Background: an optimization exercise with open tools, aiming at small area, a short achievable clock period and few clock cycles per item. Do not read the settings as production practice. At most, simulation tests tie the RTL to the original design; equivalence was not proved. Some runs may be left out. An edit can pass the tests and still lose a function that they never use. For runs 5, 6 and 13, only the layout was checked, not whether the RTL still works.

**Run 1: PDN straps and rails**

Pins as bars on the die edge.
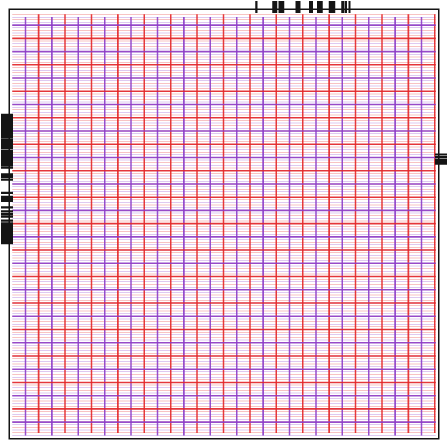
**Run 1: placement by cell class**

Scale: 1 px per um.
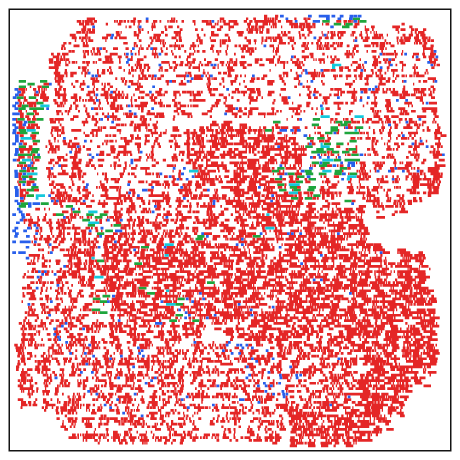
**Run 1: routed clock nets over the placement**

Scale: 1 px per um.
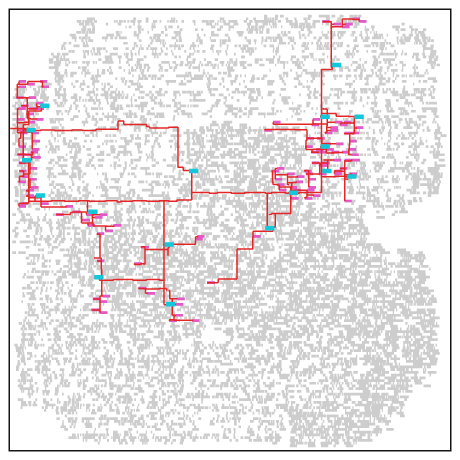
### design/flow/config.mk
export PLATFORM = sky130hd
export DESIGN_NAME = fast_power
export DESIGN_NICKNAME = fast_power
export VERILOG_FILES = /design/flow/design.v
export SDC_FILE = /design/flow/constraint.sdc
export NUM_CORES = 4
export LEC_CHECK = 0
export CAP_MARGIN = 20
export CORE_MARGIN = 2
export CORE_UTILIZATION = 40
export SLEW_MARGIN = 20
### design/flow/constraint.sdc
create_clock -name core_clock -period 24.0 [get_ports {clk}]
set_input_delay 4.8000 -clock core_clock [delete_from_list [all_inputs] [get_ports {clk}]]
set_output_delay 4.8000 -clock core_clock [all_outputs]
set_load 0.01 [all_outputs]
### design/flow/design.v
module fpu_multiply #(parameter
  double = 0
) (
  a,
  b,
  result
);
  localparam  size = (double == 0 ? 32 : 64);
  localparam exponent = (double == 0 ? 8: 11);
  localparam mantissa = (double == 0 ? 23 : 52);
  localparam bias = (double == 0 ? 127 : 1023);
  input [size-1:0] a;
  input [size-1:0] b;
  output [size-1:0] result;
  wire sign_a;
  wire [exponent-1:0] exp_a;
  wire [mantissa:0] frac_a;
  wire sign_b;
  wire [exponent-1:0] exp_b;
  wire [mantissa:0] frac_b;
  assign sign_a = a[size-1];
  assign sign_b = b[size-1];
  assign exp_a = a[size-2:size-2-exponent + 1];
  assign exp_b = b[size-2:size-2-exponent + 1];
  assign frac_a = ((exp_a == 0)) ? {1'b0, a[size-2-exponent:0]} : {1'b1, a[size-2-exponent:0]};
  assign frac_b = ((exp_b == 0)) ? {1'b0, b[size-2-exponent:0]} : {1'b1, b[size-2-exponent:0]};
  wire new_sign_bit;
  wire [exponent:0] sum_exp;
  wire [(mantissa+1)*2-1:0] prod_mantissa;
  assign new_sign_bit = sign_a ^ sign_b;
  assign sum_exp = exp_a + exp_b;
  assign prod_mantissa = {{(mantissa+1){1'b0}}, frac_a} * {{(mantissa+1){1'b0}}, frac_b} ;
  localparam steps = (mantissa + 1)*2;
  wire [(mantissa+1)*2-1:0] m_stage [0:steps];
  wire [exponent:0]         e_stage [0:steps];
  wire                      f_stage [0:steps];
  assign m_stage[0] = prod_mantissa;
  assign e_stage[0] = sum_exp - bias + 1;
  assign f_stage[0] = 1'b0;
  genvar i;
  generate
    for (i = 0; i < steps; i = i + 1) begin : norm_loop
      wire hit = f_stage[i] | m_stage[i][(mantissa + 1)*2 - 1];
      assign f_stage[i+1] = hit;
      localparam LO = (i + 1 > mantissa + 1) ? (i + 1 - (mantissa + 1)) : 0;
      if (LO == 0) begin : full
        assign m_stage[i+1] = hit ? m_stage[i] : (m_stage[i] << 1);
      end else begin : part
        assign m_stage[i+1][steps-1:LO] = hit ? m_stage[i][steps-1:LO] : m_stage[i][steps-2:LO-1];
        assign m_stage[i+1][LO-1:0] = {LO{1'b0}};
      end
      assign e_stage[i+1] = hit ? e_stage[i] : (e_stage[i] - 1'b1);
    end
  endgenerate
  wire [exponent:0] new_exp;
  wire [(mantissa+1)*2-1:0] diff_mantissa;
  assign new_exp = (prod_mantissa != 0) ? e_stage[steps] : {(exponent+1){1'b0}};
  assign diff_mantissa = m_stage[steps];
  assign result = {new_sign_bit, new_exp[exponent-1:0], diff_mantissa[(mantissa+1)*2-2:mantissa+1]};
endmodule
module fast_power #(
    parameter double = 0,
    parameter WIDTH = (double == 1) ? 64 : 32
)(
    input                   clk,
    input                   rst,
    input                   start,
    input      [WIDTH-1:0]  base,
    input      [31:0]       exponent,   
    output reg [WIDTH-1:0]  result,
    output reg              done
);
  localparam ONE = (double == 1) ? 64'h3ff0000000000000 : 32'h3f800000;
  localparam STATE_IDLE = 2'd0;
  localparam STATE_INIT = 2'd1;
  localparam STATE_CALC = 2'd2;
  localparam STATE_DONE = 2'd3;
  reg [1:0] state;
  reg [WIDTH-1:0] base_reg;
  reg [WIDTH-1:0] result_reg;
  reg [31:0]      exp_reg;
  wire [WIDTH-1:0] base_square;
  wire [WIDTH-1:0] result_mult;
  fpu_multiply #(.double(double)) mult_inst_base (
      .a(base_reg),
      .b(base_reg),
      .result(base_square)
  );
  fpu_multiply #(.double(double)) mult_inst_result (
      .a(result_reg),
      .b(base_reg),
      .result(result_mult)
  );
  always @(posedge clk) begin
    if (rst) begin
      state      <= STATE_IDLE;
      done       <= 1'b0;
      base_reg   <= {WIDTH{1'b0}};
      result_reg <= {WIDTH{1'b0}};
      exp_reg    <= 32'd0;
      result     <= {WIDTH{1'b0}};
    end else begin
      case (state)
        STATE_IDLE: begin
          done <= 1'b0;
          if (start)
            state <= STATE_INIT;
        end
        STATE_INIT: begin
          base_reg   <= base;
          result_reg <= ONE;
          exp_reg    <= exponent;
          state      <= STATE_CALC;
        end
        STATE_CALC: begin
          if (exp_reg == 0) begin
            state <= STATE_DONE;
          end else begin
            if (exp_reg[0])
              result_reg <= result_mult;
            base_reg <= base_square;
            exp_reg <= exp_reg >> 1;
            state <= STATE_CALC;
          end
        end
        STATE_DONE: begin
          result <= result_reg;
          done   <= 1'b1;
          if (!start) begin
            state <= STATE_IDLE;
            done  <= 1'b0;
          end
        end
        default: state <= STATE_IDLE;
      endcase
    end
  end
endmodule
### design/flow/run.sh
#!/bin/bash
# synth_recipe.tcl (not shown) runs the flow's synth.tcl, then flattens the netlist and writes it again
# the make line also repeats each setting of config.mk as NAME=value (left out here)
make -C /OpenROAD-flow-scripts/flow DESIGN_CONFIG=/design/flow/config.mk WORK_HOME=/design/flow/orfs CLKGATE_MAP_FILE= SYNTH_SCRIPT=/design/flow/synth_recipe.tcl finish
==> results.txt, run 1 <==
- Status: complete, no violations
- Die W: 440 um
- Most common cell in the synthesized netlist: nand2_1
- Hold buffers post-CTS: 0
- Final Non-Filler Cells: around 12000
- Worst hold path stage count: 2
- Critical R2R Capture: base_reg[27]$_SDFFE_PP0P_
- Max Freq: around 46 MHz
- Post-synth top cells: nand2_1, inv_1, fa_1
- Worst Max-Slew Pin Slew: 1250 ps
- Yosys cell types: 176
- Fillers: between 15000 and 20000
- Count of multi-input gates: 8183
- Asr flop ratio synth: 0%
- Via-to-Cell Ratio: 6.53
- Area post-placement: ~0.08 mm^2
- Worst setup path category: register to register
- Synth Cell Area: around 0.076 mm^2
- Synth Register Bits: 131
- Multi-input logic area: 0.0664 mm^2
- Cell family with most CP delay: compound AO/OA/AOI/OAI gates
- Final setup margin: between 2000 and 2500 ps
- # diodes: 2
- CTS root buffer: clkbuf_16
- DR vias: slightly above 80000
- Adder-cell share of the synthesized area: a little under a third
- Largest class: multi-input gates
- H-tree depth: 4
- Placed Cells: 12300
- Sequential area share after synthesis: 3.45%
- Area delta synth->final: 5.62%
- Mapped Nets: 11400
- Most common cell on crit path: nor2_1
- Most common cell after layout, fill and taps aside: nand2_1
- Max reg flops: 64
- Pre-CTS WS: about 2700 ps
- # clock sinks: approximately 130
- Number of non-clock inverters in the layout: ~1100
- Hold Path End: base_reg[31]$_SDFFE_PP0P_
- Final GP Congestion: 1.02
- Antenna viol nets, final: 0
Testbench counts for the RTL of run 1, summed over its fixed seeds: cycles 50,679, items 2,400.
Notes on 'PDN straps and rails' above:
legend:
  VSS:
    colour: purple
  VDD:
    colour: red
met4 straps: 32
met5 straps: 31
met1 rails: 160
rows: 159
Die H: 440 um

Notes on 'placement by cell class' above:
legend:
  other buffers and delay cells:
    colour: blue
    cells: 412
    share_of_their_area: 4.4%
  flops:
    colour: green
    cells: 131
    share_of_their_area: 3.4%
  clock drivers and dummy loads:
    colour: cyan
    cells: 32
    share_of_their_area: 0.85%
  combinational and other logic:
    colour: red
    cells: 9271
    share_of_their_area: 91%
Post-Route Utilization: 42.6%
row count: 159
sequential cell area share: 3.31%
core area: 0.188 mm^2
Final Cell Area: 0.0803 mm^2

Notes on 'routed clock nets over the placement' above:
legend:
  clock drivers:
    colour: cyan
    count: 17
  flip-flops:
    colour: magenta
    count: 131
  clock wires:
    colour: red
    length: 2930 um
routed clock nets: 18
Worst-Skew Late Latency: 540 ps
clk_skew: 21.4 ps

## run 1: metal layers
| metal | wire length, um | part of all wire [%] | global-route usage (%) |
|---|---|---|---|
| met1 | 153000 | 44 | 50.8 |
| met2 | 147000 | 42 | 52.3 |
| met3 | 36200 | 10 | 7.45 |
| met4 | 11800 | 3.4 | 10.3 |
| met5 | 80 | 0.023 | 0 |
## run 1: worst max-delay path by stage
| stage | end | from | cells past startpoint |
|---|---|---|---|
| floorplan | base_reg[29]$_SDFFE_PP0P_ | base_reg[23]$_SDFFE_PP0P_ | 72 |
| global placement | base_reg[27]$_SDFFE_PP0P_ | base_reg[28]$_SDFFE_PP0P_ | 65 |
| detailed placement | base_reg[27]$_SDFFE_PP0P_ | base_reg[28]$_SDFFE_PP0P_ | 62 |
| CTS | base_reg[27]$_SDFFE_PP0P_ | base_reg[28]$_SDFFE_PP0P_ | 62 |
| global route | base_reg[30]$_SDFFE_PP0P_ | base_reg[28]$_SDFFE_PP0P_ | 62 |
| finish | base_reg[27]$_SDFFE_PP0P_ | base_reg[28]$_SDFFE_PP0P_ | 62 |
## Run 2: large edit since run 1, in outline
design/flow/design.v: 138 -> 1066 lines; modules unchanged: 0
  fpu_multiply: edited, 60 -> 953 lines
  fast_power: edited, 78 -> 113 lines
==> module fast_power as of run 2 <==
module fast_power (
    input             clk,
    input             rst,
    input             start,
    input      [31:0] base,
    input      [31:0] exponent,
    output     [31:0] result,
    output reg        done
);
  reg        busy;
  reg        r_one;    
  reg        ph;       
  reg [31:0] e;
  reg        b_s;
  reg  [7:0] b_e;
  reg        b_l;
  reg [22:0] b_f;
  reg        r_s;
  reg  [7:0] r_e;
  reg        r_l;
  reg [22:0] r_f;
  assign result = {r_s, r_e, r_f};
  wire b_den  = ~b_l & (|b_f);           
  wire r_den  = ~r_l & (|r_f);
  wire e_last = ~(|e[31:1]);
  wire op_r   = e[0] & ~r_one & ~ph;     
  wire        x_s = op_r ? r_s : b_s;
  wire  [7:0] x_e = op_r ? r_e : b_e;
  wire        x_l = op_r ? r_l : b_l;
  wire [22:0] x_f = op_r ? r_f : b_f;
  wire [47:0] p;
  fpu_multiply mul (.x(x_f), .y(b_f), .p(p));
  wire        m_zero = ~(x_l & b_l);
  wire  [7:0] e_sum  = x_e + b_e + 8'd130;           
  wire  [7:0] m_e    = m_zero ? 8'd0 : (p[47] ? e_sum : e_sum - 8'd1);
  wire [22:0] m_f    = m_zero ? 23'd0 : (p[47] ? p[46:24] : p[45:23]);
  wire        m_s    = x_s ^ b_s;
  wire        m_l    = |m_e;
  always @(posedge clk) begin
    if (rst) begin
      busy <= 1'b0;
      done <= 1'b0;
    end else if (!busy) begin
      if (done) begin
        if (!start) done <= 1'b0;
      end else if (start) begin
        busy <= 1'b1;
      end
    end else if (!start) begin
      busy <= 1'b0;
    end else if (e == 32'd0) begin
      busy <= 1'b0;
      done <= 1'b1;
    end else if (!b_den && op_r && !r_den) begin
      if (e_last) begin
        busy <= 1'b0;
        done <= 1'b1;
      end
    end else if (!b_den && !op_r) begin
      if (e_last) begin
        busy <= 1'b0;
        done <= 1'b1;
      end
    end
  end
  always @(posedge clk) begin
    if (!busy) begin
      if (!done && start) begin
        e     <= exponent;
        b_s   <= base[31];
        b_e   <= base[30:23];
        b_l   <= |base[30:23];
        b_f   <= base[22:0];
        r_s   <= 1'b0;
        r_e   <= 8'd127;
        r_l   <= 1'b1;
        r_f   <= 23'd0;
        r_one <= 1'b1;
        ph    <= 1'b0;
      end
    end else if (b_den) begin
      {b_l, b_f} <= {b_f, 1'b0};
      b_e        <= b_e - 8'd1;
    end else if (op_r) begin
      if (r_den) begin
        {r_l, r_f} <= {r_f, 1'b0};
        r_e        <= r_e - 8'd1;
      end else begin
        r_s <= m_s;
        r_e <= m_e;
        r_l <= m_l;
        r_f <= m_f;
        ph  <= 1'b1;
      end
    end else if (e != 32'd0) begin
      if (e[0] && r_one) begin
        r_s   <= b_s;
        r_e   <= b_e;
        r_l   <= b_l;
        r_f   <= b_f;
        r_one <= 1'b0;
      end
      if (!e_last) begin
        b_s <= m_s;
        b_e <= m_e;
        b_l <= m_l;
        b_f <= m_f;
      end
      e  <= e >> 1;
      ph <= 1'b0;
    end
  end
endmodule
--- a/design/flow/config.mk
+++ b/design/flow/config.mk
@@ -6,6 +6,7 @@
 export NUM_CORES = 4
 export LEC_CHECK = 0
-export CAP_MARGIN = 20
+export ABC_AREA = 1
+export CAP_MARGIN = 60
 export CORE_MARGIN = 2
 export CORE_UTILIZATION = 40
-export SLEW_MARGIN = 20
+export SLEW_MARGIN = 60
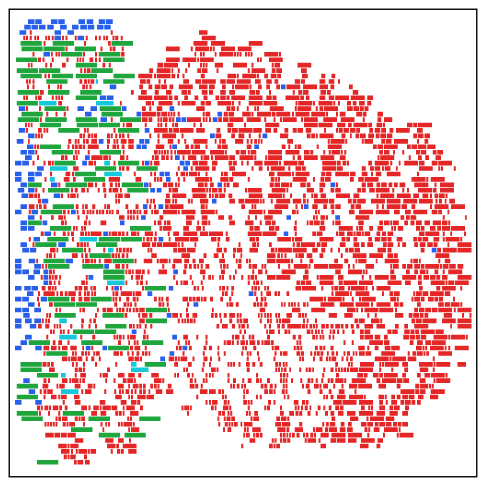
**Above:** run 2 (placement by cell class).
Scale: 2 px per um.
legend:
  combinational and other logic:
    colour: red
    cells: 2452
    share_of_their_area: 78%
  clock drivers and dummy loads:
    colour: cyan
    cells: 16
    share_of_their_area: 1.3%
  flops:
    colour: green
    cells: 102
    share_of_their_area: 14%
  other buffers and delay cells:
    colour: blue
    cells: 167
    share_of_their_area: 6.8%
row count: 83
Final Cell Area: 0.0231 mm^2

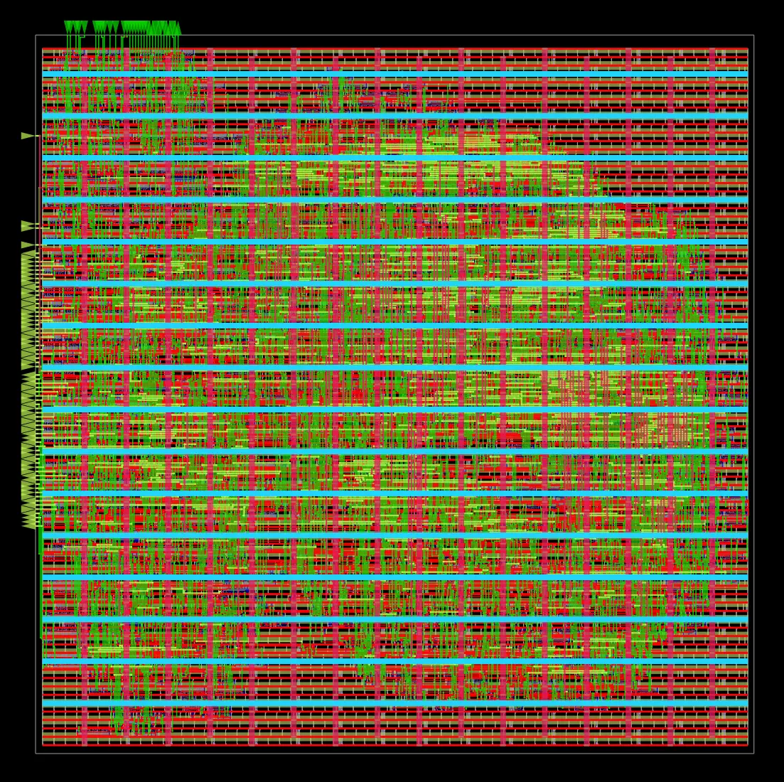
**Above:** run 2 (final layout).
Final Non-Filler Cells: 3417
Die W: 233 um
Die Area: 0.0543 mm^2
Routed WL: 83500 um

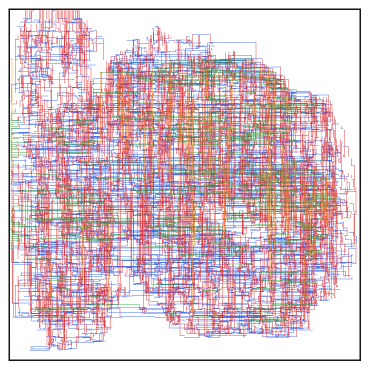
**Above:** run 2 (wiring by layer).
Scale: 1.5 px per um.
legend:
  metal 1:
    colour: blue
    wire_length: 33.6 mm
  metal 4:
    colour: orange
    wire_length: 3770 um
  metal 3:
    colour: green
    wire_length: 8380 um
  metal 2:
    colour: red
    wire_length: 37.7 mm
DR vias: 20400
Routed wire per std cell: 24.4 um
GRT Overall Usage: 30.9%

==> run 2 against run 1 <==
Still clean on timing, DRC and antenna. Worst hold slack improved by 84 ps. Via count down 75%. Register-to-register slack improved by 13000 ps. Synthesized cell count is 73% lower. Worst setup slack improved by 13000 ps. Routed wire length is 76% lower. Clock skew down 12 ps. First-iteration DRC count down 77%. Non-clock buffer count down 245. Critical path type unchanged. Critical endpoint is now r_l$_SDFFCE_PN1P_. Highest routed layer is now met4.
==> results.txt, run 2 <==
- Critical R2R Capture: r_l$_SDFFCE_PN1P_ (was base_reg[27]$_SDFFE_PP0P_)
- Synth Register Bits: 102 (was 131)
- Mapped Nets: 3139 (was 11400)
- Max reg flops: 32 (was 64)
- Multi-input logic area: 0.0157 mm^2 (was 0.0664 mm^2)
- DR DRC count: 0 (unchanged)
- Synth Cell Area: 0.0210 mm^2 (was 0.0760 mm^2)
- Met3 WL: 8380 um (was 36200 um)
- Area delta synth->final: 10.1% (was 5.62%)
- GR Util met3: 6.70% (was 7.45%)
- Hold Path End: done$_SDFFE_PP0P_ (was base_reg[31]$_SDFFE_PP0P_)
- Asr flop ratio synth: 0% (unchanged)
- Worst hold path stage count: 2 (unchanged)
- Clk_skew: 9.50 ps (was 21.4 ps)
- Antenna viol nets, final: 0 (unchanged)
- Nets: 3148 (was 11200)
- Worst setup path category: register to register (unchanged)
- Setup crit start: e[0]$_DFFE_PP_ (was base_reg[28]$_SDFFE_PP0P_)
- Core area: 0.0516 mm^2 (was 0.188 mm^2)
- Reg-to-reg startpoint: e[0]$_DFFE_PP_ (was base_reg[28]$_SDFFE_PP0P_)
- Metal2 WL: 37700 um (was 147000 um)
- Post-Route Utilization: 44.7% (was 42.6%)
- Fillers: 5240 (was 19500)
- Top sig layer: met4 (was met5)
- Post-synth top cells: nand2_1, inv_1, xor2_1 (was nand2_1, inv_1, fa_1)
- Worst-Skew Late Latency: 360 ps (was 540 ps)
- Area post-placement: 0.0228 mm^2 (was 0.0796 mm^2)
- Most common cell on crit path: fa_1 (was nor2_1)
- Synthesis Warnings: 1 (was 2)
- Met1 usage: 40.6% (was 50.8%)
- H-tree depth: 3 (was 4)
- Placed Cells: 3401 (was 12300)
- Worst Max-Slew Pin Slew: 612 ps (was 1250 ps)
- Post-CTS resize count: 0 (unchanged)
- # diodes: 0 (was 2)
- Pre-CTS WS: 15350 ps (was 2710 ps)
- Critical path depth in cells: 31 (was 62)
- Status: complete, no violations (unchanged)
- Cell family with most CP delay: adder cells (was compound AO/OA/AOI/OAI gates)
- Most common cell after layout, fill and taps aside: nand2_1 (unchanged)
- # clock sinks: 102 (was 131)
- Busiest grt layer: met2 (unchanged)
- Worst r2r path cells: 31 (was 62)
- Sequential area share after synthesis: 14.5% (was 3.45%)
- Final setup margin: 15310 ps (was 2070 ps)
- GRT overflow: 0 (unchanged)
- Met2 GRT Util: 49.2% (was 52.3%)
- Via-to-Cell Ratio: 5.96 (was 6.53)
- Worst Setup EP: r_l$_SDFFCE_PN1P_ (was base_reg[27]$_SDFFE_PP0P_)
- Hold buffers post-CTS: 0 (unchanged)
- Most common cell in the synthesized netlist: nand2_1 (unchanged)
- Yosys cell types: 48 (was 176)
- CTS root buffer: clkbuf_16 (unchanged)
- Max Freq: 115 MHz (was 45.6 MHz)
- Met1 WL: 33600 um (was 153000 um)
- Final GP Congestion: 0.991 (was 1.02)
Testbench counts for the RTL of run 2, summed over its fixed seeds: cycles 59,928, items 2,400.
-- run 2: changes by cell type after synthesis, moves of 296 or more --
cell,delta
a21oi_1,-447
fa_1,-664
clkbuf_1,-296
o21ai_0,-315
inv_1,-645
and2_1,-433
nand2_1,-678
nor2_1,-528
-- run 2: layout make-up --
class | instances | share of cell area, %
clock buffer | 9 | 0.975
clock inverter | 7 | 0.244
inverter | 441 | 7.22
multi-input combinational | 2011 | 68.2
sequential | 102 | 13.2
tap | 680 | 3.68
timing repair buffer | 167 | 6.53
-- run 2: cells by family (layout without fill, tap and decap cells) --
logic type | count (synthesis) | count (layout) | share of synthesized area (%)
AND/OR/NAND/NOR | 779 | 779 | 15.6
buffers and inverters | 610 | 624 | 11.1
AO/OA/AOI/OAI | 582 | 582 | 16.7
adder cells (fa/ha/maj) | 349 | 349 | 29.5
XOR/XNOR | 298 | 298 | 12.4
flip-flops | 102 | 102 | 14.5
multiplexers | 3 | 3 | 0.143
==> inputs of run 3 (changes only) <==
--- a/design/flow/config.mk
+++ b/design/flow/config.mk
@@ -6,7 +6,7 @@
 export NUM_CORES = 4
 export LEC_CHECK = 0
 export ABC_AREA = 1
-export CAP_MARGIN = 60
+export CAP_MARGIN = 85
 export CORE_MARGIN = 2
 export CORE_UTILIZATION = 40
-export SLEW_MARGIN = 60
+export SLEW_MARGIN = 85
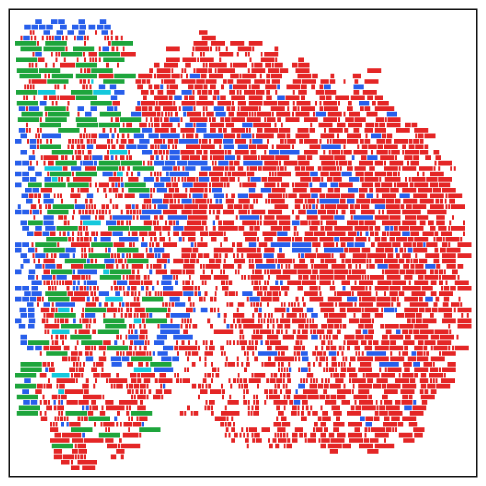
**Above:** run 3 (placement by cell class).
Scale: 2 px per um.
legend:
  clock drivers and dummy loads:
    colour: cyan
    cells: 16
    share_of_their_area: 0.99%
  flops:
    colour: green
    cells: 102
    share_of_their_area: 10%
  combinational and other logic:
    colour: red
    cells: 2452
    share_of_their_area: 73%
  other buffers and delay cells:
    colour: blue
    cells: 384
    share_of_their_area: 15%
Post-Route Utilization: 58.8%
Final Cell Area: 0.0303 mm^2
core area: 0.0516 mm^2

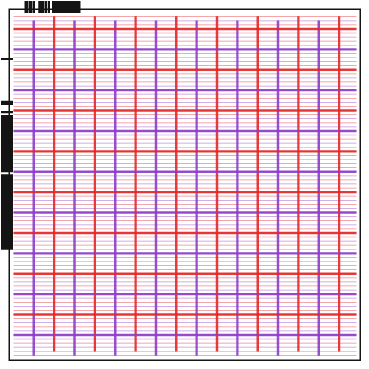
**Above:** run 3 (PDN straps and rails).
Scale: 1.5 px per um. Pins as bars on the die edge.
legend:
  VSS:
    colour: purple
  VDD:
    colour: red
met5 straps: 16
met1 rails: 84
Die H: 233 um

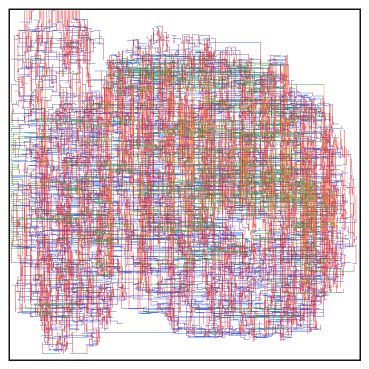
**Above:** run 3 (wiring by layer).
Scale: 1.5 px per um.
legend:
  metal 3:
    colour: green
    wire_length: 9530 um
  metal 1:
    colour: blue
    wire_length: 33.5 mm
  metal 2:
    colour: red
    wire_length: 41.1 mm
  metal 4:
    colour: orange
    wire_length: 4230 um
DR vias: 21500
Routed wire per std cell: 24.3 um
Routed WL: 88400 um
GRT Overall Usage: 32.4%

==> run 3 against run 2 <==
Cell count grew 6.4%. Routed wire length up 5.9%. Synthesized cell count did not move. Sequential share of layout area decreased by 3.1 points. Clock-buffer cell count stayed put. Fmax down 11%. Area after synthesis unchanged. Final area rose by 31%. Worst hold slack gained 1.3 ps. Clock skew fell by 0.81 ps.
==> results.txt, run 3 <==
- Reg-to-reg startpoint: e[0]$_DFFE_PP_ (unchanged)
- Met2 GRT Util: 52.9% (was 49.2%)
- Antenna viol nets, final: 0 (unchanged)
- GRT overflow: 0 (unchanged)
- Combinational family with the most area after synthesis: adder cells (unchanged)
- Area delta synth->final: 44.7% (was 10.1%)
- Top sig layer: met4 (unchanged)
- Synth Cell Area: 0.0210 mm^2 (unchanged)
- Asr flop ratio synth: 0% (unchanged)
- Met1 WL: 33500 um (was 33600 um)
- # clock sinks: 102 (unchanged)
- Hold buffers post-CTS: 0 (unchanged)
- Synthesis Warnings: 1 (unchanged)
- Sequential area share after synthesis: 14.5% (unchanged)
- GR Util met3: 6.47% (was 6.70%)
- Status: complete, no violations (unchanged)
- DR DRC count: 0 (unchanged)
- Max reg flops: 32 (unchanged)
- H-tree depth: 3 (unchanged)
- Hold Path End: done$_SDFFE_PP0P_ (unchanged)
- Cell family with most CP delay: buffers and inverters (was adder cells)
- # diodes: 0 (unchanged)
- Die W: 233 um (unchanged)
- CTS root buffer: clkbuf_16 (unchanged)
- Setup crit start: e[0]$_DFFE_PP_ (unchanged)
- Busiest grt layer: met2 (unchanged)
- Worst setup path category: register to register (unchanged)
- Adder-cell share of the synthesized area: 29.5% (unchanged)
- Max Freq: 103 MHz (was 115 MHz)
- Most common cell in the synthesized netlist: nand2_1 (unchanged)
- Met1 usage: 42.0% (was 40.6%)
- Post-synthesis mux area share: 0.143% (unchanged)
- Mapped Nets: 3139 (unchanged)
- Multi-input logic area: 0.0199 mm^2 (was 0.0157 mm^2)
- Post-synthesis compound-gate area fraction: 16.7% (unchanged)
- Synth Register Bits: 102 (unchanged)
- Row count: 83 (unchanged)
- Metal2 WL: 41100 um (was 37700 um)
- XOR/XNOR Fraction of Synth Area: 12.4% (unchanged)
- Worst Setup EP: r_f[18]$_SDFFCE_PN0P_ (was r_l$_SDFFCE_PN1P_)
- Area share of and/or/nand/nor cells after synthesis: 15.6% (unchanged)
- Post-synth top cells: nand2_1, inv_1, xor2_1 (unchanged)
- Fillers: 4263 (was 5240)
- Worst r2r path cells: 39 (was 31)
- Met3 WL: 9530 um (was 8380 um)
- Post-CTS resize count: 0 (unchanged)
- Bufs and invs on worst path: 17 (was 5)
- Final Non-Filler Cells: 3634 (was 3417)
- Nets: 3365 (was 3148)
- Yosys cell types: 48 (unchanged)
- Most common cell on crit path: buf_2 (was fa_1)
-- run 3: worst register-to-register path, delay by kind of cell (launching register included) --
kind                     cells  cell delay, ps
flip-flops                   1             390
AO/OA/AOI/OAI                4             340
adder cells (fa/ha/maj)      6            2930
XOR/XNOR                     2             310
AND/OR/NAND/NOR             10            1330
buffers and inverters       17            4190
-- run 3: final cells by class --
type | instances | share of cell area [%]
Tap cell | 680 | 2.80
Timing Repair Buffer | 384 | 14.8
Inverter | 441 | 5.93
Sequential cell | 102 | 10.0
Clock buffer | 9 | 0.742
Clock inverter | 7 | 0.219
Multi-Input combinational cell | 2011 | 65.5
-- run 3: metrics by stage --
step	cell area (um^2)	hold slack (ps)	util (%)	setup WS, ps
2_1_floorplan	21000	518	-	17040
3_3_place_gp	22700	528	44.0	15090
3_5_place_dp	28200	542	54.6	14560
4_1_cts	28500	555	55.1	14520
5_1_grt	30300	584	58.8	13980
6_report	30300	550	58.8	14270
==> inputs of run 4 (changes only) <==
--- a/design/flow/config.mk
+++ b/design/flow/config.mk
@@ -6,7 +6,7 @@
 export NUM_CORES = 4
 export LEC_CHECK = 0
 export ABC_AREA = 1
-export CAP_MARGIN = 85
+export CAP_MARGIN = 20
 export CORE_MARGIN = 2
 export CORE_UTILIZATION = 40
-export SLEW_MARGIN = 85
+export SLEW_MARGIN = 20
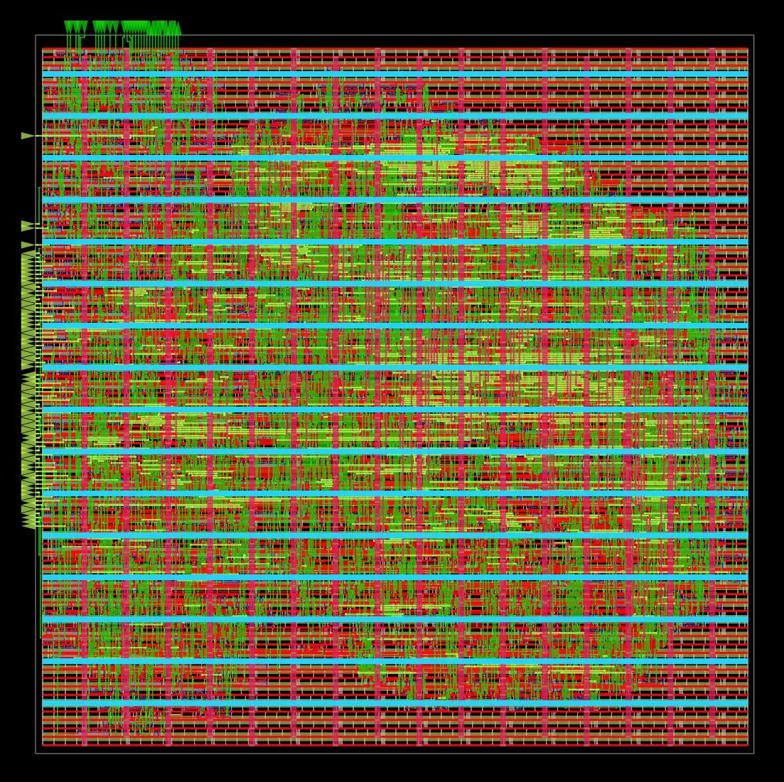
**Above:** run 4 (final layout).
Routed WL: 83400 um
Final Cell Area: 0.0230 mm^2
# IOs: 100

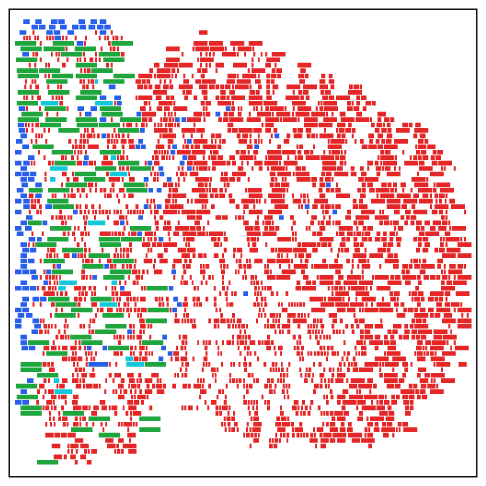
**Above:** run 4 (placement by cell class).
Scale: 2 px per um.
legend:
  flops:
    colour: green
    cells: 102
    share_of_their_area: 14%
  other buffers and delay cells:
    colour: blue
    cells: 161
    share_of_their_area: 6.7%
  combinational and other logic:
    colour: red
    cells: 2452
    share_of_their_area: 78%
  clock drivers and dummy loads:
    colour: cyan
    cells: 16
    share_of_their_area: 1.3%
Post-Route Utilization: 44.6%
sequential cell area share: 13.2%

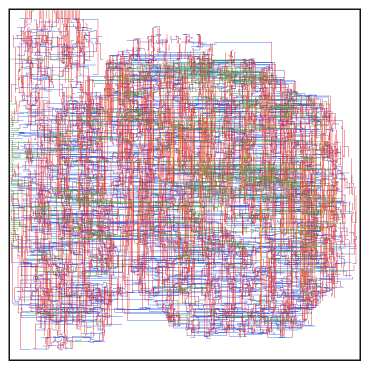
**Above:** run 4 (wiring by layer).
Scale: 1.5 px per um.
legend:
  metal 4:
    colour: orange
    wire_length: 3380 um
  metal 3:
    colour: green
    wire_length: 8050 um
  metal 1:
    colour: blue
    wire_length: 34.1 mm
  metal 2:
    colour: red
    wire_length: 37.9 mm
DR vias: 20400
GRT Overall Usage: 30.9%
Routed wire per std cell: 24.4 um

==> run 4 against run 3 <==
Still clean. Non-clock buffer count shrank 223. Area after synthesis is the same. Die area did not move. Routed wire length shrank 5.6%. Critical path depth is 7 lower. Synthesized cell count unchanged. Cell count decreased by 6.1%. Register-to-register slack better by 430 ps. Critical path type unchanged. Critical endpoint is now r_l$_SDFFCE_PN1P_. Highest routed layer unchanged.
==> results.txt, run 4 <==
- Most common cell in the synthesized netlist: nand2_1 (unchanged)
- Final Non-Filler Cells: 3411 (was 3634)
- Worst-Skew Late Latency: 360 ps (was 370 ps)
- Post-CTS resize count: 0 (unchanged)
- Worst Setup EP: r_l$_SDFFCE_PN1P_ (was r_f[18]$_SDFFCE_PN0P_)
- Multi-input logic area: 0.0157 mm^2 (was 0.0199 mm^2)
- Worst r2r path cells: 32 (was 39)
- Num sequential: 102 (unchanged)
- Worst setup path category: register to register (unchanged)
- Met3 WL: 8050 um (was 9530 um)
- Nets: 3142 (was 3365)
- Clkbuf count: 9 (unchanged)
- Max reg flops: 32 (unchanged)
- Fillers: 5240 (was 4263)
- Synthesis Warnings: 1 (unchanged)
- Reg-to-reg startpoint: r_one$_DFFE_PP_ (was e[0]$_DFFE_PP_)
- GRT overflow: 0 (unchanged)
- Setup crit start: r_one$_DFFE_PP_ (was e[0]$_DFFE_PP_)
- Signal buffers: 161 (was 384)
- Post-synth top cells: nand2_1, inv_1, xor2_1 (unchanged)
- Hold buffers post-CTS: 0 (unchanged)
- Final setup margin: 14700 ps (was 14270 ps)
- Layout clock area frac: 1.25% (was 0.961%)
- CTS root buffer: clkbuf_16 (unchanged)
- # diodes: 0 (unchanged)
- Worst Max-Slew Pin Slew: 1140 ps (was 268 ps)
- Status: complete, no violations (unchanged)
- Sequential area share after synthesis: 14.5% (unchanged)
- Antenna viol nets, final: 0 (unchanged)
- Synth Cell Area: 0.0210 mm^2 (unchanged)
- WHS: 556 ps (was 550 ps)
- Via-to-Cell Ratio: 5.98 (was 5.92)
- Area delta synth->final: 9.85% (was 44.7%)
- Met1 usage: 40.7% (was 42.0%)
- Final GP Congestion: 0.991 (unchanged)
## run 4: cell count changes in the layout (fill, tap and decap cells not counted), sizes merged
cell and change:
inv +4, clkdlybuf4s15 -7, clkdlybuf4s50 -13, clkinv -4, clkbuf -30, clkdlybuf4s18 -8, buf -165
## run 4: cells by family (layout without fill, tap and decap cells)
| logic type | count (synthesis) | in the layout | synth area share (%) |
|---|---|---|---|
| and+or+nand+nor | 779 | 779 | 15.6 |
| xor gates and xnor gates | 298 | 298 | 12.4 |
| adders and majority gates | 349 | 349 | 29.5 |
| muxes | 3 | 3 | 0.143 |
| buffers and inverters | 610 | 618 | 11.1 |
| DFF | 102 | 102 | 14.5 |
| AOI/OAI and AO/OA | 582 | 582 | 16.7 |
## run 4: critical path: cells and delay by family (launching register included)
kind	cells	cell delay, ps
AO/OA/AOI/OAI	5	1970
AND/OR/NAND/NOR	14	2220
adder cells (fa/ha/maj)	7	2890
buffers and inverters	5	1330
flip-flops	1	430
XOR/XNOR	1	200
## Run 5: large edit since run 4, in outline
design/flow/design.v: 1066 -> 1060 lines; modules unchanged: 0
  fpu_multiply: edited, 953 -> 949 lines
  fast_power: edited, 113 -> 111 lines
==> module fast_power as of run 5 <==
module fast_power (
    input             clk,
    input             rst,
    input             start,
    input      [31:0] base,
    input      [31:0] exponent,
    output     [31:0] result,
    output reg        done
);
  reg        busy;
  reg        r_one;    
  reg        op_r;     
  reg [31:0] e;        
  reg        b_s;
  reg  [7:0] b_e;
  reg        b_l;
  reg [22:0] b_f;
  reg        r_s;
  reg  [7:0] r_e;
  reg        r_l;
  reg [22:0] r_f;
  assign result = {r_s, r_e, r_f};
  wire b_den  = ~b_l & (|b_f);           
  wire r_den  = ~r_l & (|r_f);
  wire e_zero = ~(|e);
  wire e_last = ~(|e[31:1]);
  wire        x_s = op_r ? r_s : b_s;
  wire  [7:0] x_e = op_r ? r_e : b_e;
  wire        x_l = op_r ? r_l : b_l;
  wire [22:0] x_f = op_r ? r_f : b_f;
  wire [47:0] p;
  fpu_multiply mul (.x(b_f), .y(x_f), .p(p));
  wire        m_zero = ~(x_l & b_l);
  wire  [7:0] e_hi   = x_e + b_e + 8'd130;           
  wire  [7:0] e_lo   = x_e + b_e + 8'd129;
  wire  [7:0] m_e    = m_zero ? 8'd0 : (p[47] ? e_hi : e_lo);
  wire [22:0] m_f    = m_zero ? 23'd0 : (p[47] ? p[46:24] : p[45:23]);
  wire        m_s    = x_s ^ b_s;
  wire        m_l    = ~m_zero & (p[47] ? (|e_hi) : (|e_lo));
  wire do_bnorm = b_den;
  wire do_rnorm = ~b_den & op_r & r_den;
  wire do_rmul  = ~b_den & op_r & ~r_den;
  wire do_step  = ~b_den & ~op_r & ~e_zero;    
  wire do_copy  = do_step & e[0] & r_one;
  wire finish   = e_zero | ((do_rmul | do_step) & e_last);
  always @(posedge clk) begin
    if (rst) begin
      busy <= 1'b0;
      done <= 1'b0;
    end else if (!busy) begin
      if (done) begin
        if (!start) done <= 1'b0;
      end else if (start) begin
        busy <= 1'b1;
      end
    end else if (!start) begin
      busy <= 1'b0;
    end else if (finish) begin
      busy <= 1'b0;
      done <= 1'b1;
    end
  end
  always @(posedge clk) begin
    if (!busy) begin
      if (!done && start) begin
        e     <= exponent;
        b_s   <= base[31];
        b_e   <= base[30:23];
        b_l   <= |base[30:23];
        b_f   <= base[22:0];
        r_s   <= 1'b0;
        r_e   <= 8'd127;
        r_l   <= 1'b1;
        r_f   <= 23'd0;
        r_one <= 1'b1;
        op_r  <= 1'b0;
      end
    end else begin
      if (do_bnorm) begin
        {b_l, b_f} <= {b_f, 1'b0};
        b_e        <= b_e - 8'd1;
      end
      if (do_rnorm) begin
        {r_l, r_f} <= {r_f, 1'b0};
        r_e        <= r_e - 8'd1;
      end
      if (do_rmul) begin
        r_s  <= m_s;
        r_e  <= m_e;
        r_l  <= m_l;
        r_f  <= m_f;
        op_r <= 1'b0;
      end
      if (do_step) begin
        if (do_copy) begin
          r_s   <= b_s;
          r_e   <= b_e;
          r_l   <= b_l;
          r_f   <= b_f;
          r_one <= 1'b0;
        end
        b_s  <= m_s;
        b_e  <= m_e;
        b_l  <= m_l;
        b_f  <= m_f;
        e    <= e >> 1;
        op_r <= e[1] & ~(r_one & ~e[0]);
      end
    end
  end
endmodule
--- a/design/flow/config.mk
+++ b/design/flow/config.mk
@@ -7,6 +7,6 @@
 export LEC_CHECK = 0
 export ABC_AREA = 1
-export CAP_MARGIN = 20
+export CAP_MARGIN = 40
 export CORE_MARGIN = 2
 export CORE_UTILIZATION = 40
-export SLEW_MARGIN = 20
+export SLEW_MARGIN = 40
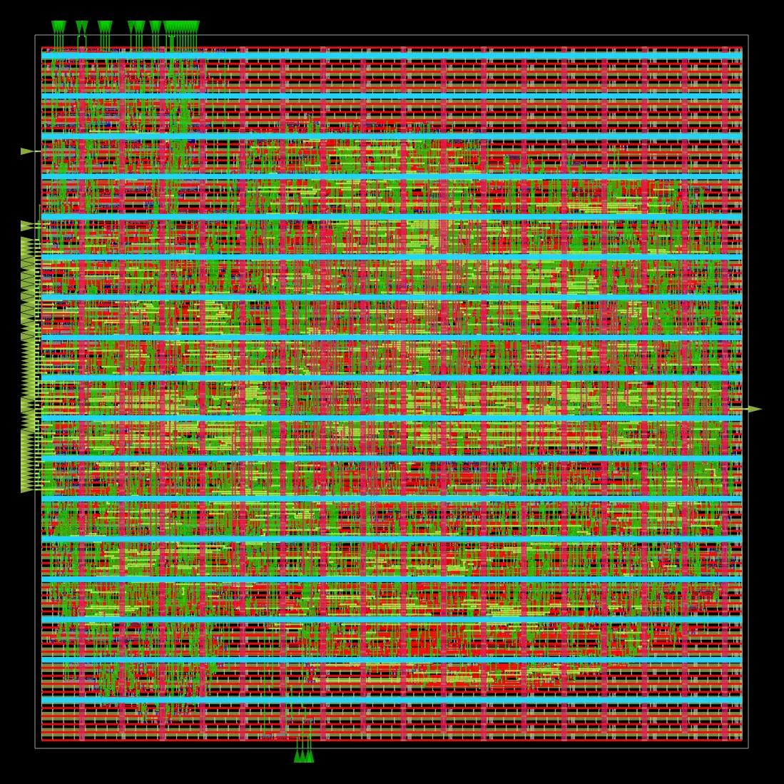
**Above:** run 5 (final layout).
Final Cell Area: 0.0242 mm^2
row count: 86
Post-Route Utilization: 43.7%

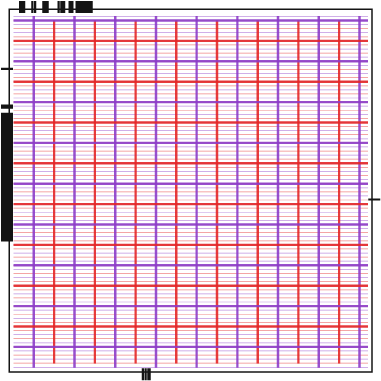
**Above:** run 5 (PDN straps and rails).
Scale: 1.5 px per um. Pins as bars on the die edge.
legend:
  VSS:
    colour: purple
  VDD:
    colour: red
met1 rails: 87
signal pins: 100
core area: 0.0553 mm^2
Die H: 241 um
Die W: 241 um

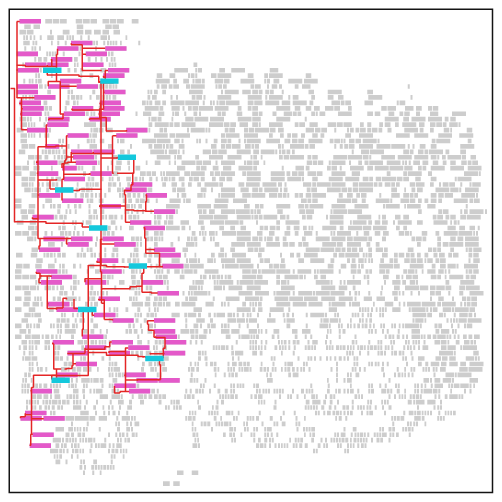
**Above:** run 5 (routed clock nets over the placement).
Scale: 2 px per um.
Worst-Skew Late Latency: 370 ps
clk_skew: 14.0 ps

==> run 5 against run 4 <==
Still clean. Synthesized cell count increased by 11%. Area after synthesis rose by 7.1%. Worst hold slack worse by 24 ps. Routed wire length up 6.9%. Worst setup slack got worse by 28 ps.
==> results.txt, run 5 <==
- Worst Setup EP: r_l$_SDFFCE_PN1P_ (unchanged)
- Final GP Congestion: 0.966 (was 0.991)
- Status: complete, no violations (unchanged)
- Asr flop ratio synth: 0% (unchanged)
- Met1 WL: 34800 um (was 34100 um)
- Area post-placement: 0.0239 mm^2 (was 0.0227 mm^2)
- # IOs: 100 (unchanged)
- Tapcells: 748 (was 680)
- Met3 WL: 9270 um (was 8050 um)
- Post-CTS resize count: 0 (unchanged)
- GR Util met3: 5.57% (was 6.54%)
- Synthesis Warnings: 1 (unchanged)
- Worst Max-Slew Pin Slew: 901 ps (was 1140 ps)
- Worst setup path category: register to register (unchanged)
- Pre-CTS WS: 14910 ps (was 14940 ps)
- Clkbuf count: 9 (unchanged)
- Die Area: 0.0580 mm^2 (was 0.0543 mm^2)
- Reg-to-reg startpoint: op_r$_SDFFCE_PN0P_ (was r_one$_DFFE_PP_)
- Number of non-clock inverters in the layout: 483 (was 441)
- Busiest grt layer: met2 (unchanged)
- Count of multi-input gates: 2256 (was 2011)
- Sequential cell area share: 12.6% (was 13.2%)
- Yosys cell types: 45 (was 48)
- Routed wire per std cell: 23.8 um (was 24.4 um)
- CTS root buffer: clkbuf_16 (unchanged)
- # clock sinks: 102 (unchanged)
- GRT Overall Usage: 30.5% (was 30.9%)
- Num sequential: 102 (unchanged)
- Critical path depth in cells: 32 (unchanged)
- Sequential area share after synthesis: 13.6% (was 14.5%)
- Synth Register Bits: 102 (unchanged)
- Hold buffers post-CTS: 0 (unchanged)
- Layout clock area frac: 1.22% (was 1.25%)
- Max Freq: 107 MHz (was 108 MHz)
- Final Non-Filler Cells: 3742 (was 3411)
- Nets: 3403 (was 3142)
- DR vias: 22200 (was 20400)
- Bufs and invs on worst path: 6 (was 5)
- Max reg flops: 32 (unchanged)
- Signal buffers: 136 (was 161)
- Top sig layer: met4 (unchanged)
- Mapped Nets: 3425 (was 3139)
- DR DRC count: 0 (unchanged)
- Via-to-Cell Ratio: 5.94 (was 5.98)
- Metal2 WL: 39900 um (was 37900 um)
- Routed WL: 89100 um (was 83400 um)
- Setup crit start: op_r$_SDFFCE_PN0P_ (was r_one$_DFFE_PP_)
- Met2 GRT Util: 47.6% (was 49.3%)
- H-tree depth: 3 (unchanged)
- Most common cell in the synthesized netlist: nand2_1 (unchanged)
- Critical R2R Capture: r_l$_SDFFCE_PN1P_ (unchanged)
- Multi-input logic area: 0.0168 mm^2 (was 0.0157 mm^2)
- Antenna viol nets, final: 0 (unchanged)
-- run 5: worst min-delay path by stage --
stage          cells past startpoint           endpoint         startpoint
3_5_place_dp                       2  done$_SDFFE_PP0P_  done$_SDFFE_PP0P_
6_report                           2  done$_SDFFE_PP0P_  done$_SDFFE_PP0P_
5_1_grt                            2  done$_SDFFE_PP0P_  done$_SDFFE_PP0P_
2_1_floorplan                      2     e[8]$_DFFE_PP_     e[9]$_DFFE_PP_
3_3_place_gp                       2  done$_SDFFE_PP0P_  done$_SDFFE_PP0P_
4_1_cts                            2  done$_SDFFE_PP0P_  done$_SDFFE_PP0P_
-- run 5: logic make-up (layout without fill, tap and decap cells) --
logic type / after synthesis / count (layout) / synth area share, %
xor gates and xnor gates: 287 / 287 / 11.2
adders and majority gates: 348 / 348 / 27.6
AOI/OAI and AO/OA: 552 / 552 / 15.3
and+or+nand+nor: 1066 / 1066 / 20.3
muxes: 3 / 3 / 0.134
other: 0 / 1 / 0
buffers and inverters: 652 / 635 / 11.8
DFF: 102 / 102 / 13.6
==> inputs of run 6 (changes only) <==
--- a/design/flow/config.mk
+++ b/design/flow/config.mk
@@ -6,7 +6,7 @@
 export NUM_CORES = 4
 export LEC_CHECK = 0
 export ABC_AREA = 1
-export CAP_MARGIN = 40
+export CAP_MARGIN = 60
 export CORE_MARGIN = 2
 export CORE_UTILIZATION = 40
-export SLEW_MARGIN = 40
+export SLEW_MARGIN = 60
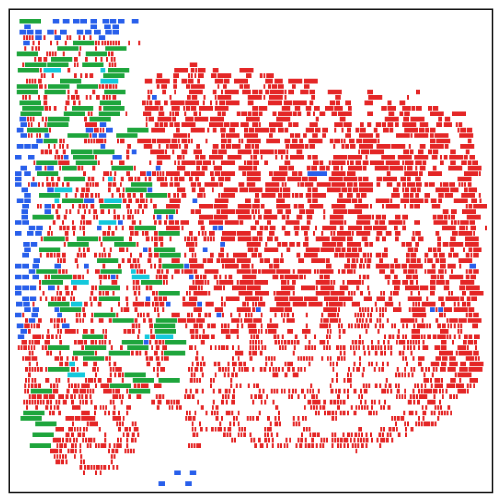
**Above:** run 6 (placement by cell class).
Scale: 2 px per um.
legend:
  other buffers and delay cells:
    colour: blue
    cells: 138
    share_of_their_area: 5.7%
  flops:
    colour: green
    cells: 102
    share_of_their_area: 13%
  combinational and other logic:
    colour: red
    cells: 2739
    share_of_their_area: 80%
  clock drivers and dummy loads:
    colour: cyan
    cells: 16
    share_of_their_area: 1.2%
sequential cell area share: 12.5%
Final Cell Area: 0.0244 mm^2
Post-Route Utilization: 44.1%

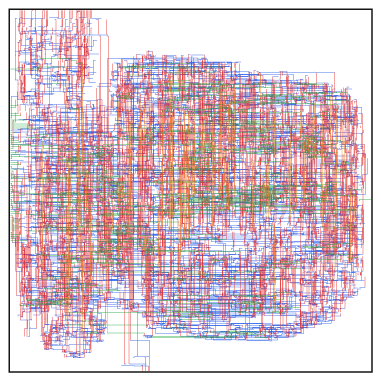
**Above:** run 6 (wiring by layer).
Scale: 1.5 px per um.
DR vias: 22100
GRT Overall Usage: 30.6%
Routed WL: 89200 um
Routed wire per std cell: 23.8 um

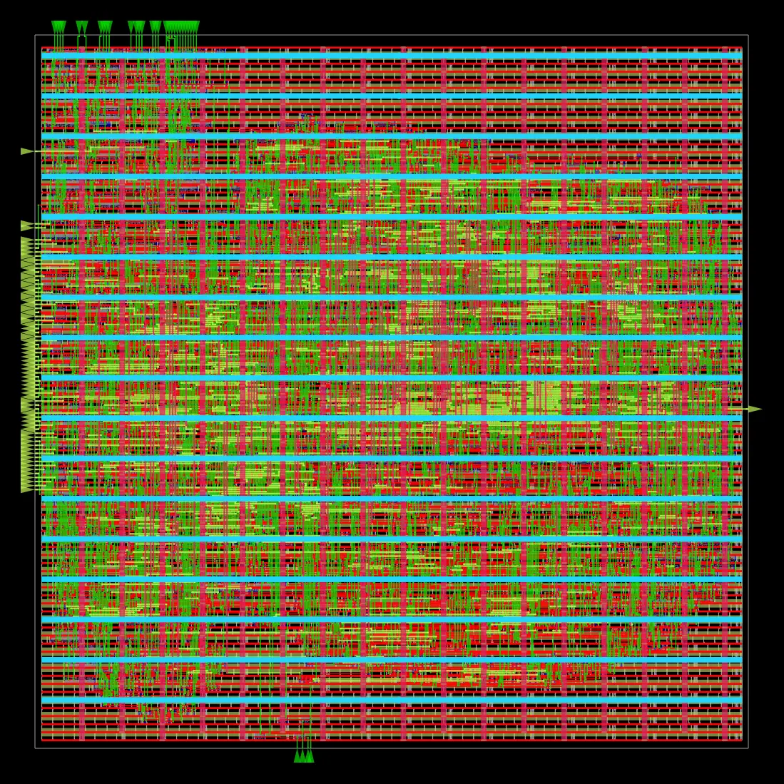
**Above:** run 6 (final layout).
Final Non-Filler Cells: 3744
Die Area: 0.0580 mm^2

==> run 6 against run 5 <==
Still clean on timing, DRC and antenna. Via count is 0.41% lower. First-iteration DRC count rose by 7.6%. Worst setup slack gained 690 ps. Cell count hardly changed. Clock skew is 1.3 ps lower. Die area unchanged. Final area is 0.78% higher. Synthesized cell count stayed put. Critical path depth increased by 1. Non-clock buffer count up 2. Critical path type unchanged. Critical endpoint unchanged.
==> results.txt, run 6 <==
- Status: complete, no violations (unchanged)
- GRT overflow: 0 (unchanged)
- Adder-cell share of the synthesized area: 27.6% (unchanged)
- Core area: 0.0553 mm^2 (unchanged)
- Clkbuf count: 9 (unchanged)
- # clock sinks: 102 (unchanged)
- # Post-CTS Setup Buffers: 0 (unchanged)
- Combinational family with the most area after synthesis: adder cells (unchanged)
- Count of multi-input gates: 2256 (unchanged)
- Fin. max-slew vios: 0 (unchanged)
- Tapcells: 748 (unchanged)
- XOR/XNOR Fraction of Synth Area: 11.2% (unchanged)
- Tcrit/Tclk final: 36.0% (was 38.9%)
- CP Launch Type: register (unchanged)
- CTS root buffer: clkbuf_16 (unchanged)
- Setup-failing EPs final: 0 (unchanged)
- Non-clock buffer share: 5.45% (was 5.26%)
- Number of non-clock inverters in the layout: 483 (unchanged)
- CTS Buf Count: 9 (unchanged)
- H-tree depth: 3 (unchanged)
- Layout clock area frac: 1.18% (was 1.22%)
- Post-CTS resize count: 0 (unchanged)
- Yosys cell types: 45 (unchanged)
- Area post-placement: 0.0240 mm^2 (was 0.0239 mm^2)
- Largest class: multi-input gates (unchanged)
- Placed Cells: 3726 (was 3724)
- Via-to-Cell Ratio: 5.91 (was 5.94)
- Mapped Nets: 3425 (unchanged)
- Fillers: 5697 (was 5744)
- Worst setup EP type: register (unchanged)
- Most common cell after layout, fill and taps aside: nand2_1 (unchanged)
- Row count: 86 (unchanged)
- # IOs: 100 (unchanged)
- Most common cell in the synthesized netlist: nand2_1 (unchanged)
- Antenna viol nets, final: 0 (unchanged)
- Final GP Congestion: 0.966 (unchanged)
- Max Freq: 116 MHz (was 107 MHz)
- Worst-Skew Late Latency: 380 ps (was 370 ps)
- Multi-input combinational area share: 69.4% (was 69.5%)
- Post-synthesis compound-gate area fraction: 15.3% (unchanged)
- DR DRC count: 0 (unchanged)
- Multi-input logic area: 0.0169 mm^2 (was 0.0168 mm^2)
- Post-synth top cells: nand2_1, inv_1, xor2_1 (unchanged)
- Most common cell on crit path: nand2_1 (unchanged)
- Die W: 241 um (unchanged)
- Hold Vio Cnt, Final: 0 (unchanged)
- Clk_skew: 12.7 ps (was 14.0 ps)
- Sequential area share after synthesis: 13.6% (unchanged)
- Area share of and/or/nand/nor cells after synthesis: 20.3% (unchanged)
- Post-synthesis mux area share: 0.134% (unchanged)
- Synth Register Bits: 102 (unchanged)
- Area delta synth->final: 8.53% (was 7.69%)
- Worst setup path category: register to register (unchanged)
- Hold buffers post-CTS: 0 (unchanged)
- Synthesis Warnings: 1 (unchanged)
- Slowest CP cell: fa_1 (was buf_4)
- RSZ-0062 raised after global routing: false (unchanged)
- Fin Setup TNS: 0 ps (unchanged)
- Signal buffers: 138 (was 136)
- Bufs and invs on worst path: 6 (unchanged)
- Max-cap viol count: 0 (unchanged)
- Asr flop ratio synth: 0% (unchanged)
- Nets: 3405 (was 3403)
- # diodes: 1 (unchanged)
- Avg Cell Area, Syn: 7.46 um^2 (unchanged)
- Synth Cell Area: 0.0225 mm^2 (unchanged)
- Vias in the first global route: 21600 (was 21900)
- Die H: 241 um (unchanged)
- Largest Register: e (unchanged)
- Max_slew headroom: 57.0% (was 39.7%)
- Num sequential: 102 (unchanged)
- Cell family with most CP delay: adder cells (unchanged)
- Worst Max-Slew Pin Slew: 638 ps (was 901 ps)
- CTS Buffer Depth: 2 (unchanged)
- Top FF cell, synth: edfxtp_1 (unchanged)
- Max reg flops: 32 (unchanged)
- Share of cells above drive strength 1: 6.04% (was 5.75%)
run 6: worst paths after layout:
check | cells after the start | end | from | slack [ps]
worst min register to register | 2 | done$_SDFFE_PP0P_ | done$_SDFFE_PP0P_ | 550
worst max register to register | 33 | r_l$_SDFFCE_PN1P_ | op_r$_SDFFCE_PN0P_ | 15360
worst max-delay path | 33 | r_l$_SDFFCE_PN1P_ | op_r$_SDFFCE_PN0P_ | 15360
worst min-delay path | 2 | done$_SDFFE_PP0P_ | done$_SDFFE_PP0P_ | 550
run 6: stage by stage:
step | setup slack [ps] | hold slack, ps
floorplan | 17100 | 517
global placement | 14610 | 509
detailed placement | 15500 | 527
CTS | 15460 | 545
global route | 15020 | 565
finish | 15360 | 547
run 6: per-layer routing:
metal  global-route usage [%]  up-vias  part of all wire [%]
met5                        0        -                     0
met4                     15.4        0                   6.1
met3                     5.89      308                    10
met2                     47.4     1430                    44
met1                     40.6    10600                    39
li1                         -     9796                     -
==> inputs of run 7 (changes only) <==
--- a/design/flow/design.v
+++ b/design/flow/design.v
@@ -968,6 +968,7 @@
   reg  [7:0] r_e;
   reg        r_l;
   reg [22:0] r_f;
+  reg [22:0] x_f;
   assign result = {r_s, r_e, r_f};
   wire b_den  = ~b_l & (|b_f);           
   wire r_den  = ~r_l & (|r_f);
@@ -976,7 +977,6 @@
   wire        x_s = op_r ? r_s : b_s;
   wire  [7:0] x_e = op_r ? r_e : b_e;
   wire        x_l = op_r ? r_l : b_l;
-  wire [22:0] x_f = op_r ? r_f : b_f;
   wire [47:0] p;
   fpu_multiply mul (.x(b_f), .y(x_f), .p(p));
   wire        m_zero = ~(x_l & b_l);
@@ -986,12 +986,71 @@
   wire [22:0] m_f    = m_zero ? 23'd0 : (p[47] ? p[46:24] : p[45:23]);
   wire        m_s    = x_s ^ b_s;
   wire        m_l    = ~m_zero & (p[47] ? (|e_hi) : (|e_lo));
-  wire do_bnorm = b_den;
-  wire do_rnorm = ~b_den & op_r & r_den;
-  wire do_rmul  = ~b_den & op_r & ~r_den;
-  wire do_step  = ~b_den & ~op_r & ~e_zero;    
+  wire cap      = ~busy & ~done;               
+  wire do_bnorm = busy & b_den;
+  wire do_rnorm = busy & ~b_den & op_r & r_den;
+  wire do_rmul  = busy & ~b_den & op_r & ~r_den;
+  wire do_step  = busy & ~b_den & ~op_r & ~e_zero;    
   wire do_copy  = do_step & e[0] & r_one;
   wire finish   = e_zero | ((do_rmul | do_step) & e_last);
+  reg        b_s_n, r_s_n, b_l_n, r_l_n, op_r_n, r_one_n;
+  reg  [7:0] b_e_n, r_e_n;
+  reg [22:0] b_f_n, r_f_n;
+  reg [31:0] e_n;
+  always @(*) begin
+    b_s_n = b_s;  b_e_n = b_e;  b_l_n = b_l;  b_f_n = b_f;
+    r_s_n = r_s;  r_e_n = r_e;  r_l_n = r_l;  r_f_n = r_f;
+    e_n = e;  op_r_n = op_r;  r_one_n = r_one;
+    if (cap) begin
+      e_n   = exponent;
+      b_s_n = base[31];
+      b_e_n = base[30:23];
+      b_l_n = |base[30:23];
+      b_f_n = base[22:0];
+      r_s_n = 1'b0;
+      r_e_n = 8'd127;
+      r_l_n = 1'b1;
+      r_f_n = 23'd0;
+      r_one_n = 1'b1;
+      op_r_n  = 1'b0;
+    end
+    if (do_bnorm) begin
+      {b_l_n, b_f_n} = {b_f, 1'b0};
+      b_e_n          = b_e - 8'd1;
+    end
+    if (do_rnorm) begin
+      {r_l_n, r_f_n} = {r_f, 1'b0};
+      r_e_n          = r_e - 8'd1;
+    end
+    if (do_rmul) begin
+      r_s_n  = m_s;
+      r_e_n  = m_e;
+      r_l_n  = m_l;
+      r_f_n  = m_f;
+      op_r_n = 1'b0;
+    end
+    if (do_step) begin
+      if (do_copy) begin
+        r_s_n   = b_s;
+        r_e_n   = b_e;
+        r_l_n   = b_l;
+        r_f_n   = b_f;
+        r_one_n = 1'b0;
+      end
+      b_s_n  = m_s;
+      b_e_n  = m_e;
+      b_l_n  = m_l;
+      b_f_n  = m_f;
+      e_n    = e >> 1;
+      op_r_n = e[1] & ~(r_one & ~e[0]);
+    end
+  end
+  always @(posedge clk) begin
+    b_s <= b_s_n;  b_e <= b_e_n;  b_l <= b_l_n;  b_f <= b_f_n;
+    r_s <= r_s_n;  r_e <= r_e_n;  r_l <= r_l_n;  r_f <= r_f_n;
+    e <= e_n;  op_r <= op_r_n;  r_one <= r_one_n;
+    x_f <= op_r_n ? r_f_n : b_f_n;
+  end
   always @(posedge clk) begin
     if (rst) begin
       busy <= 1'b0;
@@ -1009,52 +1068,4 @@
       done <= 1'b1;
     end
   end
-  always @(posedge clk) begin
-    if (!busy) begin
-      if (!done && start) begin
-        e     <= exponent;
-        b_s   <= base[31];
-        b_e   <= base[30:23];
-        b_l   <= |base[30:23];
-        b_f   <= base[22:0];
-        r_s   <= 1'b0;
-        r_e   <= 8'd127;
-        r_l   <= 1'b1;
-        r_f   <= 23'd0;
-        r_one <= 1'b1;
-        op_r  <= 1'b0;
-      end
-    end else begin
-      if (do_bnorm) begin
-        {b_l, b_f} <= {b_f, 1'b0};
-        b_e        <= b_e - 8'd1;
-      end
-      if (do_rnorm) begin
-        {r_l, r_f} <= {r_f, 1'b0};
-        r_e        <= r_e - 8'd1;
-      end
-      if (do_rmul) begin
-        r_s  <= m_s;
-        r_e  <= m_e;
-        r_l  <= m_l;
-        r_f  <= m_f;
-        op_r <= 1'b0;
-      end
-      if (do_step) begin
-        if (do_copy) begin
-          r_s   <= b_s;
-          r_e   <= b_e;
-          r_l   <= b_l;
-          r_f   <= b_f;
-          r_one <= 1'b0;
-        end
-        b_s  <= m_s;
-        b_e  <= m_e;
-        b_l  <= m_l;
-        b_f  <= m_f;
-        e    <= e >> 1;
-        op_r <= e[1] & ~(r_one & ~e[0]);
-      end
-    end
-  end
 endmodule
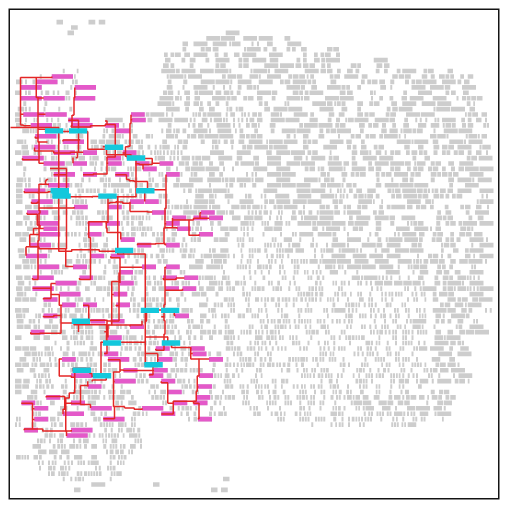
**Above:** run 7 (routed clock nets over the placement).
Scale: 2 px per um.
legend:
  clock wires:
    colour: red
    length: 2000 um
  flip-flops:
    colour: magenta
    count: 125
  clock drivers:
    colour: cyan
    count: 17
routed clock nets: 18
Worst-Skew Late Latency: 430 ps
clk_skew: 11.9 ps

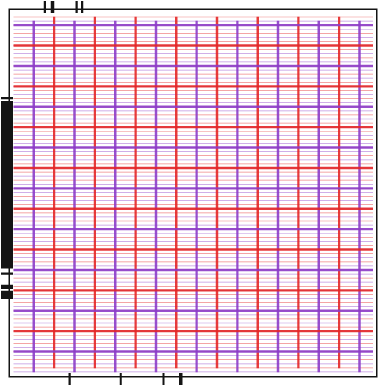
**Above:** run 7 (PDN straps and rails).
Scale: 1.5 px per um. Pins as bars on the die edge.
Die H: 244 um
Die W: 244 um
core area: 0.0567 mm^2

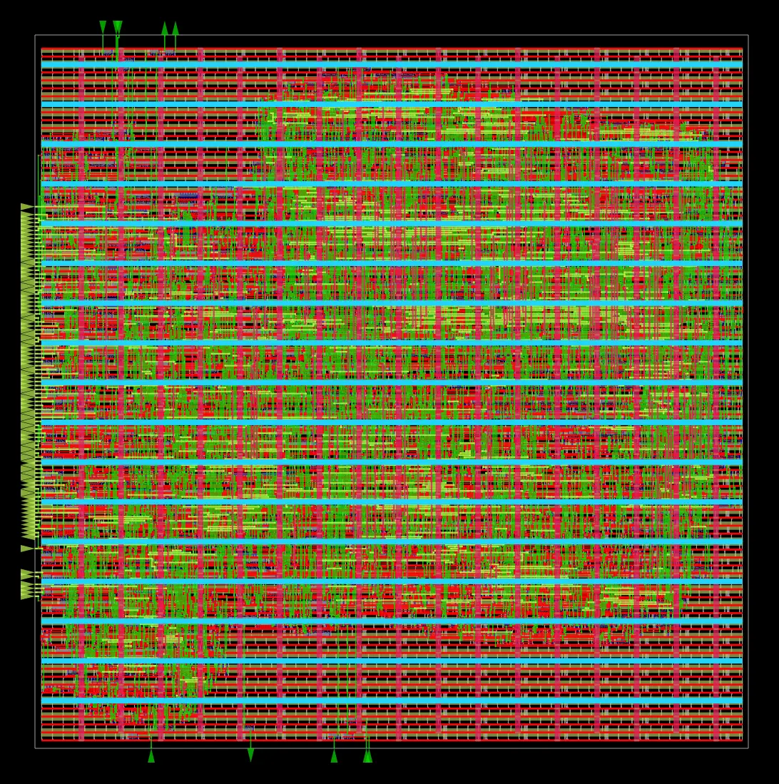
**Above:** run 7 (final layout).
Routed WL: 87200 um
Final Cell Area: 0.0254 mm^2
Final Non-Filler Cells: 4046
row count: 87
Die Area: 0.0596 mm^2

==> run 7 against run 6 <==
Still clean. Final area is 4.3% higher. Non-clock buffer count is 22 higher. Worst hold slack worse by 59 ps. Fmax is 15% higher. Critical endpoint is now b_e[4]$_DFFE_PP_. Largest cell class unchanged. Highest routed layer unchanged.
==> results.txt, run 7 <==
- GRT overflow: 0 (unchanged)
- Most common cell after layout, fill and taps aside: nand2_1 (unchanged)
- Max Freq: 133 MHz (was 116 MHz)
- Reg-to-reg startpoint: x_f[3]$_DFF_P_ (was op_r$_SDFFCE_PN0P_)
- Tcrit/Tclk final: 31.4% (was 36.0%)
- Nets: 3693 (was 3405)
- Final setup margin: 16460 ps (was 15360 ps)
- XOR/XNOR Fraction of Synth Area: 10.7% (was 11.2%)
- Area post-placement: 0.0248 mm^2 (was 0.0240 mm^2)
- Vias in the first global route: 22100 (was 21600)
- DR vias: 22600 (was 22100)
- Adder-cell share of the synthesized area: 27.0% (was 27.6%)
- Status: complete, no violations (unchanged)
- # Post-CTS Setup Buffers: 0 (unchanged)
- Worst Setup EP: b_e[4]$_DFFE_PP_ (was r_l$_SDFFCE_PN1P_)
- Max reg flops: 32 (unchanged)
- Hold Startpoint: r_one$_DFF_P_ (was done$_SDFFE_PP0P_)
- Critical path depth in cells: 27 (was 33)
- R2R Setup Slk: 16460 ps (was 15360 ps)
- # clock sinks: 125 (was 102)
- Yosys cell types: 47 (was 45)
- Share of cells above drive strength 1: 5.81% (was 6.04%)
- Post-synthesis mux area share: 0.130% (was 0.134%)
- Max_slew headroom: 58.7% (was 57.0%)
- Avg Cell Area, Syn: 6.99 um^2 (was 7.46 um^2)
- Worst hold path stage count: 2 (unchanged)
- Post-Route Utilization: 44.8% (was 44.1%)
- RSZ-0062 raised after global routing: false (unchanged)
- WHS: 488 ps (was 547 ps)
- Top FF cell, synth: dfxtp_1 (was edfxtp_1)
- Setup-failing EPs final: 0 (unchanged)
- Final GP Congestion: 1.02 (was 0.966)
- Hold buffers post-CTS: 0 (unchanged)
- Synth Cell Area: 0.0230 mm^2 (was 0.0225 mm^2)
- Worst setup path category: register to register (unchanged)
- Max-cap viol count: 0 (unchanged)
- CTS Buffer Depth: 2 (unchanged)
- Cell family with most CP delay: adder cells (unchanged)
- Post-synth top cells: nand2_1, inv_1, xor2_1 (unchanged)
- Bufs and invs on worst path: 7 (was 6)
- Most common cell on crit path: fa_1 (was nand2_1)
- Worst Max-Slew Pin Slew: 618 ps (was 638 ps)
- Post-synthesis compound-gate area fraction: 14.6% (was 15.3%)
- Synth Register Bits: 125 (was 102)
- Most common cell in the synthesized netlist: nand2_1 (unchanged)
- Asr flop ratio synth: 0% (unchanged)
- Largest Register: e (unchanged)
- Hold Vio Cnt, Final: 0 (unchanged)
- Post-CTS resize count: 0 (unchanged)
- DR DRC count: 0 (unchanged)
- Via-to-Cell Ratio: 5.60 (was 5.91)
- Synthesis Warnings: 1 (unchanged)
Testbench counts for the RTL of run 7, summed over its fixed seeds: cycles 59,928, items 2,400.
[run 7: cell types whose count changed after synthesis, moves of 33 or more]
| cell | before | now |
|---|---|---|
| dfxtp_1 | 2 | 84 |
| edfxtp_1 | 100 | 41 |
| buf_2 | 48 | 15 |
| nand2_1 | 644 | 772 |
| clkbuf_1 | 70 | 119 |
| nand3_1 | 87 | 140 |
| inv_1 | 444 | 544 |
[run 7: layer usage]
layer / global-route usage [%] / up-vias / part of all wire (%)
met5: 0 / - / 0
li1: - / 10500 / -
met4: 12.7 / 0 / 4.8
met3: 4.98 / 247 / 8.7
met2: 47.0 / 1218 / 45
met1: 37.9 / 10700 / 41
[run 7: layout make-up]
class / count / area [um^2] / share of cell area [%]
inverters: 573 / 2170 / 8.54
multi-input cells: 2401 / 17300 / 68.0
flip-flops and latches: 125 / 2920 / 11.5
clock buffers: 22 / 531 / 2.09
well taps: 756 / 946 / 3.72
repair buffers: 160 / 1510 / 5.93
clock inverters: 9 / 71.3 / 0.281
==> inputs of run 8 (changes only) <==
--- a/design/flow/config.mk
+++ b/design/flow/config.mk
@@ -8,5 +8,5 @@
 export ABC_AREA = 1
 export CAP_MARGIN = 60
 export CORE_MARGIN = 2
-export CORE_UTILIZATION = 40
+export CORE_UTILIZATION = 60
 export SLEW_MARGIN = 60
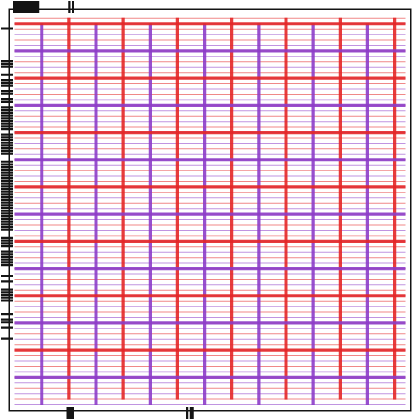
**Above:** run 8 (PDN straps and rails).
Scale: 2 px per um. Pins as bars on the die edge.
legend:
  VDD:
    colour: red
  VSS:
    colour: purple
signal pins: 100
met4 straps: 14
met1 rails: 72
met5 straps: 14
rows: 71
core area: 0.0378 mm^2
Die W: 200 um

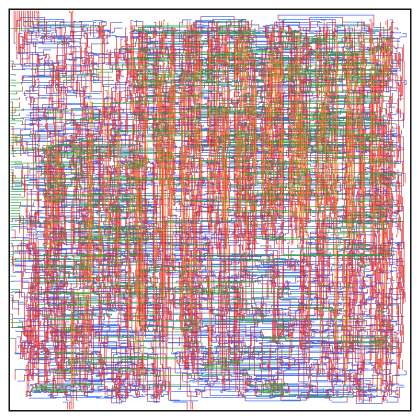
**Above:** run 8 (wiring by layer).
Scale: 2 px per um.
Routed WL: 87500 um
DR vias: 23700
Routed wire per std cell: 23.1 um

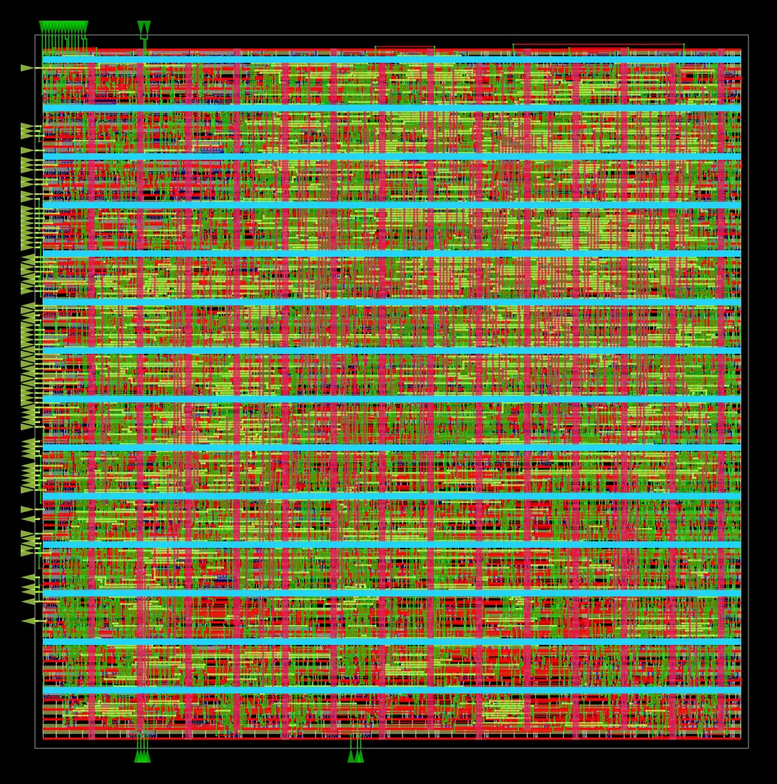
**Above:** run 8 (final layout).
row count: 71
Die H: 200 um
Final Cell Area: 0.0250 mm^2
Die Area: 0.0400 mm^2
Post-Route Utilization: 66.2%

==> run 8 against run 7 <==
Critical path depth is 2 higher. Register-to-register slack worse by 100 ps. First-iteration DRC count is 12% higher. Non-clock buffer count is 9 lower. Largest cell class unchanged.
==> results.txt, run 8 <==
- Status: complete, no violations (unchanged)
- GR Util met3: 11.4% (was 4.98%)
- Worst Setup EP: b_e[6]$_DFFE_PP_ (was b_e[4]$_DFFE_PP_)
- Met3 WL: 11600 um (was 7600 um)
- Pre-CTS WS: 16570 ps (was 16670 ps)
- Sequential area share after synthesis: 12.6% (unchanged)
- Share of cells above drive strength 1: 5.61% (was 5.81%)
- Met2 GRT Util: 66.4% (was 47.0%)
- Most common cell in the synthesized netlist: nand2_1 (unchanged)
- Worst r2r path cells: 29 (was 27)
- Reg area: 0.00292 mm^2 (about the same)
- Critical R2R Capture: b_e[6]$_DFFE_PP_ (was b_e[4]$_DFFE_PP_)
- Synth Cell Area: 0.0230 mm^2 (unchanged)
- Adder-cell share of the synthesized area: 27.0% (unchanged)
- Yosys cell types: 47 (unchanged)
- Synthesis Warnings: 1 (unchanged)
- # clock sinks: 125 (unchanged)
- Fin Setup TNS: 0 ps (unchanged)
- Placed Cells: 3758 (was 4014)
- Fillers: 3359 (was 5832)
- Worst hold path stage count: 2 (unchanged)
- Via-to-Cell Ratio: 6.26 (was 5.60)
- # Post-CTS Setup Buffers: 0 (unchanged)
- Clk_skew: 9.23 ps (was 11.9 ps)
- Nets: 3684 (was 3693)
- Hold Vio Cnt, Final: 0 (unchanged)
- Final setup margin: 16360 ps (was 16460 ps)
- Vias in the first global route: 22800 (was 22100)
- Avg Cell Area, Syn: 6.99 um^2 (unchanged)
- XOR/XNOR Fraction of Synth Area: 10.7% (unchanged)
- Mapped Nets: 3710 (unchanged)
- Antenna viol nets, final: 0 (unchanged)
- Final GP Congestion: 1.05 (was 1.02)
- Multi-input logic area: 0.0173 mm^2 (about the same)
- Max reg flops: 32 (unchanged)
- Area delta synth->final: 8.49% (was 10.3%)
- CP Launch Type: register (unchanged)
- RSZ-0062 raised after global routing: false (unchanged)
- Max_slew headroom: 58.8% (was 58.7%)
- Reg-to-reg startpoint: x_f[9]$_DFF_P_ (was x_f[3]$_DFF_P_)
- # IOs: 100 (unchanged)
- Slowest CP cell: fa_1 (was o21ai_2)
- Busiest grt layer: met2 (unchanged)
- Fin. max-slew vios: 0 (unchanged)
- Tcrit/Tclk final: 31.8% (was 31.4%)
- Most common cell after layout, fill and taps aside: nand2_1 (unchanged)
- R2R Setup Slk: 16360 ps (was 16460 ps)
- Largest Register: e (unchanged)
- Worst-Skew Late Latency: 430 ps (about the same)
- WHS: 493 ps (was 488 ps)
- Synth Register Bits: 125 (unchanged)
- Hold Startpoint: r_one$_DFF_P_ (unchanged)
- Metal2 WL: 37200 um (was 39600 um)
- GRT overflow: 0 (unchanged)
- CTS root buffer: clkbuf_16 (unchanged)
- H-tree depth: 4 (unchanged)
- DR DRC count: 0 (unchanged)
- CTS Buffer Depth: 2 (unchanged)
-- run 8: layout make-up --
| type | instances | share of cell area, % |
|---|---|---|
| multi-input combinational | 2401 | 69.0 |
| sequential | 125 | 11.7 |
| inverter | 573 | 8.71 |
| timing repair buffer | 151 | 5.64 |
| tap | 511 | 2.56 |
| clock buffer | 18 | 1.76 |
| clock inverter | 14 | 0.641 |
-- run 8: worst max-delay path: cells and delay by family, from the launching register on --
kind	cells	cell delay, ps
AOI/OAI and AO/OA	4	730
and+or+nand+nor	10	1630
buffers and inverters	8	1470
xor gates and xnor gates	1	180
DFF	1	390
adders and majority gates	6	2910
-- run 8: per-stage QoR --
stage	area, um^2
floorplan	23000
global placement	24200
detailed placement	24300
CTS	24900
global route	25000
finish	25000
-- run 8: logic make-up after synthesis --
family | Yosys count
mux | 3
xor+xnor | 282
flops | 125
fa+ha+maj | 348
buf+inv | 769
simple gates | 1201
compound gates | 567
==> inputs of run 9 (changes only) <==
--- a/design/flow/config.mk
+++ b/design/flow/config.mk
@@ -5,8 +5,8 @@
 export SDC_FILE = /design/flow/constraint.sdc
 export NUM_CORES = 4
 export LEC_CHECK = 0
-export ABC_AREA = 1
+export ABC_AREA = 0
 export CAP_MARGIN = 60
 export CORE_MARGIN = 2
-export CORE_UTILIZATION = 60
+export CORE_UTILIZATION = 40
 export SLEW_MARGIN = 60
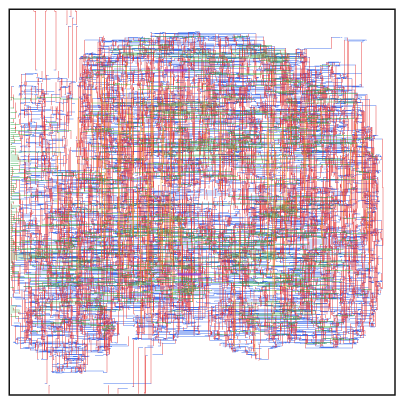
**Above:** run 9 (wiring by layer).
Scale: 1.5 px per um.
legend:
  metal 3:
    colour: green
    wire_length: 11300 um
  metal 1:
    colour: blue
    wire_length: 42.0 mm
  metal 4:
    colour: orange
    wire_length: 3560 um
  metal 5:
    colour: purple
    wire_length: 27.6 um
  metal 2:
    colour: red
    wire_length: 44.8 mm
DR vias: 26500
Routed WL: 102000 um
GRT Overall Usage: 30.1%
Routed wire per std cell: 24.5 um

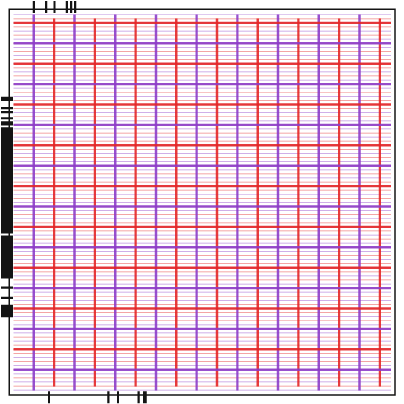
**Above:** run 9 (PDN straps and rails).
Scale: 1.5 px per um. Pins as bars on the die edge.
legend:
  VDD:
    colour: red
  VSS:
    colour: purple
signal pins: 100
met1 rails: 93
core area: 0.0630 mm^2
Die W: 256 um
Die H: 256 um

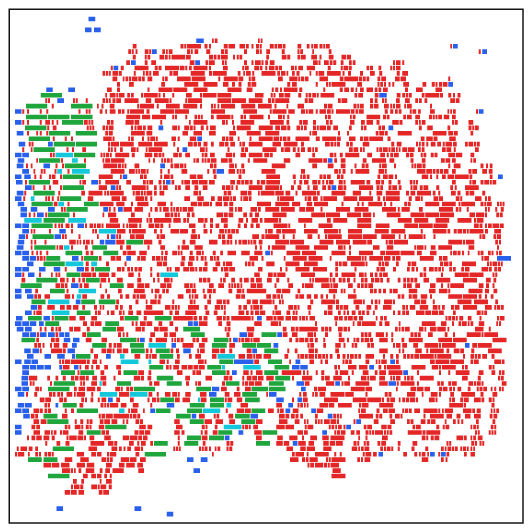
**Above:** run 9 (placement by cell class).
Scale: 2 px per um.
sequential cell area share: 10.8%
row count: 92
Post-Route Utilization: 43.7%
Final Cell Area: 0.0275 mm^2

==> run 9 against run 8 <==
Sequential share of layout area fell by 0.87 points. Critical path depth fell by 4. Core utilization fell by 23 points. Via count rose by 12%. Synthesized cell count rose by 5.3%. Area after synthesis rose by 10%. Clock-buffer cell count rose by 1. Non-clock buffer count rose by 40. Highest routed layer is now met5.
==> results.txt, run 9 <==
- Asr flop ratio synth: 0% (unchanged)
- Vias in the first global route: 24500 (was 22800)
- Nets: 3699 (was 3684)
- Met1 WL: 42000 um (was 32100 um)
- Largest Register: e (unchanged)
- Fin Setup TNS: 0 ps (unchanged)
- Hold buffers post-CTS: 0 (unchanged)
- Max reg flops: 32 (unchanged)
- Final setup margin: 15620 ps (was 16360 ps)
- Hold Vio Cnt, Final: 0 (unchanged)
- GRT overflow: 0 (unchanged)
- Setup crit start: x_f[9]$_DFF_P_ (unchanged)
- Worst setup EP type: register (unchanged)
- Top sig layer: met5 (was met4)
- CTS Buffer Depth: 2 (unchanged)
- # diodes: 1 (was 0)
- GR Util met3: 6.29% (was 11.4%)
- Met1 usage: 42.2% (was 55.9%)
- R2R Setup Slk: 15620 ps (was 16360 ps)
- CTS Buf Count: 17 (unchanged)
- Most common cell on crit path: fa_1 (was nand2_1)
- Critical path depth in cells: 25 (was 29)
- Pre-CTS WS: 15750 ps (was 16570 ps)
- Post-CTS resize count: 0 (unchanged)
- H-tree depth: 4 (unchanged)
- Num sequential: 125 (unchanged)
- Met2 GRT Util: 45.7% (was 66.4%)
- Count of multi-input gates: 2710 (was 2401)
- Final Non-Filler Cells: 4144 (was 3793)
- Reg-to-reg startpoint: x_f[9]$_DFF_P_ (unchanged)
- Avg Cell Area, Syn: 7.33 um^2 (was 6.99 um^2)
- Layout clock area frac: 2.01% (was 2.40%)
- Top FF cell, synth: dfxtp_1 (unchanged)
- Max_slew headroom: 58.7% (was 58.8%)
- WHS: 477 ps (was 493 ps)
- Multi-input combinational area share: 73.6% (was 69.0%)
- Via-to-Cell Ratio: 6.40 (was 6.26)
- Post-synth top cells: nand2_1, a21oi_1, o21ai_0 (was nand2_1, inv_1, xor2_1)
- Mapped Nets: 3885 (was 3710)
- Sequential area share after synthesis: 11.5% (was 12.6%)
- Yosys cell types: 90 (was 47)
- Worst setup path category: register to register (unchanged)
- # Post-CTS Setup Buffers: 0 (unchanged)
- Largest class: multi-input gates (unchanged)
- Clk_skew: 16.0 ps (was 9.23 ps)
- Synth Cell Area: 0.0254 mm^2 (was 0.0230 mm^2)
- Setup-failing EPs final: 0 (unchanged)
- Slowest CP cell: a2111oi_4 (was fa_1)
- Bufs and invs on worst path: 7 (was 8)
- CTS root buffer: clkbuf_16 (unchanged)
- Busiest grt layer: met2 (unchanged)
- Tapcells: 846 (was 511)
- Most common cell after layout, fill and taps aside: nand2_1 (unchanged)
- Number of non-clock inverters in the layout: 239 (was 573)
- Multi-input logic area: 0.0203 mm^2 (was 0.0173 mm^2)
- Worst-Skew Late Latency: 440 ps (was 430 ps)
- Non-clock buffer share: 6.49% (was 5.64%)
- Share of cells above drive strength 1: 7.28% (was 5.61%)
- DR DRC count: 0 (unchanged)
- Synthesis Warnings: 1 (unchanged)
- Worst Setup EP: x_f[3]$_DFF_P_ (was b_e[6]$_DFFE_PP_)
- Worst Max-Slew Pin Slew: 618 ps (was 601 ps)
- Die Area: 0.0656 mm^2 (was 0.0400 mm^2)
- Fillers: 6424 (was 3359)
- Worst r2r path cells: 25 (was 29)
- Status: complete, no violations (unchanged)
[run 9: cells by family (layout without fill, tap and decap cells)]
logic type	after synthesis	count (layout)	share of synthesized area [%]
AOI/OAI and AO/OA	1337	1337	33.6
and+or+nand+nor	874	874	15.1
buffers and inverters	635	462	9.56
adders and majority gates	384	384	25.9
DFF	125	125	11.5
muxes	61	61	2.56
xor gates and xnor gates	54	54	1.89
other	0	1	0
[run 9: worst min-delay path by stage]
stage,startpoint,to,slack [ps],cells past startpoint
final,r_one$_DFF_P_,r_one$_DFF_P_,480,2
after global routing,r_one$_DFF_P_,r_one$_DFF_P_,510,2
after CTS,r_one$_DFF_P_,r_one$_DFF_P_,480,2
after detailed placement,r_one$_DFF_P_,r_one$_DFF_P_,470,2
after global placement,r_one$_DFF_P_,r_one$_DFF_P_,470,2
after floorplan,e[31]$_SDFFE_PP0P_,e[31]$_SDFFE_PP0P_,450,2
==> inputs of run 10 (changes only) <==
--- a/design/flow/config.mk
+++ b/design/flow/config.mk
@@ -5,8 +5,8 @@
 export SDC_FILE = /design/flow/constraint.sdc
 export NUM_CORES = 4
 export LEC_CHECK = 0
-export ABC_AREA = 0
+export ABC_AREA = 1
 export CAP_MARGIN = 60
 export CORE_MARGIN = 2
 export CORE_UTILIZATION = 40
-export SLEW_MARGIN = 60
+export SLEW_MARGIN = 85
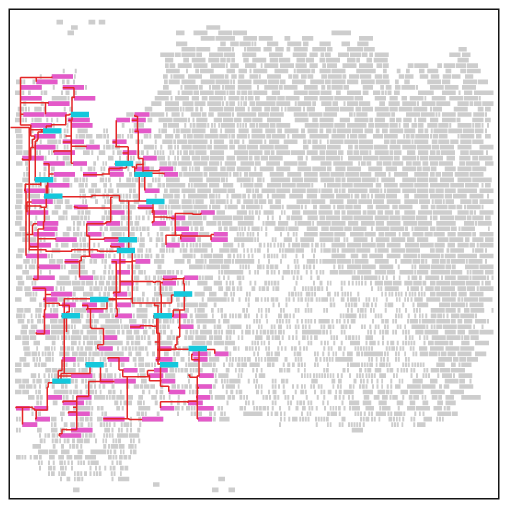
**Above:** run 10 (routed clock nets over the placement).
Scale: 2 px per um.
legend:
  clock drivers:
    colour: cyan
    count: 17
  clock wires:
    colour: red
    length: 1900 um
  flip-flops:
    colour: magenta
    count: 125
routed clock nets: 18
Worst-Skew Late Latency: 440 ps

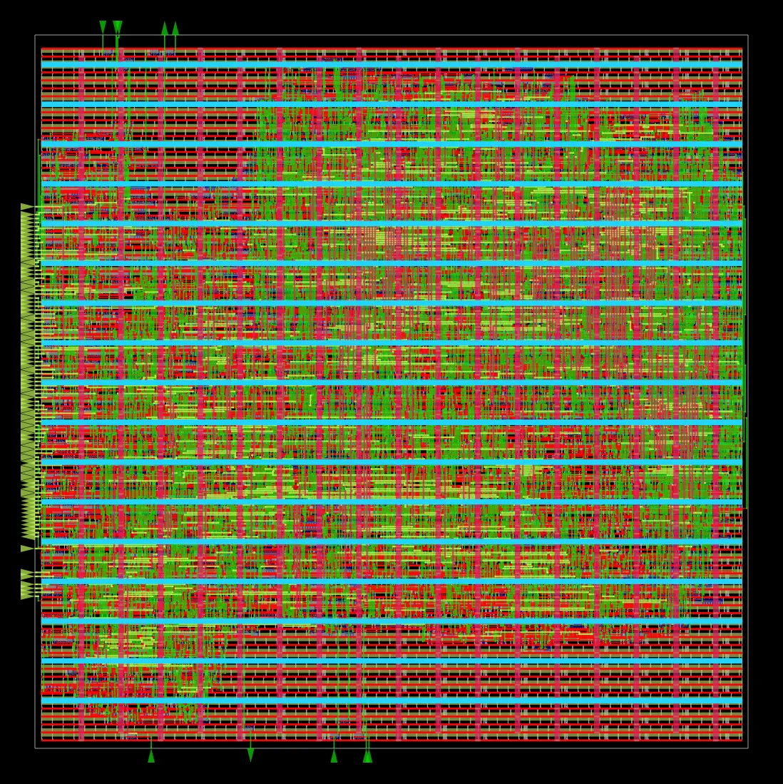
**Above:** run 10 (final layout).
Post-Route Utilization: 57.4%
Routed WL: 95400 um
Die H: 244 um
Final Cell Area: 0.0326 mm^2

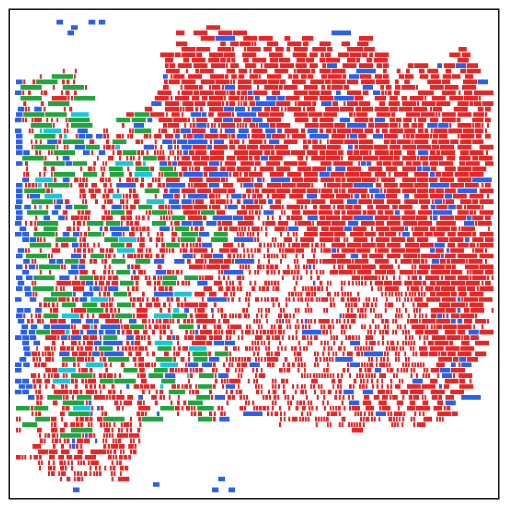
**Above:** run 10 (placement by cell class).
Scale: 2 px per um.
legend:
  other buffers and delay cells:
    colour: blue
    cells: 348
    share_of_their_area: 14%
  flops:
    colour: green
    cells: 125
    share_of_their_area: 9.4%
  clock drivers and dummy loads:
    colour: cyan
    cells: 32
    share_of_their_area: 1.8%
  combinational and other logic:
    colour: red
    cells: 2974
    share_of_their_area: 75%
row count: 87
core area: 0.0567 mm^2
sequential cell area share: 9.11%

==> run 10 against run 9 <==
Routed wire length fell by 6.2%. Via count fell by 9.0%. Sequential share of layout area is 1.7 points lower. Worst setup slack improved by 750 ps. Core utilization is 14 points higher. Area after synthesis is 9.4% lower.
==> results.txt, run 10 <==
- Slowest CP cell: fa_1 (was a2111oi_4)
- GRT overflow: 0 (unchanged)
- Max reg flops: 32 (unchanged)
- Area delta synth->final: 41.3% (was 8.26%)
- Worst r2r path cells: 38 (was 25)
- DR DRC count: 0 (unchanged)
- Vias in the first global route: 24100 (was 24500)
- Final setup margin: 16360 ps (was 15620 ps)
- # IOs: 100 (unchanged)
- Fin. max-slew vios: 0 (unchanged)
- Worst setup path category: register to register (unchanged)
- Most common cell in the synthesized netlist: nand2_1 (unchanged)
- Synth Cell Area: 0.0230 mm^2 (was 0.0254 mm^2)
- Tcrit/Tclk final: 31.8% (was 34.9%)
- Routed wire per std cell: 22.5 um (was 24.5 um)
- H-tree depth: 4 (unchanged)
- Layout clock area frac: 1.77% (was 2.01%)
- Clk_skew: 11.1 ps (was 16.0 ps)
- Post-synth top cells: nand2_1, inv_1, xor2_1 (was nand2_1, a21oi_1, o21ai_0)
- Max-cap viol count: 0 (unchanged)
- Number of non-clock inverters in the layout: 573 (was 239)
- Met1 usage: 39.6% (was 42.2%)
- Hold Path End: busy$_SDFF_PP0_ (was r_one$_DFF_P_)
- # Post-CTS Setup Buffers: 0 (unchanged)
- Count of multi-input gates: 2401 (was 2710)
- Busiest grt layer: met2 (unchanged)
- Num sequential: 125 (unchanged)
- Mapped Nets: 3710 (was 3885)
- Pre-CTS WS: 16610 ps (was 15750 ps)
- Asr flop ratio synth: 0% (unchanged)
- Setup-failing EPs final: 0 (unchanged)
- Post-CTS resize count: 0 (unchanged)
- Hold Vio Cnt, Final: 0 (unchanged)
- CTS root buffer: clkbuf_16 (unchanged)
- Nets: 3881 (was 3699)
- WHS: 526 ps (was 477 ps)
- Synth Register Bits: 125 (unchanged)
- Avg Cell Area, Syn: 6.99 um^2 (was 7.33 um^2)
- R2R Setup Slk: 16360 ps (was 15620 ps)
- Status: complete, no violations (unchanged)
- Met2 GRT Util: 49.9% (was 45.7%)
- Fin Setup TNS: 0 ps (unchanged)
- Max_slew headroom: 82.3% (was 58.7%)
- GRT Overall Usage: 31.1% (was 30.1%)
- Met3 WL: 8500 um (was 11300 um)
- Reg-to-reg startpoint: x_f[5]$_DFF_P_ (was x_f[9]$_DFF_P_)
- Yosys cell types: 47 (was 90)
## run 10: changes by cell type in the layout (fill, tap and decap cells not counted), sizes merged, moves of 155 or more
cell | previous run | this run
nor2 | 301 | 146
o21ai | 349 | 162
inv | 239 | 563
xor2 | 26 | 273
nand2 | 358 | 794
a21oi | 343 | 83
a22oi | 165 | 6
## run 10: cells by family after synthesis
logic type	synth area share (%)
AO/OA/AOI/OAI	14.6
AND/OR/NAND/NOR	22.1
XOR/XNOR	10.7
buffers and inverters	12.8
adder cells (fa/ha/maj)	27.0
multiplexers	0.130
flip-flops	12.6
## run 10: worst max path at each step
| stage | start | end | slack (ps) |
|---|---|---|---|
| 2_1_floorplan | x_f[21]$_DFF_P_ | b_e[1]$_DFFE_PP_ | 17760 |
| 3_3_place_gp | x_f[3]$_DFF_P_ | b_e[6]$_DFFE_PP_ | 16410 |
| 3_5_place_dp | x_f[13]$_DFF_P_ | b_l$_DFFE_PP_ | 16610 |
| 4_1_cts | x_f[13]$_DFF_P_ | b_l$_DFFE_PP_ | 16600 |
| 5_1_grt | x_f[5]$_DFF_P_ | b_l$_DFFE_PP_ | 16070 |
| 6_report | x_f[5]$_DFF_P_ | b_l$_DFFE_PP_ | 16360 |
==> inputs of run 11 (changes only) <==
--- a/design/flow/config.mk
+++ b/design/flow/config.mk
@@ -9,4 +9,4 @@
 export CAP_MARGIN = 60
 export CORE_MARGIN = 2
 export CORE_UTILIZATION = 40
-export SLEW_MARGIN = 85
+export SLEW_MARGIN = 75
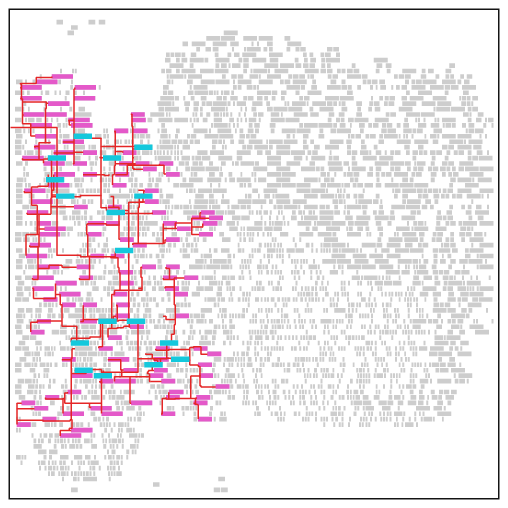
**Above:** run 11 (routed clock nets over the placement).
Scale: 2 px per um.
legend:
  clock wires:
    colour: red
    length: 1910 um
  clock drivers:
    colour: cyan
    count: 17
  flip-flops:
    colour: magenta
    count: 125
routed clock nets: 18
Worst-Skew Late Latency: 430 ps
clk_skew: 12.1 ps

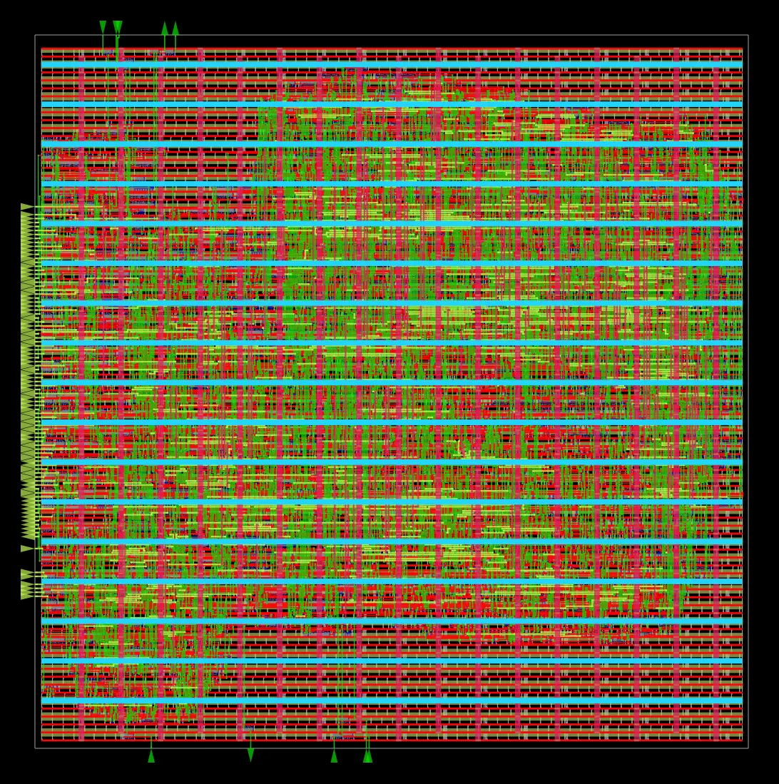
**Above:** run 11 (final layout).
Routed WL: 87400 um
Final Non-Filler Cells: 4050
Final Cell Area: 0.0258 mm^2

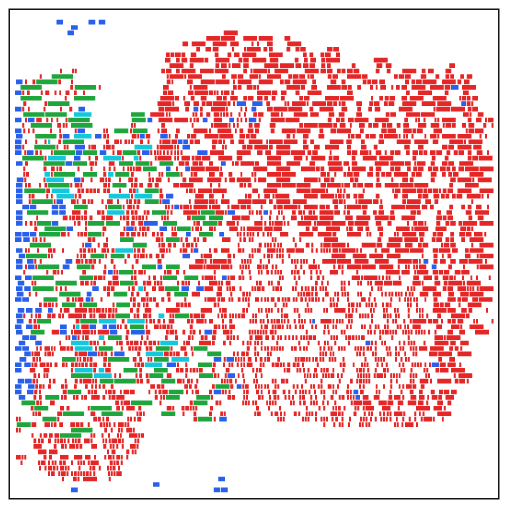
**Above:** run 11 (placement by cell class).
Scale: 2 px per um.
legend:
  combinational and other logic:
    colour: red
    cells: 2974
    share_of_their_area: 79%
  other buffers and delay cells:
    colour: blue
    cells: 163
    share_of_their_area: 6.6%
  flops:
    colour: green
    cells: 125
    share_of_their_area: 12%
  clock drivers and dummy loads:
    colour: cyan
    cells: 32
    share_of_their_area: 2.5%
Post-Route Utilization: 45.5%
sequential cell area share: 11.3%

==> run 11 against run 10 <==
Synthesized cell count is the same. Die area unchanged. Sequential share of layout area rose by 2.2 points.
==> results.txt, run 11 <==
- Worst setup EP type: register (unchanged)
- Top FF cell, synth: dfxtp_1 (unchanged)
- Final setup margin: 16890 ps (was 16360 ps)
- Row count: 87 (unchanged)
- # IOs: 100 (unchanged)
- Setup crit start: x_f[13]$_DFF_P_ (was x_f[5]$_DFF_P_)
- Fin Setup TNS: 0 ps (unchanged)
- Synth Register Bits: 125 (unchanged)
- Worst Max-Slew Pin Slew: 393 ps (was 265 ps)
- Area post-placement: 0.0250 mm^2 (was 0.0307 mm^2)
- Synth Cell Area: 0.0230 mm^2 (unchanged)
- Post-synthesis compound-gate area fraction: 14.6% (unchanged)
- Setup-failing EPs final: 0 (unchanged)
- # clock sinks: 125 (unchanged)
- Die H: 244 um (unchanged)
- Antenna viol nets, final: 0 (unchanged)
- R2R Setup Slk: 16890 ps (was 16360 ps)
- Yosys cell types: 47 (unchanged)
- Hold Path End: r_one$_DFF_P_ (was busy$_SDFF_PP0_)
- Post-synthesis mux area share: 0.130% (unchanged)
- Final GP Congestion: 1.02 (unchanged)
- Via-to-Cell Ratio: 5.61 (was 5.70)
- Pin count of the biggest net entering global routing: 57 (was 31)
- Slowest CP cell: fa_1 (unchanged)
- DR DRC count: 0 (unchanged)
- WHS: 509 ps (was 526 ps)
- Share of cells above drive strength 1: 6.41% (was 25.4%)
- Worst hold path stage count: 2 (unchanged)
- Routed wire per std cell: 21.6 um (was 22.5 um)
- Combinational family with the most area after synthesis: adder cells (unchanged)
- Sequential area share after synthesis: 12.6% (unchanged)
- # diodes: 0 (unchanged)
- Max reg flops: 32 (unchanged)
- Hold Startpoint: r_one$_DFF_P_ (was busy$_SDFF_PP0_)
- Reg-to-reg startpoint: x_f[13]$_DFF_P_ (was x_f[5]$_DFF_P_)
- Mapped Nets: 3710 (unchanged)
- Area share of and/or/nand/nor cells after synthesis: 22.1% (unchanged)
- Hold Vio Cnt, Final: 0 (unchanged)
- Critical R2R Capture: x_f[18]$_DFF_P_ (was b_l$_DFFE_PP_)
- Worst setup path category: register to register (unchanged)
- GRT overflow: 0 (unchanged)
- Crit Path Max Fanout: 23 (was 16)
- Die W: 244 um (unchanged)
- Post-CTS resize count: 0 (unchanged)
- Die Area: 0.0596 mm^2 (unchanged)
- Post-synth top cells: nand2_1, inv_1, xor2_1 (unchanged)
- Most common cell after layout, fill and taps aside: nand2_1 (unchanged)
- H-tree depth: 4 (unchanged)
- Worst Setup EP: x_f[18]$_DFF_P_ (was b_l$_DFFE_PP_)
- Adder-cell share of the synthesized area: 27.0% (unchanged)
- Area delta synth->final: 11.9% (was 41.3%)
- Worst r2r path cells: 32 (was 38)
- RSZ-0062 raised after global routing: false (unchanged)
- Avg Cell Area, Syn: 6.99 um^2 (unchanged)
- Nets: 3696 (was 3881)
- Hold buffers post-CTS: 0 (unchanged)
- Most common cell on crit path: nand2_1 (unchanged)
- Vias in the first global route: 22200 (was 24100)
- Pre-CTS WS: 17000 ps (was 16610 ps)
- CTS root buffer: clkbuf_16 (unchanged)
- Max-cap viol count: 0 (unchanged)
- DR vias: 22700 (was 24100)
- Max Freq: 141 MHz (was 131 MHz)
- Placed Cells: 4014 (was 4177)
- Largest Register: e (unchanged)
- CTS Buf Count: 17 (unchanged)
- Max_slew headroom: 73.8% (was 82.3%)
- CTS Buffer Depth: 2 (unchanged)
- Status: complete, no violations (unchanged)
- XOR/XNOR Fraction of Synth Area: 10.7% (unchanged)
- Tcrit/Tclk final: 29.6% (was 31.8%)
- Most common cell in the synthesized netlist: nand2_1 (unchanged)
- Fin. max-slew vios: 0 (unchanged)
- Core area: 0.0567 mm^2 (unchanged)
- GRT Overall Usage: 29.1% (was 31.1%)
- CP Launch Type: register (unchanged)
- Asr flop ratio synth: 0% (unchanged)
-- run 11: final cells by class --
type | count | area, um^2
clock inverters | 9 | 95.1
flip-flops and latches | 125 | 2930
well taps | 756 | 946
multi-input cells | 2401 | 17400
inverters | 573 | 2210
fillers | 5840 | 30900
repair buffers | 163 | 1630
clock buffers | 23 | 533
-- run 11: cell families (layout without fill, tap and decap cells) --
family | Yosys count | after routing
compound gates | 567 | 567
xor+xnor | 282 | 282
fa+ha+maj | 348 | 348
buf+inv | 769 | 768
flops | 125 | 125
mux | 3 | 3
simple gates | 1201 | 1201
-- run 11: layer usage --
| metal | vias up | wire [um] | GRT usage (%) |
|---|---|---|---|
| met5 | - | 0 | 0 |
| met4 | 0 | 3910 | 12.2 |
| met3 | 207 | 7730 | 4.95 |
| met2 | 1202 | 39700 | 47.1 |
| met1 | 10800 | 36000 | 38.3 |
| li1 | 10500 | - | - |
-- run 11: worst max-delay path, delay by kind of cell, from the launching register on --
family | cells | cell delay (ps)
AO/OA/AOI/OAI | 2 | 220
XOR/XNOR | 1 | 180
adder cells (fa/ha/maj) | 6 | 3050
buffers and inverters | 8 | 1210
flip-flops | 1 | 290
AND/OR/NAND/NOR | 15 | 2000
==> inputs of run 12 (changes only) <==
--- a/design/flow/config.mk
+++ b/design/flow/config.mk
@@ -6,7 +6,7 @@
 export NUM_CORES = 4
 export LEC_CHECK = 0
 export ABC_AREA = 1
-export CAP_MARGIN = 60
+export CAP_MARGIN = 20
 export CORE_MARGIN = 2
 export CORE_UTILIZATION = 40
-export SLEW_MARGIN = 75
+export SLEW_MARGIN = 90
==> run 12 against run 11 <==
Synthesized cell count unchanged. Area after synthesis unchanged. The run now fails in global routing.
==> results.txt, run 12 <==
- Post-synth EDFFs: 41 (unchanged)
- Final GP Congestion: 1.02 (unchanged)
- Die H: 244 um (unchanged)
- Pin count of the biggest net entering global routing: 20
- Post-synth top cells: nand2_1, inv_1, xor2_1 (unchanged)
- Synth Register Bits: 125 (unchanged)
- Hold buffers post-CTS: 0 (unchanged)
- Number of I/O port buffers: 99 (unchanged)
- Yosys cell types: 47 (unchanged)
- Avg Cell Area, Syn: 6.99 um^2 (unchanged)
- Exit stage: global routing
- # IOs: 100 (unchanged)
- Vias in the first global route: ~37000
- CTS Buffer Depth: 2 (unchanged)
- H-tree depth: 4 (unchanged)
- Most common cell in the synthesized netlist: nand2_1 (unchanged)
- # Post-CTS Setup Buffers: 0 (unchanged)
- Starting density of the core: 40.6% (unchanged)
- CTS root buffer: clkbuf_16 (unchanged)
- CTS Buf Count: 17 (unchanged)
- Placed Cells: 4798 (was 4014)
- GRT overflow: about 160
- Synth top area share: 21.5% (unchanged)
- Synth area leader: fa_1 (unchanged)
- Sequential area share after synthesis: 12.6% (unchanged)
- Status: aborted with a tool error (was complete, no violations)
- Stop err: [ERROR GRT-0116] Global routing finished with congestion. Check the congestion regions in the DRC Viewer.
- # clock sinks: 125 (unchanged)
- Row count: 87 (unchanged)
- Ranking of synthesized cells by area: fa_1, nand2_1, xor2_1 (unchanged)
- Mapped Nets: 3710 (unchanged)
- First-pass GRT wire length: ~270000 um
- Synthesis Warnings: 1 (unchanged)
- DPL Wire Length: 119000 um (was 64600 um)
- GRT Overall Usage: between 60 and 70%
- Post-CTS resize count: 0 (unchanged)
- Mapped Cells: 3295 (unchanged)
- Top FF cell, synth: dfxtp_1 (unchanged)
- Synth Cell Area: 0.0230 mm^2 (unchanged)
- Die W: 244 um (unchanged)
- Asr flop ratio synth: 0% (unchanged)
-- run 12: cell counts after synthesis --
No cell type changed its count.
-- run 12: metal layers --
layer  overflow  track usage (%)
met1          5             59.8
met2         79             77.6
met3          6             55.1
met4         70             60.0
met5          1             28.5
-- run 12: worst max path at each step --
stage / from / endpoint / slack, ps / cells after the start
floorplan: x_f[21]$_DFF_P_ / b_e[1]$_DFFE_PP_ / 17760 / 29
global placement: x_f[3]$_DFF_P_ / b_e[6]$_DFFE_PP_ / 16410 / 27
detailed placement: x_f[5]$_DFF_P_ / x_f[22]$_DFF_P_ / 14740 / 39
CTS: x_f[5]$_DFF_P_ / x_f[22]$_DFF_P_ / 14660 / 38
-- run 12: metrics by stage --
| step | cell area [um^2] | hold WS, ps | worst slack, ps |
|---|---|---|---|
| global placement | 24600 | 474 | 16410 |
| detailed placement | 42300 | 491 | 14740 |
| CTS | 42900 | 502 | 14660 |
| floorplan | 23000 | 459 | 17760 |
-- run 12: cell families after synthesis --
kind of cell / synth area share [%]
AOI/OAI and AO/OA: 14.6
xor gates and xnor gates: 10.7
adders and majority gates: 27.0
buffers and inverters: 12.8
DFF: 12.6
muxes: 0.130
and+or+nand+nor: 22.1
==> inputs of run 13 (changes only) <==
--- a/design/flow/design.v
+++ b/design/flow/design.v
@@ -968,7 +968,6 @@
   reg  [7:0] r_e;
   reg        r_l;
   reg [22:0] r_f;
-  reg [22:0] x_f;
   assign result = {r_s, r_e, r_f};
   wire b_den  = ~b_l & (|b_f);           
   wire r_den  = ~r_l & (|r_f);
@@ -977,8 +976,9 @@
   wire        x_s = op_r ? r_s : b_s;
   wire  [7:0] x_e = op_r ? r_e : b_e;
   wire        x_l = op_r ? r_l : b_l;
+  wire [22:0] x_f = op_r ? r_f : b_f;
   wire [47:0] p;
-  fpu_multiply mul (.x(b_f), .y(x_f), .p(p));
+  fpu_multiply mul (.x(x_f), .y(b_f), .p(p));
   wire        m_zero = ~(x_l & b_l);
   wire  [7:0] e_hi   = x_e + b_e + 8'd130;           
   wire  [7:0] e_lo   = x_e + b_e + 8'd129;
@@ -993,63 +993,29 @@
   wire do_step  = busy & ~b_den & ~op_r & ~e_zero;    
   wire do_copy  = do_step & e[0] & r_one;
   wire finish   = e_zero | ((do_rmul | do_step) & e_last);
-  reg        b_s_n, r_s_n, b_l_n, r_l_n, op_r_n, r_one_n;
-  reg  [7:0] b_e_n, r_e_n;
-  reg [22:0] b_f_n, r_f_n;
-  reg [31:0] e_n;
-  always @(*) begin
-    b_s_n = b_s;  b_e_n = b_e;  b_l_n = b_l;  b_f_n = b_f;
-    r_s_n = r_s;  r_e_n = r_e;  r_l_n = r_l;  r_f_n = r_f;
-    e_n = e;  op_r_n = op_r;  r_one_n = r_one;
-    if (cap) begin
-      e_n   = exponent;
-      b_s_n = base[31];
-      b_e_n = base[30:23];
-      b_l_n = |base[30:23];
-      b_f_n = base[22:0];
-      r_s_n = 1'b0;
-      r_e_n = 8'd127;
-      r_l_n = 1'b1;
-      r_f_n = 23'd0;
-      r_one_n = 1'b1;
-      op_r_n  = 1'b0;
-    end
-    if (do_bnorm) begin
-      {b_l_n, b_f_n} = {b_f, 1'b0};
-      b_e_n          = b_e - 8'd1;
-    end
-    if (do_rnorm) begin
-      {r_l_n, r_f_n} = {r_f, 1'b0};
-      r_e_n          = r_e - 8'd1;
-    end
-    if (do_rmul) begin
-      r_s_n  = m_s;
-      r_e_n  = m_e;
-      r_l_n  = m_l;
-      r_f_n  = m_f;
-      op_r_n = 1'b0;
-    end
-    if (do_step) begin
-      if (do_copy) begin
-        r_s_n   = b_s;
-        r_e_n   = b_e;
-        r_l_n   = b_l;
-        r_f_n   = b_f;
-        r_one_n = 1'b0;
-      end
-      b_s_n  = m_s;
-      b_e_n  = m_e;
-      b_l_n  = m_l;
-      b_f_n  = m_f;
-      e_n    = e >> 1;
-      op_r_n = e[1] & ~(r_one & ~e[0]);
-    end
-  end
+  wire [32:0] b_v    = {b_s, b_e, b_l, b_f};
+  wire [32:0] r_v    = {r_s, r_e, r_l, r_f};
+  wire [32:0] m_v    = {m_s, m_e, m_l, m_f};
+  wire [32:0] base_v = {base[31], base[30:23], |base[30:23], base[22:0]};
+  wire [32:0] one_v  = {1'b0, 8'd127, 1'b1, 23'd0};
+  wire [32:0] b_sh   = {b_s, b_e - 8'd1, b_f, 1'b0};
+  wire [32:0] r_sh   = {r_s, r_e - 8'd1, r_f, 1'b0};
+  wire b_hold = ~(cap | do_bnorm | do_step);
+  wire r_hold = ~(cap | do_rnorm | do_rmul | do_copy);
+  wire [32:0] b_n = ({33{cap}} & base_v) | ({33{do_bnorm}} & b_sh) |
+                    ({33{do_step}} & m_v) | ({33{b_hold}} & b_v);
+  wire [32:0] r_n = ({33{cap}} & one_v) | ({33{do_rnorm}} & r_sh) |
+                    ({33{do_rmul}} & m_v) | ({33{do_copy}} & b_v) |
+                    ({33{r_hold}} & r_v);
+  wire        op_r_n  = cap ? 1'b0 :
+                        do_rmul ? 1'b0 :
+                        do_step ? (e[1] & ~(r_one & ~e[0])) : op_r;
+  wire        r_one_n = cap | (r_one & ~do_copy);
+  wire [31:0] e_n     = cap ? exponent : (do_step ? {1'b0, e[31:1]} : e);
   always @(posedge clk) begin
-    b_s <= b_s_n;  b_e <= b_e_n;  b_l <= b_l_n;  b_f <= b_f_n;
-    r_s <= r_s_n;  r_e <= r_e_n;  r_l <= r_l_n;  r_f <= r_f_n;
+    {b_s, b_e, b_l, b_f} <= b_n;
+    {r_s, r_e, r_l, r_f} <= r_n;
     e <= e_n;  op_r <= op_r_n;  r_one <= r_one_n;
-    x_f <= op_r_n ? r_f_n : b_f_n;
   end
   always @(posedge clk) begin
     if (rst) begin
--- a/design/flow/config.mk
+++ b/design/flow/config.mk
@@ -6,7 +6,7 @@
 export NUM_CORES = 4
 export LEC_CHECK = 0
 export ABC_AREA = 1
-export CAP_MARGIN = 20
+export CAP_MARGIN = 60
 export CORE_MARGIN = 2
 export CORE_UTILIZATION = 40
-export SLEW_MARGIN = 90
+export SLEW_MARGIN = 75
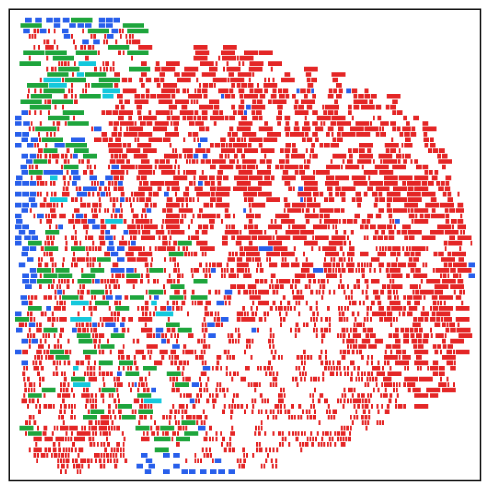
**Above:** run 13 (placement by cell class).
Scale: 2 px per um.
legend:
  flops:
    colour: green
    cells: 102
    share_of_their_area: 10%
  combinational and other logic:
    colour: red
    cells: 2702
    share_of_their_area: 81%
  clock drivers and dummy loads:
    colour: cyan
    cells: 16
    share_of_their_area: 1.5%
  other buffers and delay cells:
    colour: blue
    cells: 180
    share_of_their_area: 7.7%
row count: 84
Final Cell Area: 0.0240 mm^2
sequential cell area share: 9.91%
Post-Route Utilization: 45.6%
core area: 0.0527 mm^2

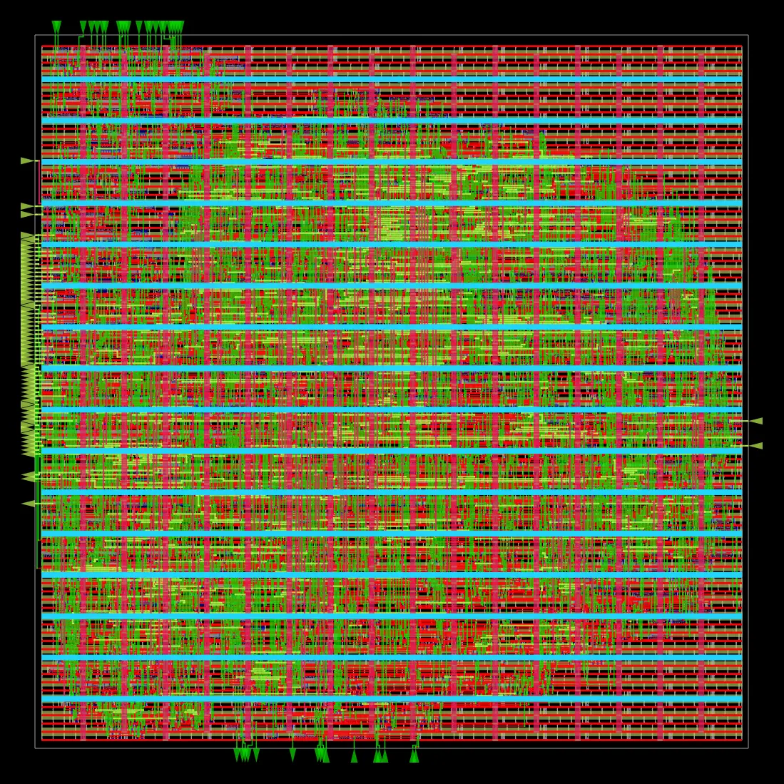
**Above:** run 13 (final layout).
Die H: 235 um
Final Non-Filler Cells: 3688
Die W: 235 um

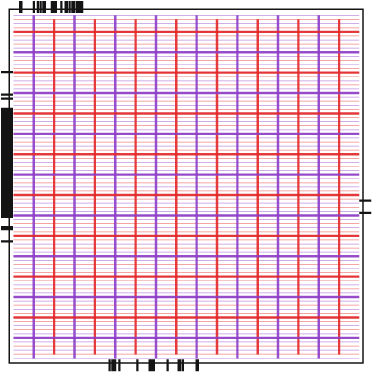
**Above:** run 13 (PDN straps and rails).
Scale: 1.5 px per um. Pins as bars on the die edge.

==> run 13 against run 12 <==
Synthesized cell count is 9.4% lower. Now clean on timing, DRC and antenna. Area after synthesis is 7.5% lower.
==> results.txt, run 13 <==
- Status: complete, no violations (was aborted with a tool error)
- Hold Startpoint: r_l$_DFF_P_
- Most common cell after layout, fill and taps aside: nand2_1
- Clk_skew: approximately 15 ps
- Vias in the first global route: approximately 22000
- Area post-placement: 0.0236 mm^2 (was 0.0423 mm^2)
- Yosys cell types: 48 (was 47)
- Final GP Congestion: 0.998 (was 1.02)
- Worst setup path category: register to register
- Synth area leader: fa_1 (unchanged)
- GRT overflow: 0
- RSZ-0062 raised after global routing: false
- Max reg flops: 32
- Placed Cells: 3672 (was 4798)
- Die Area: 0.0552 mm^2
- CP Launch Type: register
- Routed wire per std cell: about 24 um
- Hold buffers post-CTS: 0 (unchanged)
- Post-CTS resize count: 0 (unchanged)
- Via-to-Cell Ratio: slightly below 6
- CTS root buffer: clkbuf_16 (unchanged)
- Most common cell on crit path: fa_1
- Worst setup EP type: register
- Routed WL: between 80000 and 90000 um
- Pin count of the biggest net entering global routing: 53
- Nets: between 3000 and 4000
- Top FF cell, synth: dfxtp_1 (unchanged)
- Sequential area share after synthesis: 11.1% (was 12.6%)
- CTS Buf Count: 9 (was 17)
- First-pass GRT wire length: approximately 130000 um
- GRT Overall Usage: between 30% and 40%
- Post-synthesis mux area share: 0.0469% (was 0.130%)
- Asr flop ratio synth: 0% (unchanged)
- Final setup margin: about 17000 ps
- DPL Wire Length: 67000 um (was 119000 um)
- Most common cell in the synthesized netlist: nand2_1 (unchanged)
- Max_slew headroom: roughly 74%
- Metal2 WL: a little over 40000 um
- Reg area: approximately 0.0024 mm^2
- Antenna viol nets, final: 0
- CTS Buffer Depth: 2 (unchanged)
- Synth Cell Area: 0.0213 mm^2 (was 0.0230 mm^2)
- XOR/XNOR Fraction of Synth Area: 11.5% (was 10.7%)
- H-tree depth: 3 (was 4)
- Worst Max-Slew Pin Slew: about 400 ps
- Post-synth EDFFs: 32 (was 41)
- Cell family with most CP delay: adder cells
- Tcrit/Tclk final: a little under a third
- Hold Vio Cnt, Final: 0
- Avg Cell Area, Syn: 7.15 um^2 (was 6.99 um^2)
- Post-synthesis compound-gate area fraction: 16.1% (was 14.6%)
- Starting density of the core: 40.5% (was 40.6%)
- Mapped Nets: 3397 (was 3710)
- # Post-CTS Setup Buffers: 0 (unchanged)
- Pre-CTS WS: 16870 ps (was 14740 ps)
-- run 13: kinds of logic after synthesis --
group,Yosys count
adder cells (fa/ha/maj),346
AO/OA/AOI/OAI,588
XOR/XNOR,281
flip-flops,102
buffers and inverters,633
AND/OR/NAND/NOR,1033
multiplexers,1
-- run 13: path summary, 6_finish.rpt --
kind | end | slack, ps | cells after the start
worst max-delay path | r_e[7]$_DFF_P_ | 16790 | 28
worst min register to register | r_l$_DFF_P_ | 490 | 2
worst min-delay path | r_l$_DFF_P_ | 490 | 2
worst max register to register | r_e[7]$_DFF_P_ | 16790 | 28
-- run 13: final cells by class --
class / instances / share of cell area, %
multi-input cells: 2249 / 70.3
flip-flops and latches: 102 / 9.91
inverters: 453 / 7.41
repair buffers: 180 / 7.40
well taps: 688 / 3.58
clock buffers: 10 / 1.04
clock inverters: 6 / 0.359
-- run 13: metal layers --
metal,GRT usage [%],up-vias
met4,16.5,0
met2,51.3,1238
met1,40.5,10700
met5,0,-
met3,4.55,261
li1,-,9724

==> notes/layouts.md <==
Pictures saved along the way, in no particular order.

Placement by cell class.
Scale: 2 px per um.
shot_01.png
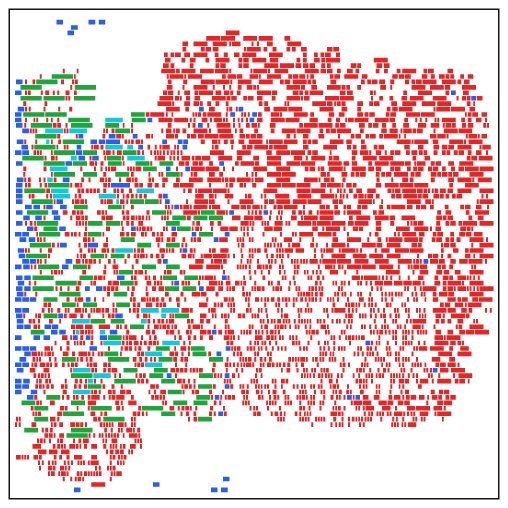
shot_02.png
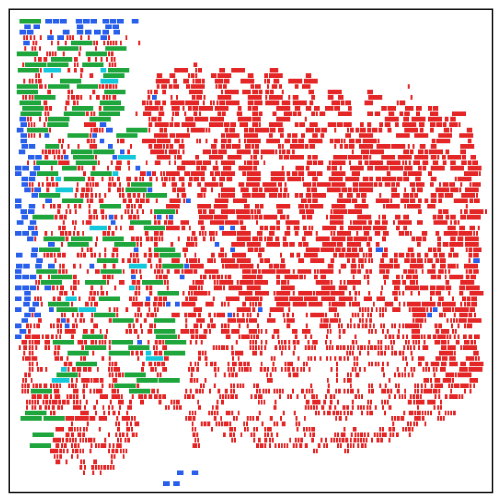
shot_03.png
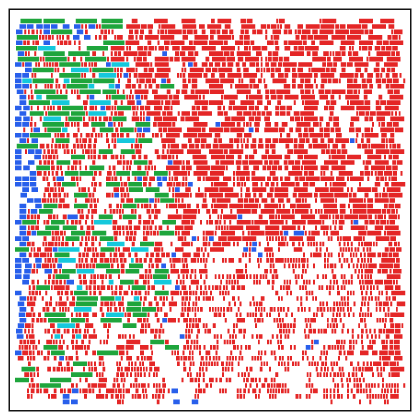
- smallest die: shot_03.png
For run 8, see shot_03.png.
For run 5, see shot_02.png.
For run 7, see shot_01.png.


==> notes/layouts.md <==
Pictures saved along the way, in no particular order.

Routed clock nets over the placement.
Scale: 2 px per um.
image #1
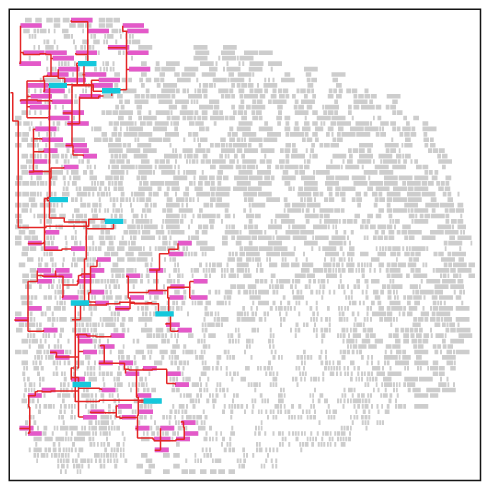
image #2
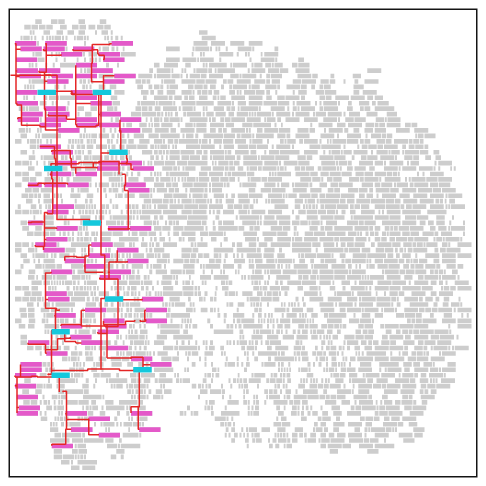
image #3
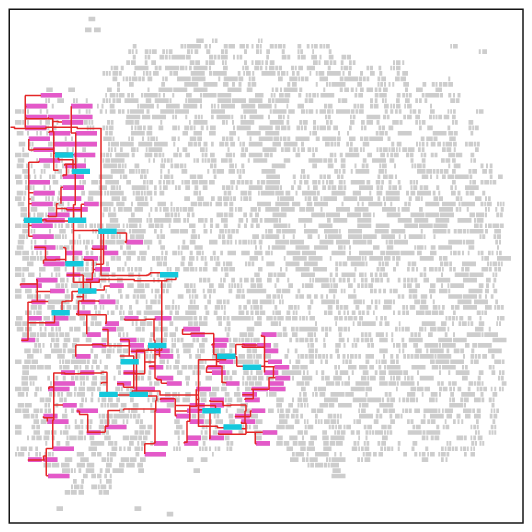
Image #3 comes from run 9.
Image #1 comes from run 13.
Image #2 comes from run 3.
The one with the most sequential cells is image #3.
The one with the largest die is image #3.

Key to image #2:
legend:
  clock wires:
    colour: red
    length: 1430 um
  clock drivers:
    colour: cyan
    count: 9
  flip-flops:
    colour: magenta
    count: 102
flops lie: a vertical strip on the left
routed clock nets: 10

separate check: timing with driven ports:
Ports are ideal in the flow. The routed layouts listed here were re-timed in OpenROAD. Step 1 sets driving cells, clkbuf_16 on the clock port and buf_2 on the other inputs (assumed; they add their load-dependent delay and slew). Step 2, shift: input delay + t, output delay - t, t = (earliest + latest rising clock arrival at the registers) / 2. This alone moves slack from input paths to output paths. Three values: ideal, step 1, step 2; two values: the first two.
run	t, ns	setup slack, ns	worst setup path at the end	worst register clock-pin slew, ns
run 1	0.594	2.068 / 2.068 / 2.068	register to register	0.08 / 0.08
run 2	0.399	15.308 / 15.308 / 15.308	register to register	0.08 / 0.08
run 3	0.409	14.268 / 14.268 / 14.268	register to register	0.08 / 0.08
run 4	0.402	14.701 / 14.701 / 14.701	register to register	0.08 / 0.08
run 5	0.407	14.673 / 14.673 / 14.673	register to register	0.08 / 0.08
run 6	0.413	15.359 / 15.359 / 15.359	register to register	0.08 / 0.08
run 7	0.470	16.461 / 16.461 / 16.461	register to register	0.07 / 0.07
run 8	0.479	16.358 / 16.358 / 16.358	register to register	0.07 / 0.07
run 9	0.484	15.618 / 15.618 / 15.618	register to register	0.06 / 0.06
run 10	0.475	16.365 / 16.365 / 16.365	register to register	0.06 / 0.06
run 11	0.468	16.892 / 16.892 / 16.892	register to register	0.07 / 0.07
run 13	0.417	16.790 / 16.790 / 16.790	register to register	0.09 / 0.09
After both steps every run listed still meets setup and hold.
